This is an optimization exercise on Yosys and OpenROAD, whose aim is a short achievable clock period and few clock cycles, not a production implementation. At most, simulation tests tie the RTL to the original design; equivalence was not proved. The series may have gaps, and a smaller design here may also do less where the tests do not look. For run 6, only the layout was checked, not whether the RTL still works. No activity file was given, so power comes from the tool's default toggle rates.

==> flow/design.v <==
module predecode(x, pd, oh1, oh2, ohd);
input  [31:0] x;
output [12:0] pd;
output [31:1] oh1, oh2, ohd;
wire [6:0] o = x[6:0];
wire [2:0] f = x[14:12];
wire nz    = (x[11:7] != 5'd0);
wire r     = (o == 7'b0110011);
wire i     = (o == 7'b0010011);
wire lw    = (o == 7'b0000011) && (f == 3'b010);
wire sw    = (o == 7'b0100011) && (f == 3'b010);
wire br    = (o == 7'b1100011) && (f == 3'b000 || f == 3'b001 || f == 3'b100 || f == 3'b101);
wire jal   = (o == 7'b1101111);
wire jalr  = (o == 7'b1100111) && (f == 3'b000);
wire lui   = (o == 7'b0110111);
wire auipc = (o == 7'b0010111);
wire r_ok  = r && ((x[31:25] == 7'h00) || (x[31:25] == 7'h20 && (f == 3'b000 || f == 3'b101)));
wire i_ok  = i && (f != 3'b011) && (f != 3'b001 || x[31:25] == 7'h00)
               && (f != 3'b101 || x[31:25] == 7'h00 || x[31:25] == 7'h20);
assign pd = {nz, r || sw || br, r || i || lw || sw || br || jalr,
             (r_ok || i_ok || jal || jalr || lui || auipc) && nz,
             auipc, lui, jalr, jal, br, sw, lw, i, r};
genvar n;
generate
for (n = 1; n < 32; n = n + 1) begin : oh
  assign oh1[n] = (x[19:15] == n);
  assign oh2[n] = (x[24:20] == n);
  assign ohd[n] = (x[11:7] == n);
end
endgenerate
endmodule
module ALU(a, b, f3, alt, rtype, y);
input  [31:0] a, b;
input  [2:0]  f3;
input         alt, rtype;
output reg [31:0] y;
wire        sub = rtype && alt;
wire [31:0] sum = sub ? (a - b) : (a + b);
wire        lt  = $signed(a) < $signed(b);
wire [31:0] sra = $signed(a) >>> b[4:0];
wire [31:0] srl = a >> b[4:0];
always @* begin
  case (f3)
  3'b000: y = sum;
  3'b001: y = a << b[4:0];
  3'b010: y = {31'd0, lt};
  3'b100: y = a ^ b;
  3'b101: y = alt ? sra : srl;
  3'b110: y = a | b;
  3'b111: y = a & b;
  default: y = {31'd0, lt};
  endcase
end
endmodule
module register_file(clock, sel1, sel2, rd1, rd2, we1, wa1, wd1, we2, wa2, wd2);
input         clock;
input  [31:1] sel1, sel2;
output reg [31:0] rd1, rd2;
input         we1, we2;
input  [31:1] wa1, wa2;        
input  [31:0] wd1, wd2;
reg [31:0] mem [1:31];
integer j;
always @* begin
  rd1 = 32'd0; rd2 = 32'd0;
  for (j = 1; j < 32; j = j + 1) begin
    rd1 = rd1 | ({32{sel1[j]}} & mem[j]);
    rd2 = rd2 | ({32{sel2[j]}} & mem[j]);
  end
end
genvar i;
generate
for (i = 1; i < 32; i = i + 1) begin : regs
  always @(posedge clock) begin
    if (we1 && wa1[i]) mem[i] <= wd1;
    else if (we2 && wa2[i]) mem[i] <= wd2;
  end
end
endgenerate
endmodule
module branch_unit(a, b, f3, taken);
input  [31:0] a, b;
input  [2:0]  f3;
output reg    taken;
wire eq = (a == b);
wire lt = $signed(a) < $signed(b);
always @* begin
  case (f3)
  3'b000: taken = eq;
  3'b001: taken = !eq;
  3'b100: taken = lt;
  default: taken = !lt;
  endcase
end
endmodule
module f2_predict(w, pc2, v2, hit2, np2, pc_e, redirect, f2_jal, np_in, pc_next);
input  [31:0] w, pc2, np2, pc_e;
input         v2, hit2, redirect;
output        f2_jal;
output [31:0] np_in, pc_next;
wire [11:0] imm = w[2] ? {w[20], w[30:21], 1'b0} : {w[7], w[30:25], w[11:8], 1'b0};
wire [11:0] lo  = pc2[11:0] + imm;
wire [31:0] jt  = {pc2[31:12], lo};
wire j4  = !w[31] && (w[30:21] == 10'd2) && !w[20] && (w[19:12] == 8'd0);   
wire isj = (w[6:0] == 7'b1101111) && !j4;
wire isb = (w[6:0] == 7'b1100011) && w[31];
assign f2_jal  = v2 && !hit2 && (isj || isb);
assign np_in   = f2_jal ? jt : np2;
assign pc_next = (f2_jal && !redirect) ? jt : pc_e;
endmodule
module main_proc(clock, reset, imem_addr, imem_rdata, dmem_addr, dmem_wdata, dmem_we, dmem_rdata);
input clock, reset;
output [31:0] imem_addr;
input  [31:0] imem_rdata;
output [31:0] dmem_addr;
output [31:0] dmem_wdata;
output        dmem_we;
input  [31:0] dmem_rdata;
reg [31:0] pc_f;             
reg        v2;               
reg [31:0] pc2;              
reg [31:0] np2;              
reg        hit2;             
reg        vI;               
reg [31:0] ir, pcI, npI;
reg        hitI, hitS;       
reg [31:1] oh1, oh2;         
reg        vS;               
reg [31:0] irS, pcS, npS;
reg        ld1_v, ld2_v;     
reg [4:0]  ld1_rd, ld2_rd;
reg [31:1] ld1_oh, ld2_oh;
reg [31:0] dm_addr, dm_wdata;
reg        dm_we;
reg        sf_v;             
reg [4:0]  sf_rs1;
reg [11:0] sf_imm;
reg [31:0] sf_data;
wire [6:0] op  = ir[6:0];
wire [2:0] f3  = ir[14:12];
wire [4:0] rs1 = ir[19:15];
wire [4:0] rs2 = ir[24:20];
wire [4:0] rd  = ir[11:7];
reg  [12:0] pd;
reg  [31:1] ohd;             
wire d_r     = pd[0];
wire d_i     = pd[1];
wire d_lw    = pd[2];
wire d_sw    = pd[3];
wire d_br    = pd[4];
wire d_jal   = pd[5];
wire d_jalr  = pd[6];
wire d_lui   = pd[7];
wire d_auipc = pd[8];
wire wr_base = pd[9];        
wire use1    = pd[10];
wire use2    = pd[11];
wire rd_nz   = pd[12];
wire fw   = d_lw && sf_v && (rs1 == sf_rs1) && (ir[31:20] == sf_imm);    
wire wr_e = wr_base || (fw && rd_nz);
wire [31:0] imm_i = {{20{ir[31]}}, ir[31:20]};
wire [31:0] imm_s = {{20{ir[31]}}, ir[31:25], ir[11:7]};
wire [31:0] imm_b = {{19{ir[31]}}, ir[31], ir[7], ir[30:25], ir[11:8], 1'b0};
wire [31:0] imm_j = {{11{ir[31]}}, ir[31], ir[19:12], ir[20], ir[30:21], 1'b0};
wire [31:0] imm_u = {ir[31:12], 12'b0};
reg  stall_r;
wire go  = vI && !stall_r;
wire [31:0] a, b;
wire [31:0] res_e;
register_file RF(.clock(clock), .sel1(oh1), .sel2(oh2), .rd1(a), .rd2(b),
                 .we1(go && wr_e), .wa1(ohd), .wd1(res_e),
                 .we2(ld2_v), .wa2(ld2_oh), .wd2(dmem_rdata));
wire [31:0] alu_y;
ALU AL(.a(a), .b(d_r ? b : imm_i), .f3(f3), .alt(ir[30]), .rtype(d_r), .y(alu_y));
wire [31:0] pc4 = pcI + 32'd4;
assign res_e = fw ? sf_data :
               d_lui ? imm_u :
               d_auipc ? (pcI + imm_u) :
               (d_jal || d_jalr) ? pc4 : alu_y;
wire taken;
branch_unit BU(.a(a), .b(b), .f3(f3), .taken(taken));
wire [31:0] br_t   = pcI + imm_b;
wire [31:0] jal_t  = pcI + imm_j;
wire [31:0] jalr_t = (a + imm_i) & ~32'd1;
wire ok_seq  = (pc4 == npI);
wire ok_br   = (br_t == npI);
wire ok_jal  = (jal_t == npI);
wire np_ok = d_jal ? ok_jal : (d_br && taken) ? ok_br : ok_seq;
wire redirect = go && (d_jalr || !np_ok);    
wire jump = d_jal || (d_br && taken);
wire [31:0] target = d_jalr ? jalr_t : d_jal ? jal_t : (d_br && taken) ? br_t : pc4;
localparam NB = 8;
reg          bt_v [0:NB-1];
reg  [9:0]   bt_tag [0:NB-1];
reg  [31:0]  bt_tgt [0:NB-1];
reg  [2:0]   bt_ptr;
reg          f_hit;
reg  [31:0]  f_tgt;
reg          e_hit;
reg  [2:0]   e_idx;
integer k;
always @* begin
  f_hit = 1'b0; f_tgt = 32'd0; e_hit = 1'b0; e_idx = 3'd0;
  for (k = 0; k < NB; k = k + 1) begin
    if (bt_v[k] && bt_tag[k] == pc_f[11:2]) begin f_hit = 1'b1; f_tgt = f_tgt | bt_tgt[k]; end
    if (bt_v[k] && bt_tag[k] == pcI[11:2]) begin e_hit = 1'b1; e_idx = k; end
  end
end
wire [31:0] f_next = f_hit ? f_tgt : (pc_f + 32'd4);
wire [31:0] w      = imem_rdata;
wire        f2_jal;
wire [31:0] np_in, pc_next;
wire [31:0] pc_keep  = issue ? f_next : pc_f;
wire        redir_t  = go && d_br && !ok_br;
wire        redir_n  = go && (d_jalr || (d_jal && !ok_jal) || (!d_jal && !ok_seq));
wire [31:0] pc_t     = redir_t ? br_t : pc_keep;
wire [31:0] pc_n     = !redir_n ? pc_keep : d_jalr ? jalr_t : d_jal ? jal_t : pc4;
wire        br_tk    = d_br && taken;
wire [31:0] pc_e     = br_tk ? pc_t : pc_n;
f2_predict FP(.w(w), .pc2(pc2), .v2(v2), .hit2(hit2), .np2(np2), .pc_e(pc_e), .redirect(redirect),
              .f2_jal(f2_jal), .np_in(np_in), .pc_next(pc_next));
reg         bu_v, bu_hit;
reg  [2:0]  bu_idx;
reg  [9:0]  bu_tag;
reg  [31:0] bu_tgt;
wire [2:0]  bt_wi = bu_hit ? bu_idx : bt_ptr;
always @(posedge clock) begin
  bu_hit <= e_hit; bu_idx <= e_idx; bu_tag <= pcI[11:2]; bu_tgt <= target;
  if (reset) begin
    bu_v <= 1'b0;
    bt_ptr <= 3'd0;
    for (k = 0; k < NB; k = k + 1) bt_v[k] <= 1'b0;
  end else begin
    bu_v <= go && jump && (redirect || !hitI);
    if (bu_v) begin
      bt_v[bt_wi] <= 1'b1;
      if (!bu_hit) bt_ptr <= bt_ptr + 3'd1;
    end
  end
  if (bu_v) begin bt_tag[bt_wi] <= bu_tag; bt_tgt[bt_wi] <= bu_tgt; end
end
wire [31:0] ls_addr = a + (d_sw ? imm_s : imm_i);
function hazard;
  input [31:0] x;
  input l1v; input [4:0] l1rd; input l2v; input [4:0] l2rd;
  reg [6:0] o;
  reg u1, u2;
  begin
    o = x[6:0];
    u1 = (o == 7'b0110011) || (o == 7'b0010011) || (o == 7'b0000011) || (o == 7'b0100011)
      || (o == 7'b1100011) || (o == 7'b1100111);
    u2 = (o == 7'b0110011) || (o == 7'b0100011) || (o == 7'b1100011);
    hazard = (u1 && x[19:15] != 5'd0 && ((l1v && x[19:15] == l1rd) || (l2v && x[19:15] == l2rd)))
          || (u2 && x[24:20] != 5'd0 && ((l1v && x[24:20] == l1rd) || (l2v && x[24:20] == l2rd)));
  end
endfunction
wire [1:0] occ = {1'b0, vI} + {1'b0, vS} + {1'b0, v2} - {1'b0, go};
wire issue = (occ <= 2'd1);
wire [12:0] nx_pd;
wire [31:1] nx_oh1, nx_oh2, nx_ohd;
predecode PDX(.x(vS ? irS : w), .pd(nx_pd), .oh1(nx_oh1), .oh2(nx_oh2), .ohd(nx_ohd));
wire       nl1_v  = go && d_lw && !fw && rd_nz;
wire       nl2_v  = ld1_v && !(go && wr_e && rd == ld1_rd);
wire       hz_ir  = hazard(ir,  nl1_v, rd, nl2_v, ld1_rd);
wire       hz_s   = hazard(irS, nl1_v, rd, nl2_v, ld1_rd);
wire       hz_w   = hazard(w,   nl1_v, rd, nl2_v, ld1_rd);
always @(posedge clock) begin
  if (reset) begin
    pc_f <= 32'd0; v2 <= 1'b0; vI <= 1'b0; vS <= 1'b0;
    ld1_v <= 1'b0; ld2_v <= 1'b0; dm_we <= 1'b0; sf_v <= 1'b0; stall_r <= 1'b0;
  end else begin
    v2 <= issue && !redirect && !f2_jal;
    pc_f <= pc_next;
    if (vS) begin
      if (go) vS <= v2 && !redirect;
      vI <= !redirect;
    end else if (vI && !go) begin
      vS <= v2 && !redirect;
      vI <= !redirect;
    end else begin
      vI <= v2 && !redirect;
    end
    dm_we  <= go && d_sw;
    ld1_v  <= nl1_v;
    stall_r <= vS ? (go ? hz_s : hz_ir) : (vI && !go) ? hz_ir : hz_w;
    if (go && d_sw) sf_v <= 1'b1;
    else if (go && (wr_e || d_lw) && rd == sf_rs1) sf_v <= 1'b0;
    ld2_v  <= nl2_v;
  end
end
always @(posedge clock) begin
  pc2 <= pc_f;
  np2 <= f_next;
  hit2 <= f_hit;
  if (vS) begin
    if (go) begin
      ir <= irS; pcI <= pcS; npI <= npS; oh1 <= nx_oh1; oh2 <= nx_oh2;
      pd <= nx_pd; ohd <= nx_ohd; hitI <= hitS;
      irS <= imem_rdata; pcS <= pc2; npS <= np_in; hitS <= hit2;
    end
  end else if (vI && !go) begin
    irS <= imem_rdata; pcS <= pc2; npS <= np_in; hitS <= hit2;
  end else begin
    ir <= imem_rdata; pcI <= pc2; npI <= np_in; oh1 <= nx_oh1; oh2 <= nx_oh2;
    pd <= nx_pd; ohd <= nx_ohd; hitI <= hit2;
  end
  dm_addr  <= (go && (d_sw || d_lw)) ? ls_addr : 32'd0;
  dm_wdata <= (go && d_sw) ? b : 32'd0;
  if (go && d_sw) begin sf_rs1 <= rs1; sf_imm <= {ir[31:25], ir[11:7]}; sf_data <= b; end
  ld1_rd <= rd;
  ld2_rd <= ld1_rd;
  ld1_oh <= ohd;
  ld2_oh <= ld1_oh;
end
assign imem_addr  = pc_f;
assign dmem_addr  = dm_addr;
assign dmem_wdata = dm_wdata;
assign dmem_we    = dm_we;
endmodule
==> flow/flow/run.sh <==
#!/bin/bash
# The standard ORFS layout (standard.sh; the standard synthesis is unchanged) with:
#  - repair_timing aiming for more setup slack than the 23 ns constraint alone asks for,
#  - port buffers made with buf_4 rather than the delay cell buffer_ports picks by default,
#  - resizing free to change a cell's footprint.
# All output goes to standard_flow.log in the work folder (ORFS's own logs are under orfs/logs).
set -euo pipefail
bash standard.sh \
  SETUP_SLACK_MARGIN=17.5 TNS_END_PERCENT=20 MATCH_CELL_FOOTPRINT=0 \
  "BUFFER_PORTS_ARGS=-buffer_cell sky130_fd_sc_hd__buf_4" \
  finish > standard_flow.log 2>&1
==> flow/standard.sh <==
#!/bin/bash
# synth_recipe.tcl (not shown) runs the flow's synth.tcl, then flattens the netlist and writes it again
# the make line also repeats each setting of config.mk as NAME=value (left out here)
make -C /OpenROAD-flow-scripts/flow DESIGN_CONFIG=/design/flow/config.mk WORK_HOME=/design/flow/orfs CLKGATE_MAP_FILE= SYNTH_SCRIPT=/design/flow/synth_recipe.tcl "${@:-finish}"
==> flow/config.mk <==
export PLATFORM = sky130hd
export DESIGN_NAME = main_proc
export DESIGN_NICKNAME = main_proc
export VERILOG_FILES = /design/flow/design.v
export SDC_FILE = /design/flow/constraint.sdc
export NUM_CORES = 4
export LEC_CHECK = 0
export ABC_CLOCK_PERIOD_IN_PS = 4000
export CAP_MARGIN = 20
export CORE_MARGIN = 2
export CORE_UTILIZATION = 30
export PLACE_DENSITY = 0.45
export SLEW_MARGIN = 20
==> flow/constraint.sdc <==
create_clock -name core_clock -period 23.0 [get_ports {clock}]
set_input_delay 4.6000 -clock core_clock [delete_from_list [all_inputs] [get_ports {clock}]]
set_output_delay 4.6000 -clock core_clock [all_outputs]
set_load 0.01 [all_outputs]
### Signal wires on met1, run 1

Scale: 1 px per um.
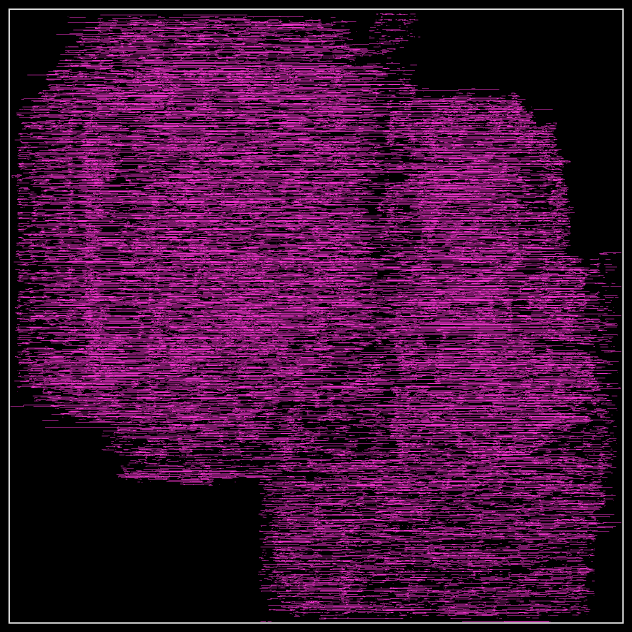
share of all routed wire	37%
nets with wire on the layer	10822
final routed wirelength across all metal layers: 678000 um
grt met1 use: 42.3%
total via count in the routed design: 105000

### Nets reached from selected ports, run 1

Scale: 1 px per um.
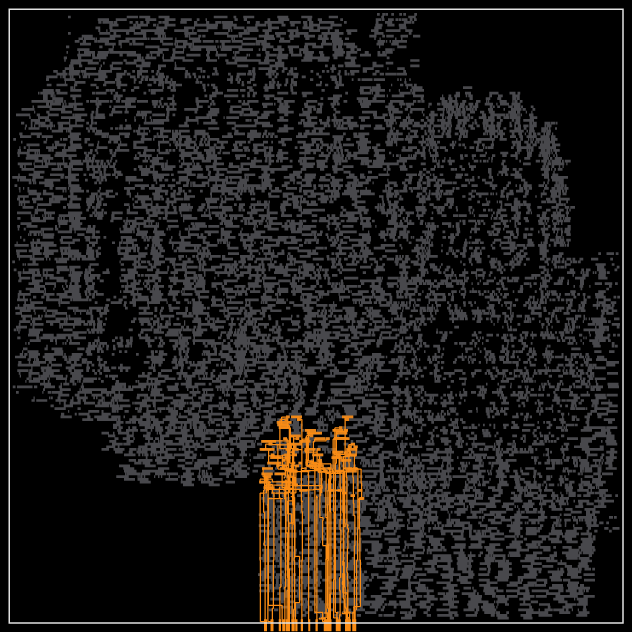
color	port	direction	edge	end cells	wire
orange	imem_rdata	input	south	114	6820 um
IO buf count: 162
I/O pin cnt: 163

### The clock network, run 1

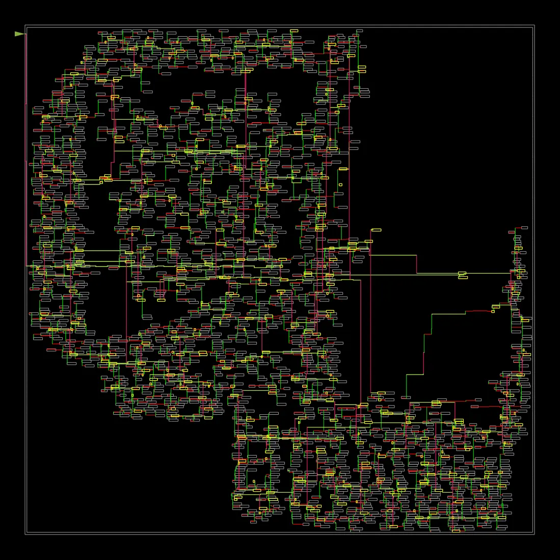
count of clock buffers in the final design: 299
setup clock skew after layout: 162 ps
Clock group: 3.77 mW
FF+latch count: 1968

==> impl_metrics.py, run 1 <==
metrics = {
    "sta": {
        "timing.final.crit_period_ps": 6440,
        "timing.slew.headroom_pct": 11.2,
        "unrepaired_setup_endpoints_after_global_routing": "true",
        "finalSetupViolations": 0,
    },
    "routing": {
        "drt_iter0_markers": 18900,
        "ant_nets": 0,
    },
    "layout": {
        "layout.cells.most_common": "sky130_fd_sc_hd__edfxtp_1",
        "mostFrequentLayoutCells": "sky130_fd_sc_hd__edfxtp_1, sky130_fd_sc_hd__nand2_1, sky130_fd_sc_hd__a22oi_1",
        "n_fill_cell": 36100,
        "synthToLayoutAreaGrowth_pct": 22.7,
        "design.final.nets": 11300,
        "layout-drive-gt1-share_pct": 21.0,
    },
    "synth": {
        "synthDistinctLibCells": 111,
        "synth_compound_gate_area_share_pct": 20.3,
        "synth_simple_gate_area_share_pct": 11.9,
        "postSynth.topFlopCell": "sky130_fd_sc_hd__edfxtp_1",
        "synth_edf_count": 1674,
        "synth.mux.area_fraction_pct": 5.81,
        "yosys.area_share.adder_pct": 2.76,
        "post_synthesis_instance_area_um2": 111000,
        "synth_area_leaders": "sky130_fd_sc_hd__edfxtp_1, sky130_fd_sc_hd__a22oi_1, sky130_fd_sc_hd__dfxtp_1",
    },
    "placed_design": {
        "dpl.hpwl_um": 421000,
    },
    "global_route": {
        "grt_util_all_layers_pct": 34.4,
        "antenna_violations_before_repair": 57,
        "largest_net_degree_at_the_start_of_global_routing": 83,
    },
    "power": {
        "p_leak_nw": 50.1,
        "comb_power_mw": 2.29,
        "power.share.combinational_pct": 22.8,
        "power_leader": "sequential cells",
        "power_density_nw_per_um2": 73.9,
    },
    "clock_network": {
        "cts_hold_buf": 0,
        "cts_post_setup_buffers_inserted": 184,
        "clockRootBuffer": "sky130_fd_sc_hd__clkbuf_16",
        "tritoncts": "built",
        "cts.repair.resized": 718,
    },
    "die": {
        "die_height_um": 612,
        "chipWidth_um": 612,
        "die_area_um2": 375000,
    },
    "setup_path": {
        "critical_path_peak_fanout": 4,
        "cp.arrival_ps": 7150,
        "timing.critical_path.from": "imem_rdata[2]",
    },
    "status": {
        "run_status": "finished clean",
    },
}
Testbench counts for the RTL of run 1, summed over its fixed seeds: cycles 32,562.
[run 1: synth_stat cells, types with 61 or more instances]
cell                       instances
sky130_fd_sc_hd__xnor2_1         313
sky130_fd_sc_hd__nand3_1         285
sky130_fd_sc_hd__clkbuf_1        801
sky130_fd_sc_hd__nand2_1        1319
sky130_fd_sc_hd__a21oi_1         446
sky130_fd_sc_hd__o31ai_1         116
sky130_fd_sc_hd__a221oi_1        148
sky130_fd_sc_hd__nor4_1           61
sky130_fd_sc_hd__mux2i_1         312
sky130_fd_sc_hd__a22o_1          126
sky130_fd_sc_hd__ha_1            232
sky130_fd_sc_hd__a222oi_1         66
sky130_fd_sc_hd__edfxtp_1       1674
sky130_fd_sc_hd__dfxtp_1         294
sky130_fd_sc_hd__buf_2            89
sky130_fd_sc_hd__nor3_1          111
sky130_fd_sc_hd__o21ai_0         929
sky130_fd_sc_hd__nor2_1          608
sky130_fd_sc_hd__nand4_1         196
sky130_fd_sc_hd__a31oi_1          88
sky130_fd_sc_hd__or4_1            77
sky130_fd_sc_hd__xor2_1          200
sky130_fd_sc_hd__inv_1           230
sky130_fd_sc_hd__buf_1            74
sky130_fd_sc_hd__a22oi_1         838
sky130_fd_sc_hd__mux2_2          293
[run 1: stage by stage]
step	cells	worst slack, ps	util, %	hold slack (ps)
6_report	16200	16560	37.0	323
5_1_grt	16200	16460	36.9	314
4_1_cts	16000	16480	35.7	287
3_5_place_dp	15300	14980	32.1	312
3_3_place_gp	15300	15050	32.1	312
2_1_floorplan	10800	15800	-	310
[run 1: final cells by class]
type,instances,area share [%]
Sequential cell,1968,41.3
Clock buffer,299,4.63
Tap cell,4950,4.55
Multi-Input combinational cell,7639,40.2
Antenna cell,41,0.0753
Inverter,237,0.711
Clock inverter,126,0.936
Timing Repair Buffer,960,7.62
[run 1: final timing paths]
kind / endpoint / slack, ps / depth (start not counted)
worst max-delay path: npI[11] / 16560 / 17
worst min-delay path: ld2_oh[16] / 320 / 0
worst min register to register: ld2_oh[16] / 320 / 0
worst max register to register: RF.mem[2][24] / 16610 / 23
[run 1: per-layer routing]
metal,vias up,GRT usage [%],routed length [um]
met5,-,1.59,1650
met4,44,22.6,56200
met3,2705,12.0,86700
met2,8731,50.6,282000
met1,52300,42.3,251000
li1,41600,-,-
==> run 2: a larger rewrite; changed files in full <==
==> flow/design.v <==
module predecode(x, pd, oh1, oh2, ohd);
input  [31:0] x;
output [12:0] pd;
output [31:1] oh1, oh2, ohd;
wire [6:0] o = x[6:0];
wire [2:0] f = x[14:12];
wire nz    = (x[11:7] != 5'd0);
wire r     = (o == 7'b0110011);
wire i     = (o == 7'b0010011);
wire lw    = (o == 7'b0000011) && (f == 3'b010);
wire sw    = (o == 7'b0100011) && (f == 3'b010);
wire br    = (o == 7'b1100011) && (f == 3'b000 || f == 3'b001 || f == 3'b100 || f == 3'b101);
wire jal   = (o == 7'b1101111);
wire jalr  = (o == 7'b1100111) && (f == 3'b000);
wire lui   = (o == 7'b0110111);
wire auipc = (o == 7'b0010111);
wire r_ok  = r && ((x[31:25] == 7'h00) || (x[31:25] == 7'h20 && (f == 3'b000 || f == 3'b101)));
wire i_ok  = i && (f != 3'b011) && (f != 3'b001 || x[31:25] == 7'h00)
               && (f != 3'b101 || x[31:25] == 7'h00 || x[31:25] == 7'h20);
assign pd = {nz, r || sw || br, r || i || lw || sw || br || jalr,
             (r_ok || i_ok || jal || jalr || lui || auipc) && nz,
             auipc, lui, jalr, jal, br, sw, lw, i, r};
genvar n;
generate
for (n = 1; n < 32; n = n + 1) begin : oh
  assign oh1[n] = (x[19:15] == n);
  assign oh2[n] = (x[24:20] == n);
  assign ohd[n] = (x[11:7] == n);
end
endgenerate
endmodule
module f2_predict(reset, w, pc2, v2, hit2, pc_e, redirect, f2_jal, jt, pc_next);
input  [31:0] w, pc2, pc_e;
input         reset, v2, hit2, redirect;
output        f2_jal;
output [11:2] jt;             
output [31:0] pc_next;
wire [5:0] hi_up = pc2[11:6] + 6'd1;
wire [5:0] hi_dn = pc2[11:6] - 6'd1;
wire [4:0] js = {1'b0, pc2[5:2]} + {1'b0, w[25:22]};
wire [4:0] bs = {1'b0, pc2[5:2]} + {1'b0, w[25], w[11:9]};
wire [5:0] jh = w[31] ? (js[4] ? pc2[11:6] : hi_dn) : (js[4] ? hi_up : pc2[11:6]);
wire [5:0] bh = w[31] ? (bs[4] ? pc2[11:6] : hi_dn) : (bs[4] ? hi_up : pc2[11:6]);
wire [11:2] jt_j = {jh, js[3:0]};
wire [11:2] jt_b = {bh, bs[3:0]};
wire isj = (w[6:0] == 7'b1101111);
wire isb = (w[6:0] == 7'b1100011) && (w[31] || w[14:12] == 3'b001);
assign f2_jal  = v2 && !hit2 && (isj || isb);
wire   f2_take = f2_jal && !redirect && !reset;
assign jt = w[2] ? jt_j : jt_b;
assign pc_next = f2_take ? {pc2[31:12], jt, 2'b00} : pc_e;
endmodule
module main_proc(clock, reset, imem_addr, imem_rdata, dmem_addr, dmem_wdata, dmem_we, dmem_rdata);
input clock, reset;
output [31:0] imem_addr;
input  [31:0] imem_rdata;
output [31:0] dmem_addr;
output [31:0] dmem_wdata;
output        dmem_we;
input  [31:0] dmem_rdata;
reg [31:0] pc_f;             
reg [31:0] pc_o;             
reg        v2;               
reg [31:0] pc2;              
reg [31:0] np2;              
reg        hit2;             
wire [31:0] w = imem_rdata;
reg        vI;               
reg [31:0] ir, pcI, npI;
reg        hitI;             
reg [12:0] pd;               
reg [31:1] oh1, oh2, ohd;    
reg        vS;               
reg [31:0] irS, pcS, npS;
reg        hitS;
reg        vE;
reg [31:0] opA, opB, opBi;   
reg [31:0] pcE, npE, kE_res, brE_t, jalE_t, pc4E, immE_i, immE_ls;
reg [2:0]  f3E;
reg        altE, rE, lwE, swE, brE, jalE, jalrE, kE, wrE, nzE, hitE;
reg        okE_seq, okE_br, okE_jal;
reg [4:0]  rs1E, rdE;
reg [11:0] immE_lo;          
reg [31:1] ohdE;
reg        okE_jalr_pred;    
reg        ld1_v, ld2_v;     
reg [4:0]  ld1_rd, ld2_rd;
reg [31:1] ld1_oh, ld2_oh;
reg [31:0] dm_addr, dm_wdata;
reg        dm_we;
reg        sf_v;             
reg [4:0]  sf_rs1;
reg [11:0] sf_imm;
reg [31:0] sf_data;
reg  [31:0] alu_y;
wire        alu_sub = rE && altE;
wire [31:0] alu_sum = alu_sub ? (opA - opBi) : (opA + opBi);
wire        alu_lt  = $signed(opA) < $signed(opBi);
wire [31:0] alu_sra = $signed(opA) >>> opBi[4:0];
wire [31:0] alu_srl = opA >> opBi[4:0];
always @* begin
  case (f3E)
  3'b000: alu_y = alu_sum;
  3'b001: alu_y = opA << opBi[4:0];
  3'b010: alu_y = {31'd0, alu_lt};
  3'b100: alu_y = opA ^ opBi;
  3'b101: alu_y = altE ? alu_sra : alu_srl;
  3'b110: alu_y = opA | opBi;
  3'b111: alu_y = opA & opBi;
  default: alu_y = {31'd0, alu_lt};
  endcase
end
wire fwE  = lwE && sf_v && (rs1E == sf_rs1) && (immE_lo == sf_imm);    
wire e_wr = vE && (wrE || (fwE && nzE));
wire [31:0] res_e = kE ? kE_res : fwE ? sf_data : alu_y;
wire br_eq = (opA == opB);
wire br_lt = $signed(opA) < $signed(opB);
reg  taken;
always @* begin
  case (f3E)
  3'b000: taken = br_eq;
  3'b001: taken = !br_eq;
  3'b100: taken = br_lt;
  default: taken = !br_lt;
  endcase
end
wire br_tk = brE && taken;
wire [31:0] jalr_t = (opA + immE_i) & ~32'd1;
wire [31:0] ls_addr = opA + immE_ls;
wire redir_t  = vE && !okE_br;
wire ok_jalr  = (jalr_t == npE);
wire redir_n  = vE && (jalrE ? !ok_jalr : jalE ? !okE_jal : !okE_seq);
wire redirect = br_tk ? redir_t : redir_n;
wire jump     = jalE || br_tk;
wire [31:0] target = jalrE ? jalr_t : jalE ? jalE_t : br_tk ? brE_t : pc4E;
reg  [31:0] rf [1:31];
reg  [31:0] rf1, rf2;
integer j;
always @* begin
  rf1 = 32'd0; rf2 = 32'd0;
  for (j = 1; j < 32; j = j + 1) begin
    rf1 = rf1 | ({32{oh1[j]}} & rf[j]);
    rf2 = rf2 | ({32{oh2[j]}} & rf[j]);
  end
end
genvar gi;
generate
for (gi = 1; gi < 32; gi = gi + 1) begin : regs
  always @(posedge clock) begin
    if (e_wr && ohdE[gi]) rf[gi] <= res_e;
    else if (ld2_v && ld2_oh[gi]) rf[gi] <= dmem_rdata;
  end
end
endgenerate
wire [2:0] f3  = ir[14:12];
wire [4:0] rs1 = ir[19:15];
wire [4:0] rs2 = ir[24:20];
wire [4:0] rd  = ir[11:7];
wire d_r     = pd[0];
wire d_i     = pd[1];
wire d_lw    = pd[2];
wire d_sw    = pd[3];
wire d_br    = pd[4];
wire d_jal   = pd[5];
wire d_jalr  = pd[6];
wire d_lui   = pd[7];
wire d_auipc = pd[8];
wire wr_base = pd[9];        
wire use1    = pd[10];
wire use2    = pd[11];
wire rd_nz   = pd[12];
wire [31:0] imm_i = {{20{ir[31]}}, ir[31:20]};
wire [31:0] imm_s = {{20{ir[31]}}, ir[31:25], ir[11:7]};
wire [31:0] imm_b = {{19{ir[31]}}, ir[31], ir[7], ir[30:25], ir[11:8], 1'b0};
wire [31:0] imm_j = {{11{ir[31]}}, ir[31], ir[19:12], ir[20], ir[30:21], 1'b0};
wire [31:0] imm_u = {ir[31:12], 12'b0};
wire e1 = e_wr && (rdE == rs1);
wire e2 = e_wr && (rdE == rs2);
wire l1 = ld2_v && (ld2_rd == rs1);
wire l2 = ld2_v && (ld2_rd == rs2);
wire [31:0] fa_o = l1 ? dmem_rdata : rf1;
wire [31:0] fb_o = l2 ? dmem_rdata : rf2;
wire [31:0] fa = e1 ? res_e : fa_o;
wire [31:0] fb = e2 ? res_e : fb_o;
wire ldE = vE && lwE && !fwE && nzE;
wire hz  = (use1 && rs1 != 5'd0 && ((ldE && rdE == rs1) || (ld1_v && ld1_rd == rs1)))
        || (use2 && rs2 != 5'd0 && ((ldE && rdE == rs2) || (ld1_v && ld1_rd == rs2)));
wire go  = vI && !hz;        
wire [31:0] pc4   = pcI + 32'd4;
wire [31:0] br_t  = pcI + imm_b;
wire [31:0] jal_t = pcI + imm_j;
reg         tl_v, ta_v;
reg  [4:0]  tl_r, ta_r;
reg  [31:0] tl_val, ta_val;
reg         fpI, fpS;        
reg  [11:2] jtI, jtS;        
wire [31:0] jtD = {pcI[31:12], jtI, 2'b00};
wire [31:0] npD = fpI ? jtD : npI;    
wire        dm_l    = tl_v && (tl_r == rs1);
wire        dm_a    = ta_v && (ta_r == rs1);
wire [31:0] d_jt    = ((dm_l ? tl_val : ta_val) + imm_i) & ~32'd1;
wire        d_redir = go && d_jalr && !fpI && (dm_l || dm_a);    
wire        flush   = redirect || d_redir;   
localparam NB = 8;
reg          bt_v [0:NB-1];
reg  [9:0]   bt_tag [0:NB-1];
reg  [31:0]  bt_tgt [0:NB-1];
reg  [2:0]   bt_ptr;
reg          f_hit;
reg  [31:0]  f_tgt;
reg          e_hit;
reg  [2:0]   e_idx;
integer k;
always @* begin
  f_hit = 1'b0; f_tgt = 32'd0; e_hit = 1'b0; e_idx = 3'd0;
  for (k = 0; k < NB; k = k + 1) begin
    if (bt_v[k] && bt_tag[k] == pc_f[11:2]) begin f_hit = 1'b1; f_tgt = f_tgt | bt_tgt[k]; end
    if (bt_v[k] && bt_tag[k] == pcE[11:2]) begin e_hit = 1'b1; e_idx = k; end
  end
end
wire [31:0] f_next = f_hit ? f_tgt : (pc_f + 32'd4);
reg         bu_v, bu_hit;
reg  [2:0]  bu_idx;
reg  [9:0]  bu_tag;
reg  [31:0] bu_tgt;
wire [2:0]  bt_wi = bu_hit ? bu_idx : bt_ptr;
always @(posedge clock) begin
  bu_hit <= e_hit; bu_idx <= e_idx; bu_tag <= pcE[11:2]; bu_tgt <= target;
  if (reset) begin
    bu_v <= 1'b0;
    bt_ptr <= 3'd0;
    for (k = 0; k < NB; k = k + 1) bt_v[k] <= 1'b0;
  end else begin
    bu_v <= vE && jump && (redirect || !hitE);
    if (bu_v) begin
      bt_v[bt_wi] <= 1'b1;
      if (!bu_hit) bt_ptr <= bt_ptr + 3'd1;
    end
  end
  if (bu_v) begin bt_tag[bt_wi] <= bu_tag; bt_tgt[bt_wi] <= bu_tgt; end
end
wire [1:0] occ = {1'b0, vI} + {1'b0, vS} + {1'b0, v2} - {1'b0, go};
wire issue = (occ <= 2'd1);
wire [31:0] pc_keep = reset ? 32'd0 : d_redir ? d_jt : issue ? f_next : pc_f;
wire [31:0] e_tgt   = br_tk ? brE_t : jalrE ? jalr_t : jalE ? jalE_t : pc4E;
wire        e_take  = redirect && !reset;
wire        f2_jal;
wire [11:2] f2_jt;
wire [31:0] pc_next;
f2_predict FP(.reset(reset), .w(w), .pc2(pc2), .v2(v2), .hit2(hit2), .pc_e(pc_keep), .redirect(d_redir),
              .f2_jal(f2_jal), .jt(f2_jt), .pc_next(pc_next));
wire [12:0] nx_pd;
wire [31:1] nx_oh1, nx_oh2, nx_ohd;
predecode PDX(.x(vS ? irS : w), .pd(nx_pd), .oh1(nx_oh1), .oh2(nx_oh2), .ohd(nx_ohd));
always @(posedge clock) begin
  if (reset) begin
    v2 <= 1'b0; vI <= 1'b0; vS <= 1'b0; vE <= 1'b0;
    ld1_v <= 1'b0; ld2_v <= 1'b0; dm_we <= 1'b0; sf_v <= 1'b0;
    tl_v <= 1'b0; ta_v <= 1'b0;
  end else begin
    if (go) begin
      if ((d_jal || d_jalr) && rd_nz) tl_v <= 1'b1;
      else if ((wr_base || (d_lw && rd_nz)) && rd == tl_r) tl_v <= 1'b0;
      if (d_auipc && rd_nz) ta_v <= 1'b1;
      else if ((wr_base || (d_lw && rd_nz)) && rd == ta_r) ta_v <= 1'b0;
    end
    v2   <= issue && !flush && !f2_jal;
    if (vS) begin
      if (go) vS <= v2 && !flush;
      vI <= !flush;
    end else if (vI && !go) begin
      vS <= v2 && !flush;
      vI <= !redirect;
    end else begin
      vI <= v2 && !flush;
    end
    vE <= go && !redirect;
    dm_we <= vE && swE;
    ld1_v <= ldE;
    ld2_v <= ld1_v && !(e_wr && rdE == ld1_rd);
    if (vE && swE) sf_v <= 1'b1;
    else if (vE && (wrE || lwE) && rdE == sf_rs1) sf_v <= 1'b0;
  end
end
always @(posedge clock) begin
  pc_f <= e_take ? e_tgt : pc_next;    
  pc_o <= reset ? 32'd0 : e_take ? e_tgt : pc_next;
  pc2 <= pc_f;
  np2 <= f_next;
  hit2 <= f_hit;
  if (vS) begin
    if (go) begin
      ir <= irS; pcI <= pcS; npI <= npS; hitI <= hitS; fpI <= fpS; jtI <= jtS;
      pd <= nx_pd; oh1 <= nx_oh1; oh2 <= nx_oh2; ohd <= nx_ohd;
      irS <= w; pcS <= pc2; npS <= np2; hitS <= hit2; fpS <= f2_jal; jtS <= f2_jt;
    end
  end else if (vI && !go) begin
    irS <= w; pcS <= pc2; npS <= np2; hitS <= hit2; fpS <= f2_jal; jtS <= f2_jt;
  end else begin
    ir <= w; pcI <= pc2; npI <= np2; hitI <= hit2; fpI <= f2_jal; jtI <= f2_jt;
    pd <= nx_pd; oh1 <= nx_oh1; oh2 <= nx_oh2; ohd <= nx_ohd;
  end
  if (go && (d_jal || d_jalr)) begin tl_r <= rd; tl_val <= pc4; end
  if (go && d_auipc) begin ta_r <= rd; ta_val <= pcI + imm_u; end
  opA <= fa; opB <= fb; opBi <= (d_r && e2) ? res_e : d_r ? fb_o : imm_i;    
  pcE <= pcI; npE <= d_redir ? d_jt : npD; hitE <= hitI;
  kE_res <= d_lui ? imm_u : d_auipc ? (pcI + imm_u) : pc4;
  kE <= d_lui || d_auipc || d_jal || d_jalr;
  brE_t <= br_t; jalE_t <= jal_t; pc4E <= pc4;
  immE_i <= imm_i; immE_ls <= d_sw ? imm_s : imm_i; immE_lo <= ir[31:20];
  f3E <= f3; altE <= ir[30];
  rE <= d_r; lwE <= d_lw; swE <= d_sw; brE <= d_br; jalE <= d_jal; jalrE <= d_jalr;
  wrE <= wr_base; nzE <= rd_nz;
  okE_seq <= fpI ? (pc4 == jtD) : (pc4 == npI);
  okE_br  <= fpI ? (br_t == jtD) : (br_t == npI);
  okE_jal <= fpI ? (jal_t == jtD) : (jal_t == npI);
  rs1E <= rs1; rdE <= rd; ohdE <= ohd;
  dm_addr  <= (vE && (swE || lwE)) ? ls_addr : 32'd0;
  dm_wdata <= (vE && swE) ? opB : 32'd0;
  if (vE && swE) begin sf_rs1 <= rs1E; sf_imm <= {immE_ls[11:5], immE_ls[4:0]}; sf_data <= opB; end
  ld1_rd <= rdE;  ld1_oh <= ohdE;
  ld2_rd <= ld1_rd; ld2_oh <= ld1_oh;
end
assign imem_addr  = pc_o;
assign dmem_addr  = dm_addr;
assign dmem_wdata = dm_wdata;
assign dmem_we    = dm_we;
endmodule
==> flow/flow/run.sh <==
#!/bin/bash
# The standard ORFS layout (standard.sh; the standard synthesis is unchanged) with:
#  - repair_timing aiming for more setup slack than the 23 ns constraint alone asks for,
#  - port buffers made with buf_4 rather than the delay cell buffer_ports picks by default,
#  - resizing free to change a cell's footprint.
# All output goes to standard_flow.log in the work folder (ORFS's own logs are under orfs/logs).
set -euo pipefail
bash standard.sh \
  SETUP_SLACK_MARGIN=16.8 TNS_END_PERCENT=50 MATCH_CELL_FOOTPRINT=0 \
  "BUFFER_PORTS_ARGS=-buffer_cell sky130_fd_sc_hd__buf_4" \
  finish > standard_flow.log 2>&1
==> flow/config.mk <==
export PLATFORM = sky130hd
export DESIGN_NAME = main_proc
export DESIGN_NICKNAME = main_proc
export VERILOG_FILES = /design/flow/design.v
export SDC_FILE = /design/flow/constraint.sdc
export NUM_CORES = 4
export LEC_CHECK = 0
export ABC_CLOCK_PERIOD_IN_PS = 100
export CAP_MARGIN = 20
export CELL_PAD_IN_SITES_DETAIL_PLACEMENT = 1
export CELL_PAD_IN_SITES_GLOBAL_PLACEMENT = 1
export CORE_MARGIN = 2
export CORE_UTILIZATION = 30
export PLACE_DENSITY = 0.45
export SLEW_MARGIN = 20
export SYNTH_HIERARCHICAL = 1
### Wiring by layer, run 2

Scale: 1 px per um.
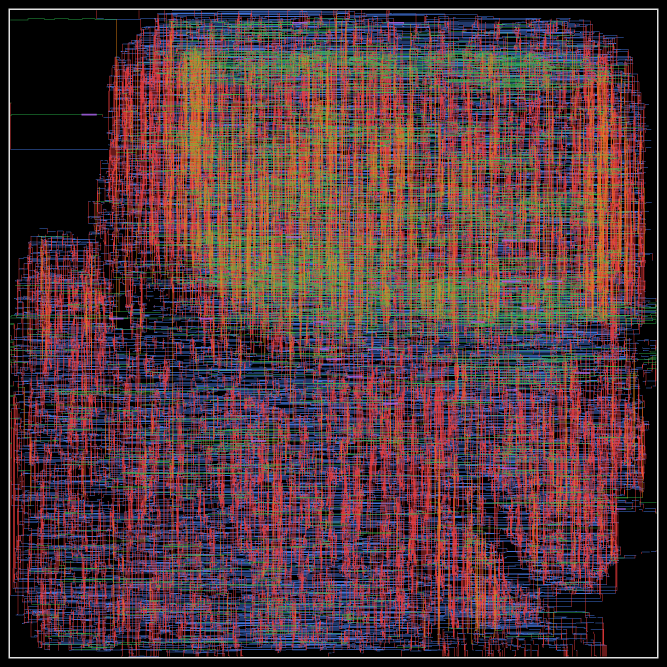
color	layer	wire length
purple	metal 5	311 um
red	metal 2	311 mm
orange	metal 4	40.9 mm
green	metal 3	81.5 mm
blue	metal 1	326 mm
total via count in the routed design: 111000
final routed wirelength across all metal layers: 760000 um
detail-routed net length per standard cell: 43.1 um
All-Layer GR Usage: 35.2%

==> impl_metrics.py, run 2 <==
metrics = {
    "status": {
        "run_status": "finished clean",
    },
    "power": {
        "power_density_nw_per_um2": 88.6,
        "clockPowerShare_pct": 39.0,
        "worst_ir_drop_vdd_mv": 0.0587,
        "seqPwrFrac_pct": 40.9,
        "power.share.combinational_pct": 20.1,
        "net-switching-power_mw": 4.15,
        "p_leak_nw": 53.1,
        "switching_share_pct": 32.9,
        "p_total_mw": 12.6,
        "p_int_mw": 8.49,
    },
    "setup_path": {
        "critPathSlowestCell": "sky130_fd_sc_hd__nor3b_1",
        "worst_setup_path_start_kind": "input pin",
        "worst_ep_required_time_ps": 23830,
        "path_delay_family": "simple AND/OR/NAND/NOR gates",
        "critical_path_peak_fanout": 29,
        "end_kind": "flip-flop",
        "cp_num_buf_inv": 2,
        "criticalPathCategory": "input pin to flip-flop",
        "cp.arrival_ps": 7080,
        "path_cells": "buf_4 -> nor3b_1 -> o31ai_1 -> nor2_2 -> buf_4 -> mux2_2 -> mux2_1 -> and2_1",
        "timing.critical_path.mode_cell": "sky130_fd_sc_hd__buf_4",
        "critical_path.max_stage_delay_ps": 630,
    },
    "synth": {
        "synth.net_count": 12300,
        "post_synthesis_instance_area_um2": 124000,
        "synthesis.area_per_instance_um2": 10.4,
        "netlist_instances": 11900,
        "synthesis.yosys.warnings": 8,
    },
    "sta": {
        "final.period_utilization_pct": 27.2,
        "finalSetupViolations": 0,
        "post-route-worst-setup-slack_ps": 16740,
        "unrepaired_setup_endpoints_after_global_routing": "true",
        "skew_ps": 88.3,
        "tightestPinTransition_ps": 1360,
        "maxClockFrequency_mhz": 160,
        "timing.slew.headroom_pct": 9.33,
        "final.hold.worst_slack_ps": 317,
        "setup-tns-final_ps": 0,
        "timing.final.max_slew_violations": 0,
        "timing_hold_violations_final": 0,
        "timing.final.crit_period_ps": 6260,
    },
    "layout": {
        "design.final.nets": 12200,
        "mostFrequentLayoutCells": "sky130_fd_sc_hd__nand2_1, sky130_fd_sc_hd__edfxtp_1, sky130_fd_sc_hd__o21ai_0",
        "seqCellArea_um2": 66500,
        "layout.cells.most_common": "sky130_fd_sc_hd__nand2_1",
        "final_cell_count_no_fill": 17600,
        "largest_registers_in_the_final_layout": "rf: 992 flops, bt_tgt: 256 flops, bt_tag: 80 flops",
        "registers.top_by_ff_count": "rf",
        "synthToLayoutAreaGrowth_pct": 15.1,
        "multiInputGateArea_um2": 53900,
        "n_fill_cell": 45200,
        "largest_reg_flops": 992,
        "layout-drive-gt1-share_pct": 13.4,
    },
    "clock_network": {
        "clk_pin_slew_ps": 60,
        "cts_max_path_buffers": 4,
        "worst_skew_pair.late_latency_ps": 970,
        "tritoncts": "built",
        "htree_num_levels": 5,
        "cts_hold_buf": 0,
        "clockRootBuffer": "sky130_fd_sc_hd__clkbuf_16",
    },
    "die": {
        "rows": 236,
        "die_height_um": 647,
        "fp.coreArea_um2": 412000,
        "initial_core_util_pct": 30.1,
        "top_level_ports": 163,
        "chipWidth_um": 647,
        "die_area_um2": 418000,
    },
    "routing": {
        "drt_iter0_markers": 17900,
        "detail_route.first_pass.iterations": 7,
        "post-route-drc-count": 0,
        "drt-vias-per-instance": 6.31,
        "ant_nets": 0,
    },
    "global_route": {
        "grt-ovfl-total": 0,
        "largest_net_degree_at_the_start_of_global_routing": 155,
        "antenna_violations_before_repair": 107,
        "grt_pass1_wl_um": 1000000,
        "first_global_vias": 107000,
    },
    "placed_design": {
        "dpl.hpwl_um": 482000,
        "place_congestion": 0.934,
        "io_buffers": 162,
        "post-place-ws_ps": 15850,
        "placed_cells": 17000,
    },
    "run": {
        "maxCapViolCount": 0,
    },
    "worst_hold_path": {
        "holdCritPathClass": "flip-flop to flip-flop",
    },
}
Testbench counts for the RTL of run 2, summed over its fixed seeds: cycles 33,471.
### The clock network, run 2

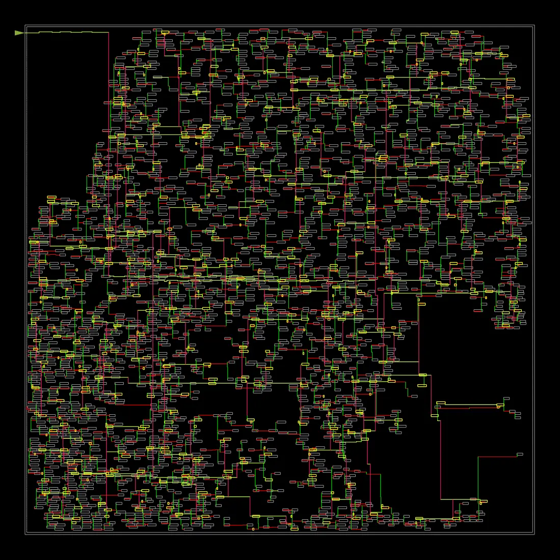
TritonCTS buffer count: 306
FF+latch count: 2436
number of sinks on the clock net: 2436

==> run 2: power groups by stage <==
stage | logic (mW) | clock network, mW | registers [mW]
finish | 2.54 | 4.94 | 5.17
global placement | 2.40 | 0 | 5.26
floorplan | 1.35 | 0 | 5.12
global route | 2.62 | 5.14 | 5.19
CTS | 2.44 | 5.00 | 5.17
detailed placement | 2.42 | 0 | 5.26
==> run 2: repair_timing <==
item,in CTS,in global routing
setup endpoints to repair,106,101
pin swaps,4,1
gates cloned,2,0
resized for setup,20,11
buffers inserted,8,3
==> run 2: area by class of cell <==
type / count / area share (%)
antenna: 75 / 0.132
tap: 5474 / 4.80
inverter: 226 / 0.594
clock inverter: 144 / 0.988
clock buffer: 414 / 5.97
multi-input combinational: 8292 / 37.7
sequential: 2436 / 46.6
timing repair buffer: 571 / 3.19
==> run 2: worst paths after layout <==
check | from | endpoint | slack [ps] | depth (start not counted)
worst min-delay path | ld1_oh[1] | ld2_oh[1] | 320 | 0
worst max-delay path | imem_rdata[13] | pc_o[4] | 16740 | 8
worst min register to register | ld1_oh[1] | ld2_oh[1] | 320 | 0
worst max register to register | immE_i[11] | rf[31][30] | 16830 | 12
==> run 2: per-stage QoR <==
step | instance area [um^2] | util [%]
floorplan | 124000 | -
global placement | 132000 | 32.1
detailed placement | 132000 | 32.1
CTS | 142000 | 34.5
global route | 143000 | 34.6
finish | 143000 | 34.6
==> run 2: metal layers <==
metal	share of wire, %	vias up	GRT usage, %	routed length [um]
li1	-	44000	-	-
met4	5.4	48	16.9	40900
met2	41	7770	50.1	311000
met1	43	57600	49.2	326000
met3	11	1866	9.24	81500
met5	0.041	-	0.127	310
==> run 3: changes to the inputs <==
--- a/flow/design.v
+++ b/flow/design.v
@@ -77,4 +77,5 @@
 reg [31:0] opA, opB, opBi;   
 reg [31:0] pcE, npE, kE_res, brE_t, jalE_t, pc4E, immE_i, immE_ls;
+reg [31:0] negE_i;           
 reg [2:0]  f3E;
 reg        altE, rE, lwE, swE, brE, jalE, jalrE, kE, wrE, nzE, hitE;
@@ -200,5 +201,15 @@
 wire        dm_a    = ta_v && (ta_r == rs1);
 wire [31:0] d_jt    = ((dm_l ? tl_val : ta_val) + imm_i) & ~32'd1;
-wire        d_redir = go && d_jalr && !fpI && (dm_l || dm_a);    
+wire        d_jr    = go && d_jalr && !fpI && (dm_l || dm_a);
+wire d_ok_seq = fpI ? (pc4 == jtD) : (pc4 == npI);
+wire d_ok_br  = fpI ? (br_t == jtD) : (br_t == npI);
+wire d_ok_jal = fpI ? (jal_t == jtD) : (jal_t == npI);
+wire e_addi   = wrE && !rE && !kE && (f3E == 3'b000);
+wire e_zero   = (opA == negE_i);
+wire d_zloop  = !f3[2] && (rs2 == 5'd0) && e1 && e_addi;
+wire d_taken  = e_zero ^ f3[0];
+wire d_brr    = go && d_br && d_zloop && (d_taken ? !d_ok_br : !d_ok_seq);
+wire        d_redir = d_jr || d_brr;         
+wire [31:0] d_tgt   = d_jalr ? d_jt : d_taken ? br_t : pc4;
 wire        flush   = redirect || d_redir;   
 localparam NB = 8;
@@ -242,5 +253,5 @@
 wire [1:0] occ = {1'b0, vI} + {1'b0, vS} + {1'b0, v2} - {1'b0, go};
 wire issue = (occ <= 2'd1);
-wire [31:0] pc_keep = reset ? 32'd0 : d_redir ? d_jt : issue ? f_next : pc_f;
+wire [31:0] pc_keep = reset ? 32'd0 : d_redir ? d_tgt : issue ? f_next : pc_f;
 wire [31:0] e_tgt   = br_tk ? brE_t : jalrE ? jalr_t : jalE ? jalE_t : pc4E;
 wire        e_take  = redirect && !reset;
@@ -304,15 +315,15 @@
   if (go && d_auipc) begin ta_r <= rd; ta_val <= pcI + imm_u; end
   opA <= fa; opB <= fb; opBi <= (d_r && e2) ? res_e : d_r ? fb_o : imm_i;    
-  pcE <= pcI; npE <= d_redir ? d_jt : npD; hitE <= hitI;
+  pcE <= pcI; npE <= d_redir ? d_tgt : npD; hitE <= hitI;
   kE_res <= d_lui ? imm_u : d_auipc ? (pcI + imm_u) : pc4;
   kE <= d_lui || d_auipc || d_jal || d_jalr;
   brE_t <= br_t; jalE_t <= jal_t; pc4E <= pc4;
-  immE_i <= imm_i; immE_ls <= d_sw ? imm_s : imm_i; immE_lo <= ir[31:20];
+  immE_i <= imm_i; negE_i <= 32'd0 - imm_i; immE_ls <= d_sw ? imm_s : imm_i; immE_lo <= ir[31:20];
   f3E <= f3; altE <= ir[30];
   rE <= d_r; lwE <= d_lw; swE <= d_sw; brE <= d_br; jalE <= d_jal; jalrE <= d_jalr;
   wrE <= wr_base; nzE <= rd_nz;
-  okE_seq <= fpI ? (pc4 == jtD) : (pc4 == npI);
-  okE_br  <= fpI ? (br_t == jtD) : (br_t == npI);
-  okE_jal <= fpI ? (jal_t == jtD) : (jal_t == npI);
+  okE_seq <= d_brr || d_ok_seq;       
+  okE_br  <= d_brr || d_ok_br;
+  okE_jal <= d_ok_jal;
   rs1E <= rs1; rdE <= rd; ohdE <= ohd;
   dm_addr  <= (vE && (swE || lwE)) ? ls_addr : 32'd0;
==> flow/flow/run.sh (replaced) <==
#!/bin/bash
# The standard ORFS layout (standard.sh; the standard synthesis is unchanged) with:
#  - repair_timing aiming for more setup slack than the 23 ns constraint alone asks for,
#  - port buffers made with buf_4 rather than the delay cell buffer_ports picks by default,
#  - resizing free to change a cell's footprint,
#  - after global placement, the flip-flops that drive output ports get the strongest
#    drive of their cell type (flow/upsize_out_flops.tcl).
# All output goes to standard_flow.log in the work folder (ORFS's own logs are under orfs/logs).
set -euo pipefail
bash standard.sh \
  SETUP_SLACK_MARGIN=16.8 TNS_END_PERCENT=50 MATCH_CELL_FOOTPRINT=0 \
  "BUFFER_PORTS_ARGS=-buffer_cell sky130_fd_sc_hd__buf_4" \
  "POST_GLOBAL_PLACE_TCL=$(pwd)/flow/upsize_out_flops.tcl" \
  finish > standard_flow.log 2>&1
==> flow/flow/upsize_out_flops.tcl (new file) <==
# Run after global placement (POST_GLOBAL_PLACE hook): give the flip-flops that
# drive the output ports (imem_addr, dmem_addr, dmem_wdata, dmem_we) the
# strongest drive of their cell type. Same cell type, same register; only the
# drive strength changes. Detailed placement legalizes afterwards.
set db [ord::get_db]
set block [[$db getChip] getBlock]
set strong [$db findMaster sky130_fd_sc_hd__dfxtp_4]
set n 0
foreach inst [$block getInsts] {
  set name [$inst getName]
  if {[regexp {^(pc_o|dm_addr|dm_wdata|dm_we)(\\\[|\$)} $name]} {
    if {[[$inst getMaster] getName] eq "sky130_fd_sc_hd__dfxtp_1"} {
      $inst swapMaster $strong
      incr n
    }
  }
}
puts "upsize_out_flops: $n flip-flops set to dfxtp_4"
### The clock network, run 3

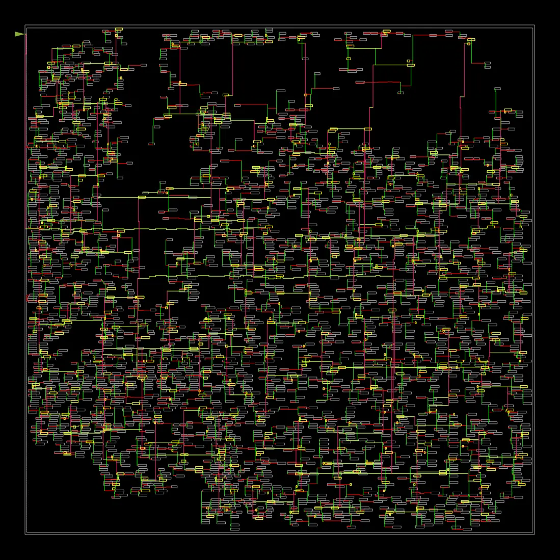
clock latency reported for the late side of the worst-skew pair: 1000 ps
setup clock skew after layout: 72.9 ps
count of clock buffers in the final design: 425
FF+latch count: 2448

==> impl_metrics.py, run 3 <==
metrics = {
    "global_route": {
        "antenna_violations_before_repair": 85,
        "grt_pass1_wl_um": 995000,
        "grt_util_all_layers_pct": 34.3,
        "first_global_vias": 107000,
        "grt-ovfl-total": 0,
    },
    "die": {
        "initial_core_util_pct": 30.1,
        "die_height_um": 651,
        "chipWidth_um": 651,
        "top_level_ports": 163,
        "rows": 237,
        "fp.coreArea_um2": 417000,
    },
    "power": {
        "p_int_mw": 8.69,
        "net-switching-power_mw": 4.53,
        "worst_ir_drop_vdd_mv": 0.0729,
        "p_leak_nw": 52.4,
        "power_density_nw_per_um2": 91.1,
        "switching_share_pct": 34.3,
        "seqPwrFrac_pct": 39.9,
    },
    "setup_path": {
        "worst_ep_required_time_ps": 23820,
        "cp.arrival_ps": 6940,
        "path_cells": "clkbuf_16 -> ha_1 -> a21o_1 -> a211o_1 -> a2111o_1 -> a21oi_1 -> o21ai_0 -> a31oi_1 -> o21ai_1 -> nor4_2 -> nand4_1 -> a21boi_4 -> inv_2 -> nor2_1 -> or4b_1 -> nor2_2 -> buf_12 -> mux2_2 -> mux2_2 -> and2_1",
        "end_kind": "flip-flop",
        "critPathSlowestCell": "sky130_fd_sc_hd__or4b_1",
        "path_delay_family": "compound AO/OA/AOI/OAI gates",
        "worst_setup_path_start_kind": "flip-flop",
        "reg2reg_from": "ir[31]",
        "criticalPathCategory": "flip-flop to flip-flop",
        "timing.critical_path.mode_cell": "sky130_fd_sc_hd__mux2_2",
        "worst_r2r_path_depth": 20,
        "worst-r2r-setup-slack_ps": 16880,
        "cp-endpoint": "pc_o[2]",
        "critical_path_peak_fanout": 30,
        "timing.critical_path.from": "ir[31]",
    },
    "clock_network": {
        "clockRootBuffer": "sky130_fd_sc_hd__clkbuf_16",
        "cts_max_path_buffers": 4,
        "tritoncts": "built",
        "htree_num_levels": 5,
        "numClockSinks": 2448,
        "tritoncts.num_buffers": 306,
        "clk_pin_slew_ps": 60,
    },
    "sta": {
        "tightestPinTransition_ps": 1280,
        "timing.final.max_slew_violations": 0,
        "unrepaired_setup_endpoints_after_global_routing": "false",
        "final.hold.worst_slack_ps": 274,
        "timing.slew.headroom_pct": 14.9,
        "finalSetupViolations": 0,
        "final.period_utilization_pct": 26.6,
        "setup-tns-final_ps": 0,
        "timing_hold_violations_final": 0,
        "timing.final.crit_period_ps": 6120,
    },
    "routing": {
        "routedWlPerCell_um": 43.6,
        "via_count": 108000,
        "drt-vias-per-instance": 6.28,
        "detail_route.first_pass.iterations": 12,
        "post-route-drc-count": 0,
        "ant_nets": 0,
        "wl_um": 752000,
    },
    "layout": {
        "design.final.nets": 11800,
        "largest_reg_flops": 992,
        "final_cell_count_no_fill": 17300,
        "registers.top_by_ff_count": "rf",
        "mostFrequentLayoutCells": "sky130_fd_sc_hd__edfxtp_1, sky130_fd_sc_hd__nand2_1, sky130_fd_sc_hd__o21ai_0",
        "synthToLayoutAreaGrowth_pct": 15.5,
        "largest_registers_in_the_final_layout": "rf: 992 flops, bt_tgt: 256 flops, bt_tag: 80 flops",
        "layout-drive-gt1-share_pct": 17.7,
        "postLayoutCellArea_um2": 145000,
    },
    "synth": {
        "post_synthesis_instance_area_um2": 126000,
        "netlist_instances": 11500,
        "synthesis.yosys.warnings": 8,
        "synth.net_count": 11800,
        "synthesis.area_per_instance_um2": 10.9,
    },
    "placed_design": {
        "io_buffers": 162,
        "post_dp_cell_area_um2": 134000,
        "dpl.hpwl_um": 493000,
    },
    "run": {
        "maxCapViolCount": 0,
    },
    "status": {
        "run_status": "finished clean",
    },
    "worst_hold_path": {
        "holdCritPathClass": "flip-flop to flip-flop",
    },
}
Testbench counts for the RTL of run 3, summed over its fixed seeds: cycles 32,913.
### Clock distribution, run 3

Scale: 1 px per um.
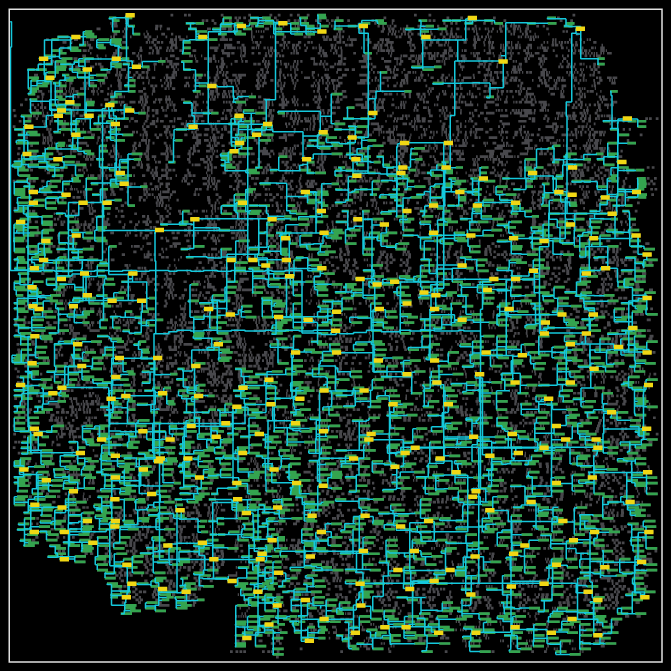
[yellow] clock drivers | count: 306
[green] flip-flops | count: 2448
[cyan] clock wires | length: 39.6 mm
routed clock nets	307
clock network fraction of design power: 36.8%
Clock group: 4.86 mW

[run 3: what timing repair did]
item	4_1_cts	5_1_grt
cloned	1	0
hold endpoints to repair	0	0
endpoints found under the setup margin	69	276
hold buffers	0	0
resized for setup	56	48
setup buffers	23	13
pin swaps	4	12
[run 3: layer usage]
layer  routed length, um  part of all wire [%]  GRT usage, %
met5                 281                 0.037        0.0905
met4               46800                   6.2          18.5
met3               62400                   8.3          6.84
met2              335000                    45          53.4
met1              308000                    41          44.8
[run 3: worst min path at each step]
stage | from | depth (start not counted) | endpoint
final | ld1_oh[25] | 0 | ld2_oh[25]
after global routing | ld1_oh[30] | 0 | ld2_oh[30]
after CTS | ld1_oh[25] | 0 | ld2_oh[25]
after detailed placement | ld1_oh[13] | 0 | ld2_oh[13]
after global placement | ld1_oh[11] | 0 | ld2_oh[11]
after floorplan | ld1_oh[10] | 0 | ld2_oh[10]
[run 3: cell type report]
| class | count | area [um^2] |
|---|---|---|
| fillers | 44900 | 272000 |
| flip-flops and latches | 2448 | 67100 |
| multi-input cells | 7856 | 55800 |
| clock buffers | 425 | 8540 |
| well taps | 5497 | 6880 |
| repair buffers | 613 | 4730 |
| clock inverters | 127 | 1130 |
| inverters | 208 | 785 |
| diodes | 76 | 190 |
[run 3: power groups by stage]
stage | combinational, mW | sequential (mW) | clock [mW]
detailed placement | 2.94 | 5.37 | 0
global route | 3.19 | 5.30 | 5.07
floorplan | 1.60 | 5.21 | 0
finish | 3.08 | 5.28 | 4.86
global placement | 2.94 | 5.37 | 0
CTS | 2.99 | 5.28 | 4.92
[run 3: through the flow]
stage | utilization (%) | setup WS (ps)
floorplan | - | 16470
CTS | 34.7 | 16800
detailed placement | 32.3 | 15870
global route | 34.8 | 16740
finish | 34.8 | 16880
global placement | 32.2 | 15840
==> run 4: changes to the inputs <==
--- a/flow/design.v
+++ b/flow/design.v
@@ -209,5 +209,5 @@
 wire d_zloop  = !f3[2] && (rs2 == 5'd0) && e1 && e_addi;
 wire d_taken  = e_zero ^ f3[0];
-wire d_brr    = go && d_br && d_zloop && (d_taken ? !d_ok_br : !d_ok_seq);
+wire d_brr    = go && d_br && d_zloop && (d_taken ^ (fpI || hitI));
 wire        d_redir = d_jr || d_brr;         
 wire [31:0] d_tgt   = d_jalr ? d_jt : d_taken ? br_t : pc4;
@@ -253,5 +253,6 @@
 wire [1:0] occ = {1'b0, vI} + {1'b0, vS} + {1'b0, v2} - {1'b0, go};
 wire issue = (occ <= 2'd1);
-wire [31:0] pc_keep = reset ? 32'd0 : d_redir ? d_tgt : issue ? f_next : pc_f;
+wire [31:0] pc_keep = reset ? 32'd0 : issue ? f_next : pc_f;
+wire        d_take  = d_redir && !reset;
 wire [31:0] e_tgt   = br_tk ? brE_t : jalrE ? jalr_t : jalE ? jalE_t : pc4E;
 wire        e_take  = redirect && !reset;
@@ -259,5 +260,5 @@
 wire [11:2] f2_jt;
 wire [31:0] pc_next;
-f2_predict FP(.reset(reset), .w(w), .pc2(pc2), .v2(v2), .hit2(hit2), .pc_e(pc_keep), .redirect(d_redir),
+f2_predict FP(.reset(reset), .w(w), .pc2(pc2), .v2(v2), .hit2(hit2), .pc_e(pc_keep), .redirect(1'b0),
               .f2_jal(f2_jal), .jt(f2_jt), .pc_next(pc_next));
 wire [12:0] nx_pd;
@@ -295,6 +296,6 @@
 end
 always @(posedge clock) begin
-  pc_f <= e_take ? e_tgt : pc_next;    
-  pc_o <= reset ? 32'd0 : e_take ? e_tgt : pc_next;
+  pc_f <= e_take ? e_tgt : d_take ? d_tgt : pc_next;    
+  pc_o <= reset ? 32'd0 : e_take ? e_tgt : d_take ? d_tgt : pc_next;
   pc2 <= pc_f;
   np2 <= f_next;
### The clock network, run 4

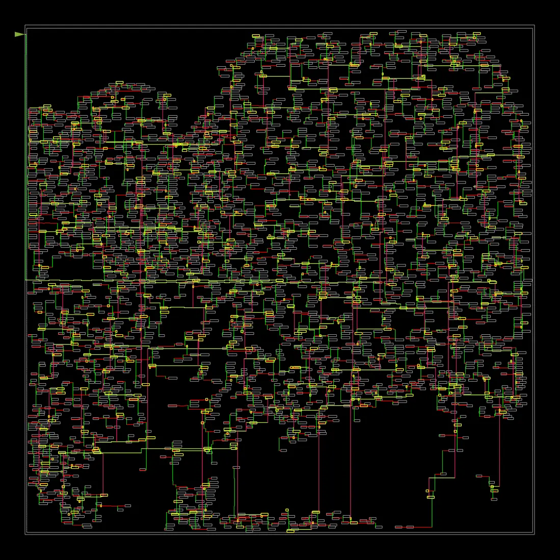
number of sinks on the clock net: 2448
setup clock skew after layout: 77.3 ps
clock latency reported for the late side of the worst-skew pair: 1010 ps

==> impl_metrics.py, run 4 <==
metrics = {
    "setup_path": {
        "worst_ep_required_time_ps": 23830,
        "critical_path_peak_fanout": 9,
        "worst-r2r-setup-slack_ps": 16780,
        "timing.rr.end": "pc_o[29]",
        "worst_r2r_path_depth": 17,
        "cp.arrival_ps": 7050,
        "timing.critical_path.from": "ir[18]",
        "path_cells": "xnor2_1 -> nand4_1 -> nor2_4 -> buf_12 -> mux2_2 -> ha_1 -> and3_1 -> nand4_1 -> or3_1 -> a31oi_1 -> o2111ai_1 -> a211oi_2 -> o21ai_0 -> and4b_1 -> nor3_1 -> o31a_1 -> o31ai_1",
        "reg2reg_from": "ir[18]",
        "critical_path.max_stage_delay_ps": 720,
        "timing.critical_path.mode_cell": "sky130_fd_sc_hd__nand4_1",
        "cp-endpoint": "pc_o[29]",
        "critPathSlowestCell": "sky130_fd_sc_hd__edfxtp_1",
        "end_kind": "flip-flop",
        "criticalPathCategory": "flip-flop to flip-flop",
        "worst_setup_path_start_kind": "flip-flop",
    },
    "synth": {
        "synth.net_count": 11900,
        "synthesis.area_per_instance_um2": 10.8,
        "netlist_instances": 11600,
        "post_synthesis_instance_area_um2": 126000,
        "synthesis.yosys.warnings": 8,
    },
    "routing": {
        "drt_iter0_markers": 17100,
        "post-route-drc-count": 0,
        "detail_route.first_pass.iterations": 15,
        "drt-vias-per-instance": 6.32,
        "routedWlPerCell_um": 43.2,
        "ant_nets": 0,
    },
    "placed_design": {
        "io_buffers": 162,
        "dpl.hpwl_um": 489000,
        "placed_cells": 16700,
        "post_dp_cell_area_um2": 135000,
    },
    "layout": {
        "postLayoutCellArea_um2": 145000,
        "registers.top_by_ff_count": "rf",
        "synthToLayoutAreaGrowth_pct": 15.4,
        "layout.cells.most_common": "sky130_fd_sc_hd__edfxtp_1",
        "design.final.nets": 11900,
        "final_core_util_pct": 34.8,
        "largest_registers_in_the_final_layout": "rf: 992 flops, bt_tgt: 256 flops, bt_tag: 80 flops",
        "final_cell_count_no_fill": 17400,
        "multiInputGateArea_um2": 55400,
        "mostFrequentLayoutCells": "sky130_fd_sc_hd__edfxtp_1, sky130_fd_sc_hd__nand2_1, sky130_fd_sc_hd__o21ai_0",
        "layout-drive-gt1-share_pct": 17.1,
        "largest_reg_flops": 992,
        "n_fill_cell": 45200,
        "seqCellArea_um2": 67100,
    },
    "sta": {
        "timing_hold_violations_final": 0,
        "unrepaired_setup_endpoints_after_global_routing": "true",
        "timing.final.max_slew_violations": 0,
        "maxClockFrequency_mhz": 161,
        "timing.final.crit_period_ps": 6220,
        "final.period_utilization_pct": 27.0,
        "tightestPinTransition_ps": 1440,
        "setup-tns-final_ps": 0,
        "timing.slew.headroom_pct": 4.14,
        "finalSetupViolations": 0,
    },
    "clock_network": {
        "htree_num_levels": 5,
        "clk_pin_slew_ps": 60,
        "tritoncts.num_buffers": 306,
        "cts_hold_buf": 0,
        "cts_max_path_buffers": 4,
        "tritoncts": "built",
        "clockRootBuffer": "sky130_fd_sc_hd__clkbuf_16",
    },
    "power": {
        "power_density_nw_per_um2": 89.6,
        "p_leak_nw": 52.7,
        "p_total_mw": 13.0,
        "worst_ir_drop_vdd_mv": 0.0533,
    },
    "global_route": {
        "grt_pass1_wl_um": 993000,
        "largest_net_degree_at_the_start_of_global_routing": 81,
        "grt_most_used_layer": "met2",
        "antenna_violations_before_repair": 87,
        "grt-ovfl-total": 0,
        "grt_util_all_layers_pct": 34.2,
        "grtUsageMet3_pct": 6.52,
        "first_global_vias": 106000,
        "grt_util_met2_pct": 51.8,
        "grt.met1_usage_pct": 46.4,
    },
    "status": {
        "run_status": "finished clean",
    },
    "die": {
        "top_level_ports": 163,
        "die_height_um": 652,
        "fp.coreArea_um2": 417000,
        "chipWidth_um": 652,
        "rows": 237,
        "initial_core_util_pct": 30.2,
    },
    "run": {
        "maxCapViolCount": 0,
    },
    "worst_hold_path": {
        "holdCritPathClass": "flip-flop to flip-flop",
    },
}
Testbench counts for the RTL of run 4, summed over its fixed seeds: cycles 32,913.
### Wiring by layer, run 4

Scale: 1 px per um.
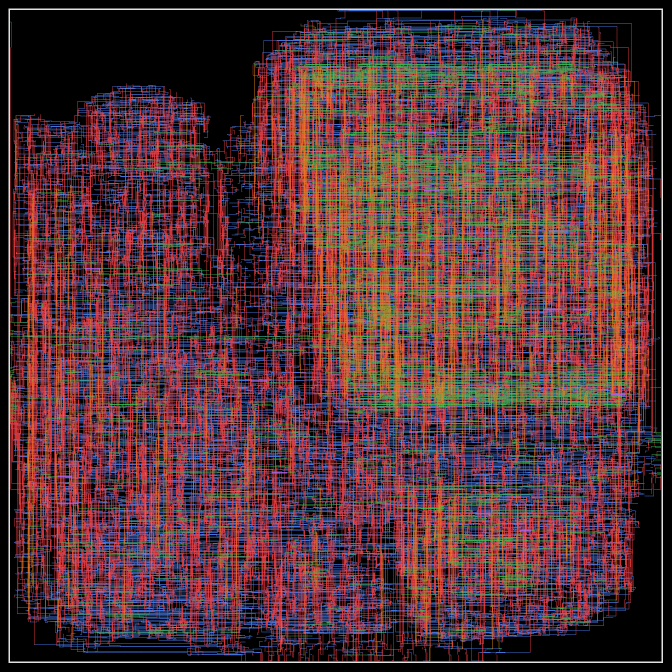
color	layer	wire length
red	metal 2	327 mm
blue	metal 1	313 mm
green	metal 3	68.0 mm
orange	metal 4	44.2 mm
purple	metal 5	332 um
total via count in the routed design: 110000
final routed wirelength across all metal layers: 752000 um

## run 4: changes by cell type in the layout (fill, tap and decap cells not counted), sizes merged, moves of 35 or more
cell    previous run  this run
a22o             400       365
nand2           1283      1337
a22oi            292       370
a221oi           407       356
o31ai             25        72
and3             113        48
a21oi            365       427
## run 4: repair_timing
action	4_1_cts	5_1_grt
setup endpoints to repair	110	140
pin swaps	0	3
endpoints found under the hold margin	0	0
buffers inserted	0	10
resized for setup	6	22
## run 4: layer usage
layer	vias to the layer above	wire length, um
met5	-	332
met4	38	44200
li1	43900	-
met1	57500	313000
met2	6895	327000
met3	1675	68000
## run 4: worst max-delay path, delay by kind of cell, from the launching register on
family / cells / cell delay [ps]
and+or+nand+nor: 7 / 2210
DFF: 1 / 720
muxes: 1 / 330
adders and majority gates: 1 / 380
buffers and inverters: 1 / 160
AOI/OAI and AO/OA: 6 / 2070
xor gates and xnor gates: 1 / 180
## run 4: cell type report
type                            instances  area share [%]
Clock buffer                          403            5.79
Multi-Input combinational cell       7945            38.2
Antenna cell                          101           0.174
Sequential cell                      2448            46.2
Tap cell                             5497            4.74
Clock inverter                        153            1.07
Inverter                              231           0.597
Timing Repair Buffer                  615            3.26
## run 4: how the worst min path moves through the flow
stage                           from    endpoint  slack [ps]  cells after the start
final                      ld1_oh[2]   ld2_oh[2]         260                      0
after global routing       ld1_oh[2]   ld2_oh[2]         310                      0
after CTS                  ld1_oh[2]   ld2_oh[2]         300                      0
after detailed placement  ld1_oh[23]  ld2_oh[23]         310                      0
after global placement    ld1_oh[18]  ld2_oh[18]         310                      0
after floorplan           ld1_oh[10]  ld2_oh[10]         310                      0
## run 4: where the power goes
group / internal (mW) / switching (mW) / leakage (nW)
Clock: 2.86 / 2.11 / 4.85
Sequential: 4.97 / 0.233 / 22.1
Combinational: 0.810 / 2.03 / 25.7
## run 4: stage by stage
step,setup slack [ps],hold slack (ps)
finish,16780,260
global route,16780,309
CTS,16650,300
detailed placement,15700,313
global placement,15680,310
floorplan,16250,310
==> run 5: changes to the inputs <==
--- a/flow/design.v
+++ b/flow/design.v
@@ -200,5 +200,7 @@
 wire        dm_l    = tl_v && (tl_r == rs1);
 wire        dm_a    = ta_v && (ta_r == rs1);
-wire [31:0] d_jt    = ((dm_l ? tl_val : ta_val) + imm_i) & ~32'd1;
+wire [31:0] d_jt_l  = (tl_val + imm_i) & ~32'd1;
+wire [31:0] d_jt_a  = (ta_val + imm_i) & ~32'd1;
+wire [31:0] d_jt    = dm_l ? d_jt_l : d_jt_a;
 wire        d_jr    = go && d_jalr && !fpI && (dm_l || dm_a);
 wire d_ok_seq = fpI ? (pc4 == jtD) : (pc4 == npI);
### Clock distribution, run 5

Scale: 1 px per um.
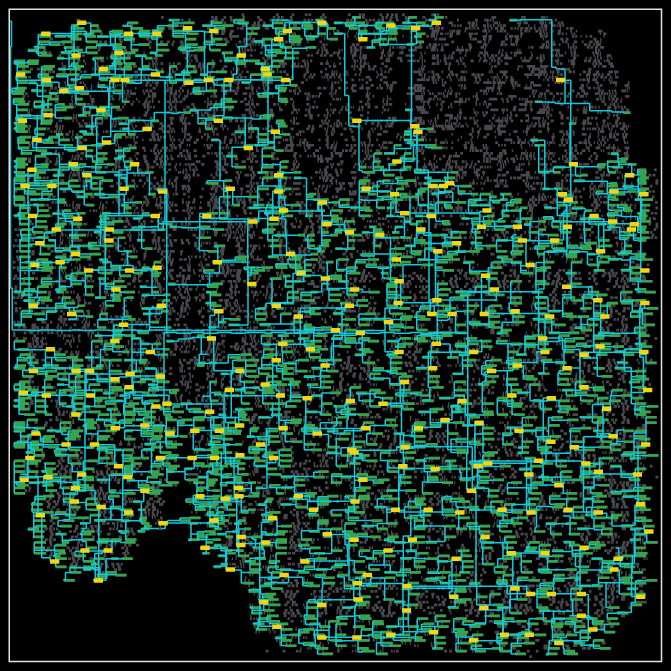
[cyan] clock wires | length: 39.5 mm
[yellow] clock drivers | count: 306
[green] flip-flops | count: 2448
flops lie	all over the die
routed clock nets	307
setup clock skew after layout: 96.4 ps
clock latency reported for the late side of the worst-skew pair: 990 ps
clock network fraction of design power: 38.7%
Clock group: 4.90 mW

==> impl_metrics.py, run 5 <==
metrics = {
    "layout": {
        "largest_reg_flops": 992,
        "final_core_util_pct": 34.7,
        "n_fill_cell": 45000,
        "layout-drive-gt1-share_pct": 15.7,
        "design.final.nets": 11900,
        "mostFrequentLayoutCells": "sky130_fd_sc_hd__edfxtp_1, sky130_fd_sc_hd__nand2_1, sky130_fd_sc_hd__o21ai_0",
        "largest_registers_in_the_final_layout": "rf: 992 flops, bt_tgt: 256 flops, bt_tag: 80 flops",
        "synthToLayoutAreaGrowth_pct": 15.2,
        "registers.top_by_ff_count": "rf",
        "multiInputGateArea_um2": 54900,
        "seqCellArea_um2": 67100,
        "layout.cells.most_common": "sky130_fd_sc_hd__edfxtp_1",
    },
    "die": {
        "chipWidth_um": 651,
        "initial_core_util_pct": 30.1,
    },
    "sta": {
        "tightestPinTransition_ps": 1840,
        "final.hold.worst_slack_ps": 262,
        "post-route-worst-setup-slack_ps": 16750,
        "setup-tns-final_ps": 0,
        "timing.final.max_slew_violations": 3,
    },
    "routing": {
        "drt-vias-per-instance": 6.30,
        "ant_nets": 0,
        "post-route-drc-count": 0,
        "drt_iter0_markers": 15900,
        "wl_um": 743000,
    },
    "power": {
        "p_leak_nw": 52.6,
        "seqPwrFrac_pct": 40.7,
        "power.share.combinational_pct": 20.6,
        "net-switching-power_mw": 4.16,
        "worst_ir_drop_vdd_mv": 0.0671,
    },
    "global_route": {
        "grt_pass1_wl_um": 985000,
        "antenna_violations_before_repair": 77,
        "largest_net_degree_at_the_start_of_global_routing": 157,
        "first_global_vias": 107000,
    },
    "worst_hold_path": {
        "min-delay-start": "ld1_oh[27]",
        "worst_hold_path.num_cells": 0,
        "hold_critical_path_endpoint": "ld2_oh[27]",
    },
    "clock_network": {
        "tritoncts.num_buffers": 306,
        "tritoncts": "built",
        "clockRootBuffer": "sky130_fd_sc_hd__clkbuf_16",
        "cts_max_path_buffers": 4,
    },
    "setup_path": {
        "path_delay_family": "compound AO/OA/AOI/OAI gates",
        "path_cells": "buf_4 -> ha_1 -> inv_1 -> fa_1 -> nor2b_1 -> o22ai_1 -> nand4_1 -> a211o_1 -> nand3_1 -> a21oi_1 -> and2_1 -> a211oi_1",
        "timing.critical_path.from": "imem_rdata[9]",
        "reg2reg_from": "opA[14]",
        "critical_path.max_stage_delay_ps": 570,
        "worst_r2r_path_depth": 15,
    },
    "synth": {
        "synthesis.yosys.warnings": 8,
        "synthesis.area_per_instance_um2": 10.7,
        "synth.net_count": 12100,
    },
    "placed_design": {
        "dpl.hpwl_um": 475000,
        "post_dp_cell_area_um2": 134000,
    },
    "run": {
        "maxCapViolCount": 1,
    },
    "status": {
        "check-failures": "capacitance limit, slew limit",
        "run_status": "complete, but fails checks",
    },
}
Testbench counts for the RTL of run 5, summed over its fixed seeds: cycles 32,913.
### The clock network, run 5

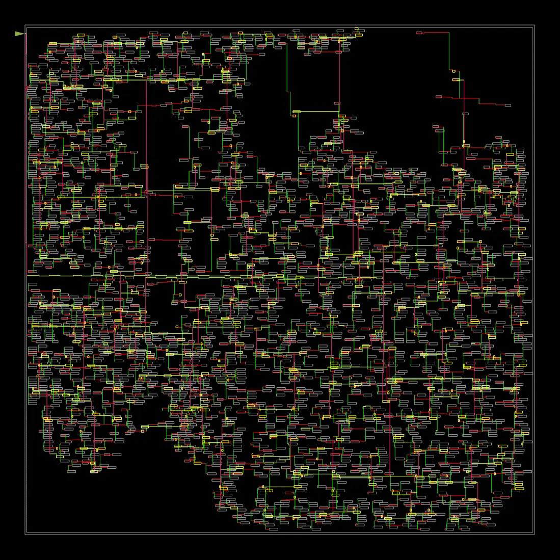
count of clock buffers in the final design: 408

==> run 5: cell type report <==
cell class / count / area share, %
clock buffer: 408 / 5.88
clock inverter: 155 / 0.937
timing repair buffer: 603 / 3.31
antenna: 36 / 0.0623
sequential: 2448 / 46.4
tap: 5497 / 4.76
multi-input combinational: 7986 / 38.0
inverter: 254 / 0.662
==> run 5: how the worst max path moves through the flow <==
| stage | endpoint | cells after the start |
|---|---|---|
| final | pc_o[10] | 12 |
| after global routing | pc_o[10] | 12 |
| after CTS | opBi[29] | 15 |
| after detailed placement | pc_f[5] | 8 |
| after global placement | pc_f[5] | 8 |
| after floorplan | pc_o[10] | 11 |
==> run 5: power groups by stage <==
stage / combinational, mW / clock [mW] / sequential [mW]
2_1_floorplan: 1.36 / 0 / 5.14
3_5_place_dp: 2.49 / 0 / 5.24
3_3_place_gp: 2.47 / 0 / 5.25
4_1_cts: 2.50 / 4.96 / 5.15
6_report: 2.60 / 4.90 / 5.15
5_1_grt: 2.69 / 5.11 / 5.16
==> run 5: metal layers <==
layer  wire (um)  global-route usage [%]  vias to the layer above
li1            -                       -                    44000
met1      313000                    46.0                    57100
met2      318000                    50.9                     6750
met3       67800                    7.10                     1706
met4       43500                    16.2                       20
met5         131                       0                        -
==> run 5: timing repair <==
item	in CTS	in global routing
cloned	0	1
setup buffers	4	16
endpoints found under the setup margin	51	215
gates resized for setup	10	12
hold buffers	0	0
pin swaps	0	4
endpoints found under the hold margin	0	0
--- run 6 (changed files replaced; the others as in run 5) ---
removed: flow/flow/run.sh
removed: flow/flow/upsize_out_flops.tcl
removed: flow/standard.sh
==> flow/design.v <==
module main_controller(instr,ALUop,pc1,pc2,wr_rd,i_m,reg_wr,reg_rd,mem_alu,alu_src,final_rd);
input [31:0]instr;
output reg [2:0]mem_alu;
output reg [1:0]pc1,alu_src;
output reg [3:0]ALUop;
output reg wr_rd,i_m,reg_wr,reg_rd,pc2;
output reg final_rd;
always @*
begin
  ALUop = 4'd0; pc1 = 2'd0; pc2 = 1'd0; wr_rd = 1'd0; i_m = 1'd1;
  reg_rd = 1'd0; reg_wr = 1'd0; mem_alu = 3'd3; final_rd = 1'd1; alu_src = 2'd0;
  case(instr[6:0])
  7'b0110011: begin  
    reg_rd = 1'd1; reg_wr = 1'd1; alu_src = 2'd0;
    case({instr[30],instr[14:12]})
      4'b0000: ALUop = 4'd0;    
      4'b1000: ALUop = 4'd1;    
      4'b0001: ALUop = 4'd2;    
      4'b0010: ALUop = 4'd10;   
      4'b0100: ALUop = 4'd7;    
      4'b0101: ALUop = 4'd3;    
      4'b1101: ALUop = 4'd4;    
      4'b0110: ALUop = 4'd6;    
      4'b0111: ALUop = 4'd5;    
      default: begin reg_rd = 1'd0; reg_wr = 1'd0; end
    endcase
  end
  7'b0010011: begin  
    reg_rd = 1'd1; reg_wr = 1'd1; alu_src = 2'd1;
    case(instr[14:12])
      3'b000: ALUop = 4'd0;     
      3'b010: ALUop = 4'd10;    
      3'b100: ALUop = 4'd7;     
      3'b110: ALUop = 4'd6;     
      3'b111: ALUop = 4'd5;     
      3'b001: begin ALUop = 4'd2; alu_src = 2'd3; end                   
      3'b101: begin ALUop = instr[30] ? 4'd4 : 4'd3; alu_src = 2'd3; end  
      default: begin reg_rd = 1'd0; reg_wr = 1'd0; end
    endcase
  end
  7'b0000011: begin  
    if (instr[14:12] == 3'b010) begin
      ALUop = 4'd0; i_m = 1'd0; reg_rd = 1'd1; reg_wr = 1'd1; final_rd = 1'd0; alu_src = 2'd1;
    end
  end
  7'b1100111: begin  
    if (instr[14:12] == 3'b000) begin
      ALUop = 4'd0; pc1 = 2'd3; pc2 = 1'd1; reg_rd = 1'd1; reg_wr = 1'd1; mem_alu = 3'd0; alu_src = 2'd1;
    end
  end
  7'b0100011: begin  
    if (instr[14:12] == 3'b010) begin
      ALUop = 4'd0; wr_rd = 1'd1; i_m = 1'd0; reg_rd = 1'd1; alu_src = 2'd2;
    end
  end
  7'b1100011: begin  
    reg_rd = 1'd1; pc1 = 2'd2;
    case(instr[14:12])
      3'b000: ALUop = 4'd8;     
      3'b001: ALUop = 4'd11;    
      3'b100: ALUop = 4'd10;    
      3'b101: ALUop = 4'd9;     
      default: begin reg_rd = 1'd0; pc1 = 2'd0; end
    endcase
  end
  7'b1101111: begin pc1 = 2'd1; reg_wr = 1'd1; mem_alu = 3'd0; end  
  7'b0110111: begin reg_wr = 1'd1; mem_alu = 3'd2; end               
  7'b0010111: begin reg_wr = 1'd1; mem_alu = 3'd1; end               
  default: ;
  endcase
end
endmodule
module alu_control(B_INV,shift,sel,CIN,m,s,alu_op);
output reg B_INV,CIN;
output reg [1:0]m,s,shift,sel;
input [3:0]alu_op;
always @*
begin
B_INV = 1'b0; CIN = 1'b0; m = 2'd0; s = 2'd1; shift = 2'd0; sel = 2'd0;
case (alu_op)
4'd0:  begin B_INV = 1'b0; CIN = 1'b0; s = 2'd1; end             
4'd1:  begin B_INV = 1'b1; CIN = 1'b1; s = 2'd1; end             
4'd2:  begin shift = 2'd0; s = 2'd2; end                          
4'd3:  begin shift = 2'd1; s = 2'd2; end                          
4'd4:  begin shift = 2'd2; s = 2'd2; end                          
4'd5:  begin sel = 2'd0; s = 2'd0; end                            
4'd6:  begin sel = 2'd1; s = 2'd0; end                            
4'd7:  begin sel = 2'd2; s = 2'd0; end                            
4'd8:  begin B_INV = 1'b1; CIN = 1'b1; s = 2'd3; m = 2'd0; end   
4'd9:  begin B_INV = 1'b1; CIN = 1'b1; s = 2'd3; m = 2'd1; end   
4'd10: begin B_INV = 1'b1; CIN = 1'b1; s = 2'd3; m = 2'd2; end   
4'd11: begin B_INV = 1'b1; CIN = 1'b1; s = 2'd3; m = 2'd3; end   
default: ;
endcase
end
endmodule
module ALU(A,B,CIN,B_INV,s,m,shift,sel,result,comp,JLR);
input [31:0]A,B;
input [1:0]s,sel,m;
input CIN,B_INV;
input [1:0]shift;
output reg[31:0]result;
output [31:0] JLR;
output reg comp;
wire [31:0]i0,i2;
wire [32:0]i1;
wire [31:0]tempB;
wire bt;
assign  tempB = B_INV?(~B):B;
logical m1(A,tempB,sel,i0);             
sub_add m2(A,tempB,CIN,i1);             
shift   m3(A,B,shift,i2);               
comparison m4(A,tempB,m,bt);            
assign JLR = i1[31:0] & (~(32'd1)) ;
always @*
begin
comp = bt;
case (s)
2'd0: result = i0;
2'd1: result = i1[31:0];
2'd2: result = i2;
default: result = {31'd0, bt};
endcase
end
endmodule
module shift(rs,s_value,x,out);
input [31:0]rs,s_value;
input [1:0]x;
output reg[31:0]out;
always @*
begin
case(x)
2'd0: out = rs << s_value[4:0];
2'd1: out = rs >> s_value[4:0];
default: out = $signed(rs) >>> s_value[4:0];
endcase
end
endmodule
module comparison (A,B,m,bt);
input [31:0]A,B;
input [1:0]m;
output reg bt;
wire [32:0] out;
wire lt;
sub_add A1(A,B,1'b1,out);
assign lt = (A[31] == B[31]) ? A[31] : out[31];
always @*
begin
case (m)
2'd0: bt = (out[31:0] == 32'b0);
2'd1: bt = ~lt;
2'd2: bt = lt;
default: bt = (out[31:0] != 32'b0);
endcase
end
endmodule
module logical(x,y,sel,out);
input [31:0]x,y;
input [1:0]sel;
output reg[31:0]out;
always @*
begin
case (sel)
2'd0: out = (x&y);
2'd1: out = (x|y);
default: out = (x^y);
endcase
end
endmodule
module sub_add(a,b,flag,res);
parameter n = 32;
input [n-1:0]a,b;
input flag;
output [n:0]res;
wire c1,c2,c3,cin;
wire [n-1:n/2]out1,out2;
wire [n+1:0]out;
assign cin = flag;
adder A1(cin,a[((n/2)-1):0],b[((n/2)-1):0],out[((n/2)-1):0],c1);
adder A2(1'b0,a[n-1:n/2],b[n-1:n/2],out1[n-1:n/2],c2);
adder A3(1'b1,a[n-1:n/2],b[n-1:n/2],out2[n-1:n/2],c3);
assign out[n+1:n/2]=c1?{1'b0,c3,out2[n-1:n/2]}:{1'b0,c2,out1[n-1:n/2]};
assign res = flag?({out[n-1],out[n-1:0]}):(out[n:0]);
endmodule
module adder(carryin,x,y,sub_add,carryout);
parameter n = 16;
output [n-1:0]sub_add;
output carryout;
input [n-1:0]x,y;
input carryin;
 wire [n:0]w;
 genvar i;
 assign w[0] = carryin;
 generate
 for (i=0; i<n; i=i+1 )
 begin: nbit_adder
   full_adder fa(w[i],x[i],y[i],sub_add[i],w[i+1]);
 end
 endgenerate
assign carryout = w[n];
endmodule
module full_adder(cin,a,b,sum,cout);
output sum,cout;
input a,b,cin;
assign sum = a^b^cin;
assign cout = (a&b)|(b&cin)|(a&cin);
endmodule
module imm_gen(instr,imm_i,imm_u,imm_s,imm_b,imm_j,shmt_i);
output [31:0]imm_i,imm_u,imm_s,imm_b,imm_j,shmt_i;
input [31:0]instr;
assign imm_i  = {{20{instr[31]}},instr[31:20]};                                   
assign shmt_i = {27'b0,instr[24:20]};                                             
assign imm_s  = {{20{instr[31]}},instr[31:25],instr[11:7]};                       
assign imm_b  = {{19{instr[31]}},instr[31],instr[7],instr[30:25],instr[11:8],1'b0};   
assign imm_j  = {{11{instr[31]}},instr[31],instr[19:12],instr[20],instr[30:21],1'b0};  
assign imm_u  = {instr[31:12],12'b0};                                             
endmodule
module register_file(instr,wr_data,reg_wr,clock,rd1,rd2);
input [31:0]wr_data;
input clock,reg_wr;
output [31:0]rd1,rd2;
input [31:0]instr;
wire [4:0]rs1,rs2,rd;
reg [31:0]mem[1:31];
assign rs1 = instr[19:15];
assign rs2 = instr[24:20];
assign rd  = instr[11:7];
assign rd1 = (rs1 == 5'd0) ? 32'd0 : mem[rs1];
assign rd2 = (rs2 == 5'd0) ? 32'd0 : mem[rs2];
always @(posedge clock)
begin
if (reg_wr && rd != 5'd0)
  mem[rd] <= wr_data;
end
endmodule
module pc_generation(pc_in,pc_out,pc1,pc2,JLR,comp,imm_b,imm_j);
input [31:0]JLR,pc_in,imm_b,imm_j;
input [1:0]pc1;
input pc2,comp;
output [31:0]pc_out;
wire carryout;
wire [31:0] pc_B;
reg [31:0]pc_A;
always @*
begin
case(pc1)
2'd0: pc_A = 32'd4;
2'd1: pc_A = imm_j;
2'd2: pc_A = comp ? imm_b : 32'd4;
default: pc_A = 32'h0;
endcase
end
adder32 X1(1'b0,pc_in,pc_A,pc_B,carryout);
assign pc_out = pc2 ? JLR : pc_B ;
endmodule
module adder32(carryin,x,y,sub_add,carryout);
parameter n = 32;
output [n-1:0]sub_add;
output carryout;
input [n-1:0]x,y;
input carryin;
 wire [n:0]w;
 genvar i;
 assign w[0] = carryin;
 generate
 for (i=0; i<n; i=i+1 )
 begin: nbit_adder
   full_adder1 fa(w[i],x[i],y[i],sub_add[i],w[i+1]);
 end
 endgenerate
assign carryout = w[n];
endmodule
module full_adder1 (cin,a,b,sum,cout);
output sum,cout;
input a,b,cin;
assign sum = a^b^cin;
assign cout = (a&b)|(b&cin)|(a&cin);
endmodule
module main_proc(clock, reset, imem_addr, imem_rdata, dmem_addr, dmem_wdata, dmem_we, dmem_rdata);
input clock, reset;
output [31:0] imem_addr;
input  [31:0] imem_rdata;
output [31:0] dmem_addr;
output [31:0] dmem_wdata;
output        dmem_we;
input  [31:0] dmem_rdata;
localparam S_FETCH = 3'd0, S_DECODE = 3'd1, S_REG = 3'd2, S_EXEC = 3'd3, S_MEM = 3'd4, S_WB = 3'd5;
reg [2:0]  state;
reg [31:0] pc, instr;
wire [3:0] alu_op_d;
wire [1:0] pc1_d, alu_src_d;
wire [2:0] mem_alu_d;
wire pc2_d, wr_rd_d, i_m_d, reg_wr_d, reg_rd_d, final_rd_d;
reg  [3:0] alu_op;
reg  [1:0] pc1, alu_src;
reg  [2:0] mem_alu;
reg  pc2, wr_rd, i_m, reg_wr, final_rd;
wire [31:0] imm_i_d, imm_u_d, imm_s_d, imm_b_d, imm_j_d, shmt_i_d;
reg  [31:0] imm_i, imm_u, imm_s, imm_b, imm_j, shmt_i;
wire [31:0] rf_rd1, rf_rd2;
reg  [31:0] rd1, rd2;
wire B_INV, CIN;
wire [1:0] m, s, shift, sel;
reg  [31:0] alu_B;
wire [31:0] alu_result, JLR, next_pc;
wire comp;
reg  [31:0] result;
reg  [31:0] npc;
wire [31:0] out1, wb_data;
wire we_rf;
main_controller A2(instr, alu_op_d, pc1_d, pc2_d, wr_rd_d, i_m_d, reg_wr_d, reg_rd_d, mem_alu_d, alu_src_d, final_rd_d);
imm_gen A6(instr, imm_i_d, imm_u_d, imm_s_d, imm_b_d, imm_j_d, shmt_i_d);
assign we_rf = (state == S_WB) && reg_wr;
register_file AX(instr, wb_data, we_rf, clock, rf_rd1, rf_rd2);
alu_control A4(B_INV, shift, sel, CIN, m, s, alu_op);
always @*
begin
case (alu_src)
2'd0: alu_B = rd2;
2'd1: alu_B = imm_i;
2'd2: alu_B = imm_s;
default: alu_B = shmt_i;
endcase
end
ALU A5(rd1, alu_B, CIN, B_INV, s, m, shift, sel, alu_result, comp, JLR);
pc_generation A7(pc, next_pc, pc1, pc2, JLR, comp, imm_b, imm_j);
mux3 M3(mem_alu, pc, imm_u, result, out1);
mux1 M1(final_rd, out1, dmem_rdata, wb_data);
always @(posedge clock)
begin
  if (reset) begin
    state <= S_FETCH;
    pc    <= 32'd0;
    result <= 32'd0;
  end else begin
    case (state)
    S_FETCH:  state <= S_DECODE;
    S_DECODE: begin instr <= imem_rdata; state <= S_REG; end
    S_REG: begin
      alu_op <= alu_op_d; pc1 <= pc1_d; pc2 <= pc2_d; wr_rd <= wr_rd_d; i_m <= i_m_d;
      reg_wr <= reg_wr_d; mem_alu <= mem_alu_d; final_rd <= final_rd_d; alu_src <= alu_src_d;
      imm_i <= imm_i_d; imm_u <= imm_u_d; imm_s <= imm_s_d; imm_b <= imm_b_d; imm_j <= imm_j_d; shmt_i <= shmt_i_d;
      rd1 <= rf_rd1; rd2 <= rf_rd2;
      state <= S_EXEC;
    end
    S_EXEC: begin result <= alu_result; npc <= next_pc; state <= S_MEM; end
    S_MEM:  state <= S_WB;
    default: begin pc <= npc; state <= S_FETCH; end
    endcase
  end
end
assign imem_addr  = pc;
assign dmem_addr  = i_m ? 32'd0 : result;    
assign dmem_wdata = rd2;
assign dmem_we    = (state == S_MEM) && wr_rd;
endmodule
module mux1 (final_rd,out1,data_mem,rd);
input final_rd;
input [31:0]out1, data_mem;
output [31:0]rd;
assign rd = final_rd ? out1 : data_mem;
endmodule
module mux3 (mem_alu, pc_in, imm_u, result, out1);
output reg [31:0] out1;
input [2:0]mem_alu;
input [31:0] imm_u,pc_in;
input [31:0]result;
wire [31:0]x1,x2;
wire c1, c2;
adder32 A1(1'b0,pc_in,32'd4,x1,c1);
adder32 A2(1'b0,pc_in,imm_u,x2,c2);
always @*
begin
case(mem_alu)
3'd0: out1 = x1;
3'd1: out1 = x2;
3'd2: out1 = imm_u;
default: out1 = result;
endcase
end
endmodule
==> flow/run.sh <==
#!/bin/bash
# synth_recipe.tcl (not shown) runs the flow's synth.tcl, then flattens the netlist and writes it again
# the make line also repeats each setting of config.mk as NAME=value (left out here)
make -C /OpenROAD-flow-scripts/flow DESIGN_CONFIG=/design/flow/config.mk WORK_HOME=/design/flow/orfs CLKGATE_MAP_FILE= SYNTH_SCRIPT=/design/flow/synth_recipe.tcl finish
==> flow/config.mk <==
export PLATFORM = sky130hd
export DESIGN_NAME = main_proc
export DESIGN_NICKNAME = main_proc
export VERILOG_FILES = /design/flow/design.v
export SDC_FILE = /design/flow/constraint.sdc
export NUM_CORES = 4
export LEC_CHECK = 0
export CAP_MARGIN = 20
export CORE_MARGIN = 2
export CORE_UTILIZATION = 40
export PLACE_DENSITY = 0.6
export SLEW_MARGIN = 20
### Signal wires on met1, run 6

Scale: 1 px per um.
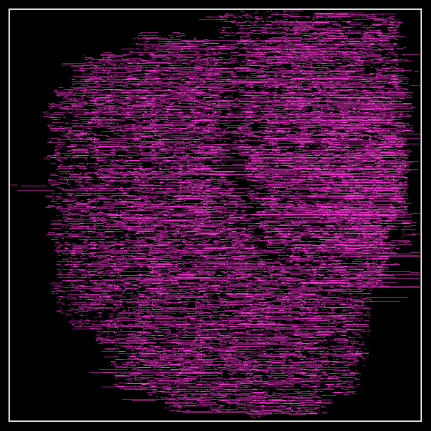
nets with wire on the layer	4590
wire length on this layer	93.2 mm
main direction	horizontal
share of all routed wire	39%
grt met1 use: 38.0%
final routed wirelength across all metal layers: 239000 um
total via count in the routed design: 44100

==> impl_metrics.py, run 6 <==
metrics = {
    "die": {
        "fp.coreArea_um2": 165000,
        "rows": 149,
        "die_area_um2": 169000,
        "chipWidth_um": 411,
        "top_level_ports": 163,
        "die_height_um": 411,
        "initial_core_util_pct": 40.2,
    },
    "clock_network": {
        "htree_num_levels": 4,
        "clockRootBuffer": "sky130_fd_sc_hd__clkbuf_16",
        "tritoncts": "built",
        "cts_max_path_buffers": 3,
        "cts_hold_buf": 0,
        "clk_pin_slew_ps": 60,
        "numClockSinks": 1241,
        "tritoncts.num_buffers": 140,
        "worst_skew_pair.late_latency_ps": 810,
    },
    "sta": {
        "timing_hold_violations_final": 0,
        "unrepaired_setup_endpoints_after_global_routing": "false",
        "post-route-worst-setup-slack_ps": 747,
        "timing.slew.headroom_pct": 15.6,
        "maxClockFrequency_mhz": 44.9,
        "finalSetupViolations": 0,
        "final.period_utilization_pct": 96.8,
        "tightestPinTransition_ps": 1230,
        "timing.final.crit_period_ps": 22250,
        "skew_ps": 31.9,
        "setup-tns-final_ps": 0,
        "timing.final.max_slew_violations": 0,
    },
    "layout": {
        "layout-drive-gt1-share_pct": 22.8,
        "design.final.nets": 4818,
        "final_core_util_pct": 45.5,
        "registers.top_by_ff_count": "AX.mem",
        "layout.cells.most_common": "sky130_fd_sc_hd__edfxtp_1",
        "largest_reg_flops": 992,
        "mostFrequentLayoutCells": "sky130_fd_sc_hd__edfxtp_1, sky130_fd_sc_hd__mux4_2, sky130_fd_sc_hd__mux2i_1",
        "synthToLayoutAreaGrowth_pct": 13.3,
    },
    "routing": {
        "drt-vias-per-instance": 6.44,
        "routedWlPerCell_um": 34.8,
        "post-route-drc-count": 0,
        "detail_route.first_pass.iterations": 8,
        "ant_nets": 0,
        "drt_iter0_markers": 6310,
    },
    "synth": {
        "synth.net_count": 4729,
        "synthesis.yosys.warnings": 10,
        "ys_seq_area_share_pct": 55.1,
        "synth_top_cells_by_count": "sky130_fd_sc_hd__edfxtp_1, sky130_fd_sc_hd__mux4_2, sky130_fd_sc_hd__mux2i_1",
        "synthesis.area_per_instance_um2": 14.8,
        "yosysMostFrequentCell": "sky130_fd_sc_hd__edfxtp_1",
        "synthDominantCellAreaShare_pct": 52.7,
        "post_synthesis_instance_area_um2": 66100,
        "async_flop_share_pct": 0,
        "synth.largest_area_cell": "sky130_fd_sc_hd__edfxtp_1",
        "ys_ff_latch": 1241,
        "postSynth.topFlopCell": "sky130_fd_sc_hd__edfxtp_1",
        "synthDistinctLibCells": 84,
        "synth_edf_count": 1160,
        "synth_area_leaders": "sky130_fd_sc_hd__edfxtp_1, sky130_fd_sc_hd__mux4_2, sky130_fd_sc_hd__mux2i_1",
        "netlist_instances": 4464,
    },
    "worst_hold_path": {
        "hold_critical_path_endpoint": "imm_i[6]",
        "min-delay-start": "instr[26]",
        "holdCritPathClass": "flip-flop to flip-flop",
        "worst_hold_path.num_cells": 0,
    },
    "setup_path": {
        "end_kind": "flip-flop",
        "worst_ep_required_time_ps": 23520,
        "cp.arrival_ps": 22770,
        "timing.rr.end": "npc[31]",
        "worst_r2r_path_depth": 60,
        "critical_path_peak_fanout": 4,
        "reg2reg_from": "alu_src[0]",
        "critical_path.max_stage_delay_ps": 550,
        "criticalPathCategory": "flip-flop to flip-flop",
        "cp_num_buf_inv": 2,
        "critPathSlowestCell": "sky130_fd_sc_hd__fa_1",
        "timing.critical_path.mode_cell": "sky130_fd_sc_hd__fa_1",
        "worst_setup_path_start_kind": "flip-flop",
        "path_delay_family": "adder cells",
        "worst-r2r-setup-slack_ps": 750,
        "timing.critical_path.from": "alu_src[0]",
    },
    "global_route": {
        "antenna_violations_before_repair": 11,
        "largest_net_degree_at_the_start_of_global_routing": 95,
        "grt_pass1_wl_um": 333000,
        "grt_util_all_layers_pct": 28.0,
        "grt-ovfl-total": 0,
        "first_global_vias": 43300,
    },
    "status": {
        "run_status": "finished clean",
    },
    "placed_design": {
        "post-place-ws_ps": 133,
        "place_congestion": 1.01,
        "dpl.hpwl_um": 154000,
        "io_buffers": 162,
    },
    "power": {
        "power_density_nw_per_um2": 70.3,
        "worst_ir_drop_vdd_mv": 0.0535,
        "p_leak_nw": 25.1,
    },
    "run": {
        "maxCapViolCount": 0,
    },
}
### Nets reached from selected ports, run 6

Scale: 1 px per um.
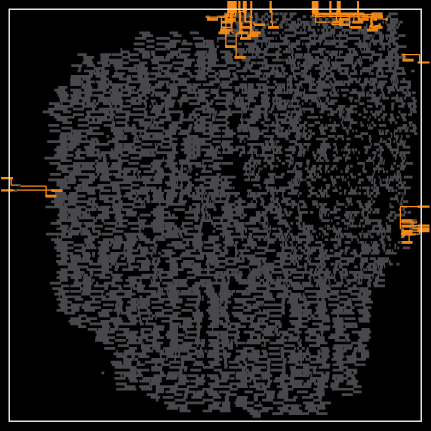
color	port	direction	edge	end cells	wire
orange	imem_rdata	input	24 north, 6 east, 2 west	36	1150 um

[run 6: report_power, final]
part	switching [mW]	internal, mW
clock network	0.946	1.20
registers	0.0221	2.48
logic	0.400	0.217
[run 6: logic make-up (layout without fill, tap and decap cells)]
logic type      Yosys count  after routing  share of synthesized area (%)
flops                  1241           1241                           55.1
mux                     947            947                           22.9
compound gates          825            825                           8.35
simple gates            672            672                           4.68
buf+inv                 536            729                           3.44
fa+ha+maj               199            199                           4.94
xor+xnor                 44             44                          0.583
other cells               0              5                              0
[run 6: layout make-up]
| cell class | instances | area [um^2] |
|---|---|---|
| Clock inverter | 63 | 490 |
| Antenna cell | 5 | 12.5 |
| Timing Repair Buffer | 314 | 2890 |
| Tap cell | 2189 | 2740 |
| Sequential cell | 1241 | 36500 |
| Multi-Input combinational cell | 2687 | 27900 |
| Fill cell | 14300 | 89700 |
| Inverter | 169 | 634 |
| Clock buffer | 183 | 3800 |
[run 6: metal layers]
| layer | up-vias | part of all wire, % | track usage, % |
|---|---|---|---|
| met4 | 14 | 5.2 | 12.9 |
| met3 | 576 | 10 | 6.12 |
| met2 | 2672 | 46 | 43.2 |
| met5 | - | 0.043 | 0 |
| li1 | 18000 | - | - |
| met1 | 22900 | 39 | 38.0 |
[run 6: per-stage QoR]
step	power, mW	area [um^2]	hold slack, ps	std cells
4_1_cts	5.27	74700	453	6839
3_3_place_gp	3.15	70400	449	6593
6_report	5.27	74900	454	6851
3_5_place_dp	3.15	70400	439	6593
5_1_grt	5.40	74900	455	6847
2_1_floorplan	2.89	66100	400	4464
[run 6: worst max-delay path by stage]
stage	to	slack, ps	cells past startpoint
after floorplan	npc[31]	420	63
after global placement	npc[31]	220	60
after detailed placement	npc[31]	130	60
after CTS	npc[31]	20	60
after global routing	npc[31]	20	60
final	npc[31]	750	60
[run 6: timing repair]
| action | 4_1_cts | 5_1_grt |
|---|---|---|
| setup endpoints to repair | 1 | 3 |
| gates resized for setup | 1 | 25 |
| pin swaps | 0 | 4 |
| cloned | 0 | 0 |
| buffers inserted | 0 | 5 |

-- separate check: timing with driven ports --
Ports are ideal in the flow. The routed layouts listed here were re-timed in OpenROAD.
Step 1 (the two cells are an assumption about what drives the block):
set clk [get_ports {clock}]
set_driving_cell -lib_cell sky130_fd_sc_hd__clkbuf_16 $clk
set_driving_cell -lib_cell sky130_fd_sc_hd__buf_2 [delete_from_list [all_inputs] $clk]
Step 2 also shifts input and output timing later by t, the mid clock arrival at the registers, as if the neighbouring blocks saw the same clock.
Slacks: ideal / step 1 / step 2; pairs: ideal / step 1.
run | t (ns) | setup slack, ns | hold slack, ns
run 1 | 1.084 | 16.564 / 16.542 / 15.458 | 0.323 / 0.323 / 0.323
run 2 | 1.051 | 16.744 / 16.681 / 15.792 | 0.317 / 0.317 / 0.317
run 3 | 1.083 | 16.884 / 16.779 / 15.911 | 0.274 / 0.274 / 0.274
run 4 | 1.067 | 16.781 / 16.781 / 15.808 | 0.260 / 0.260 / 0.260
run 5 | 1.065 | 16.751 / 16.749 / 15.779 | 0.262 / 0.262 / 0.262
run 6 | 0.876 | 0.747 / 0.747 / 0.747 | 0.454 / 0.454 / 0.454
For run 1, which loses most, drivers alone change the setup slack by -0.022 ns; drivers and shift together by -1.106 ns.
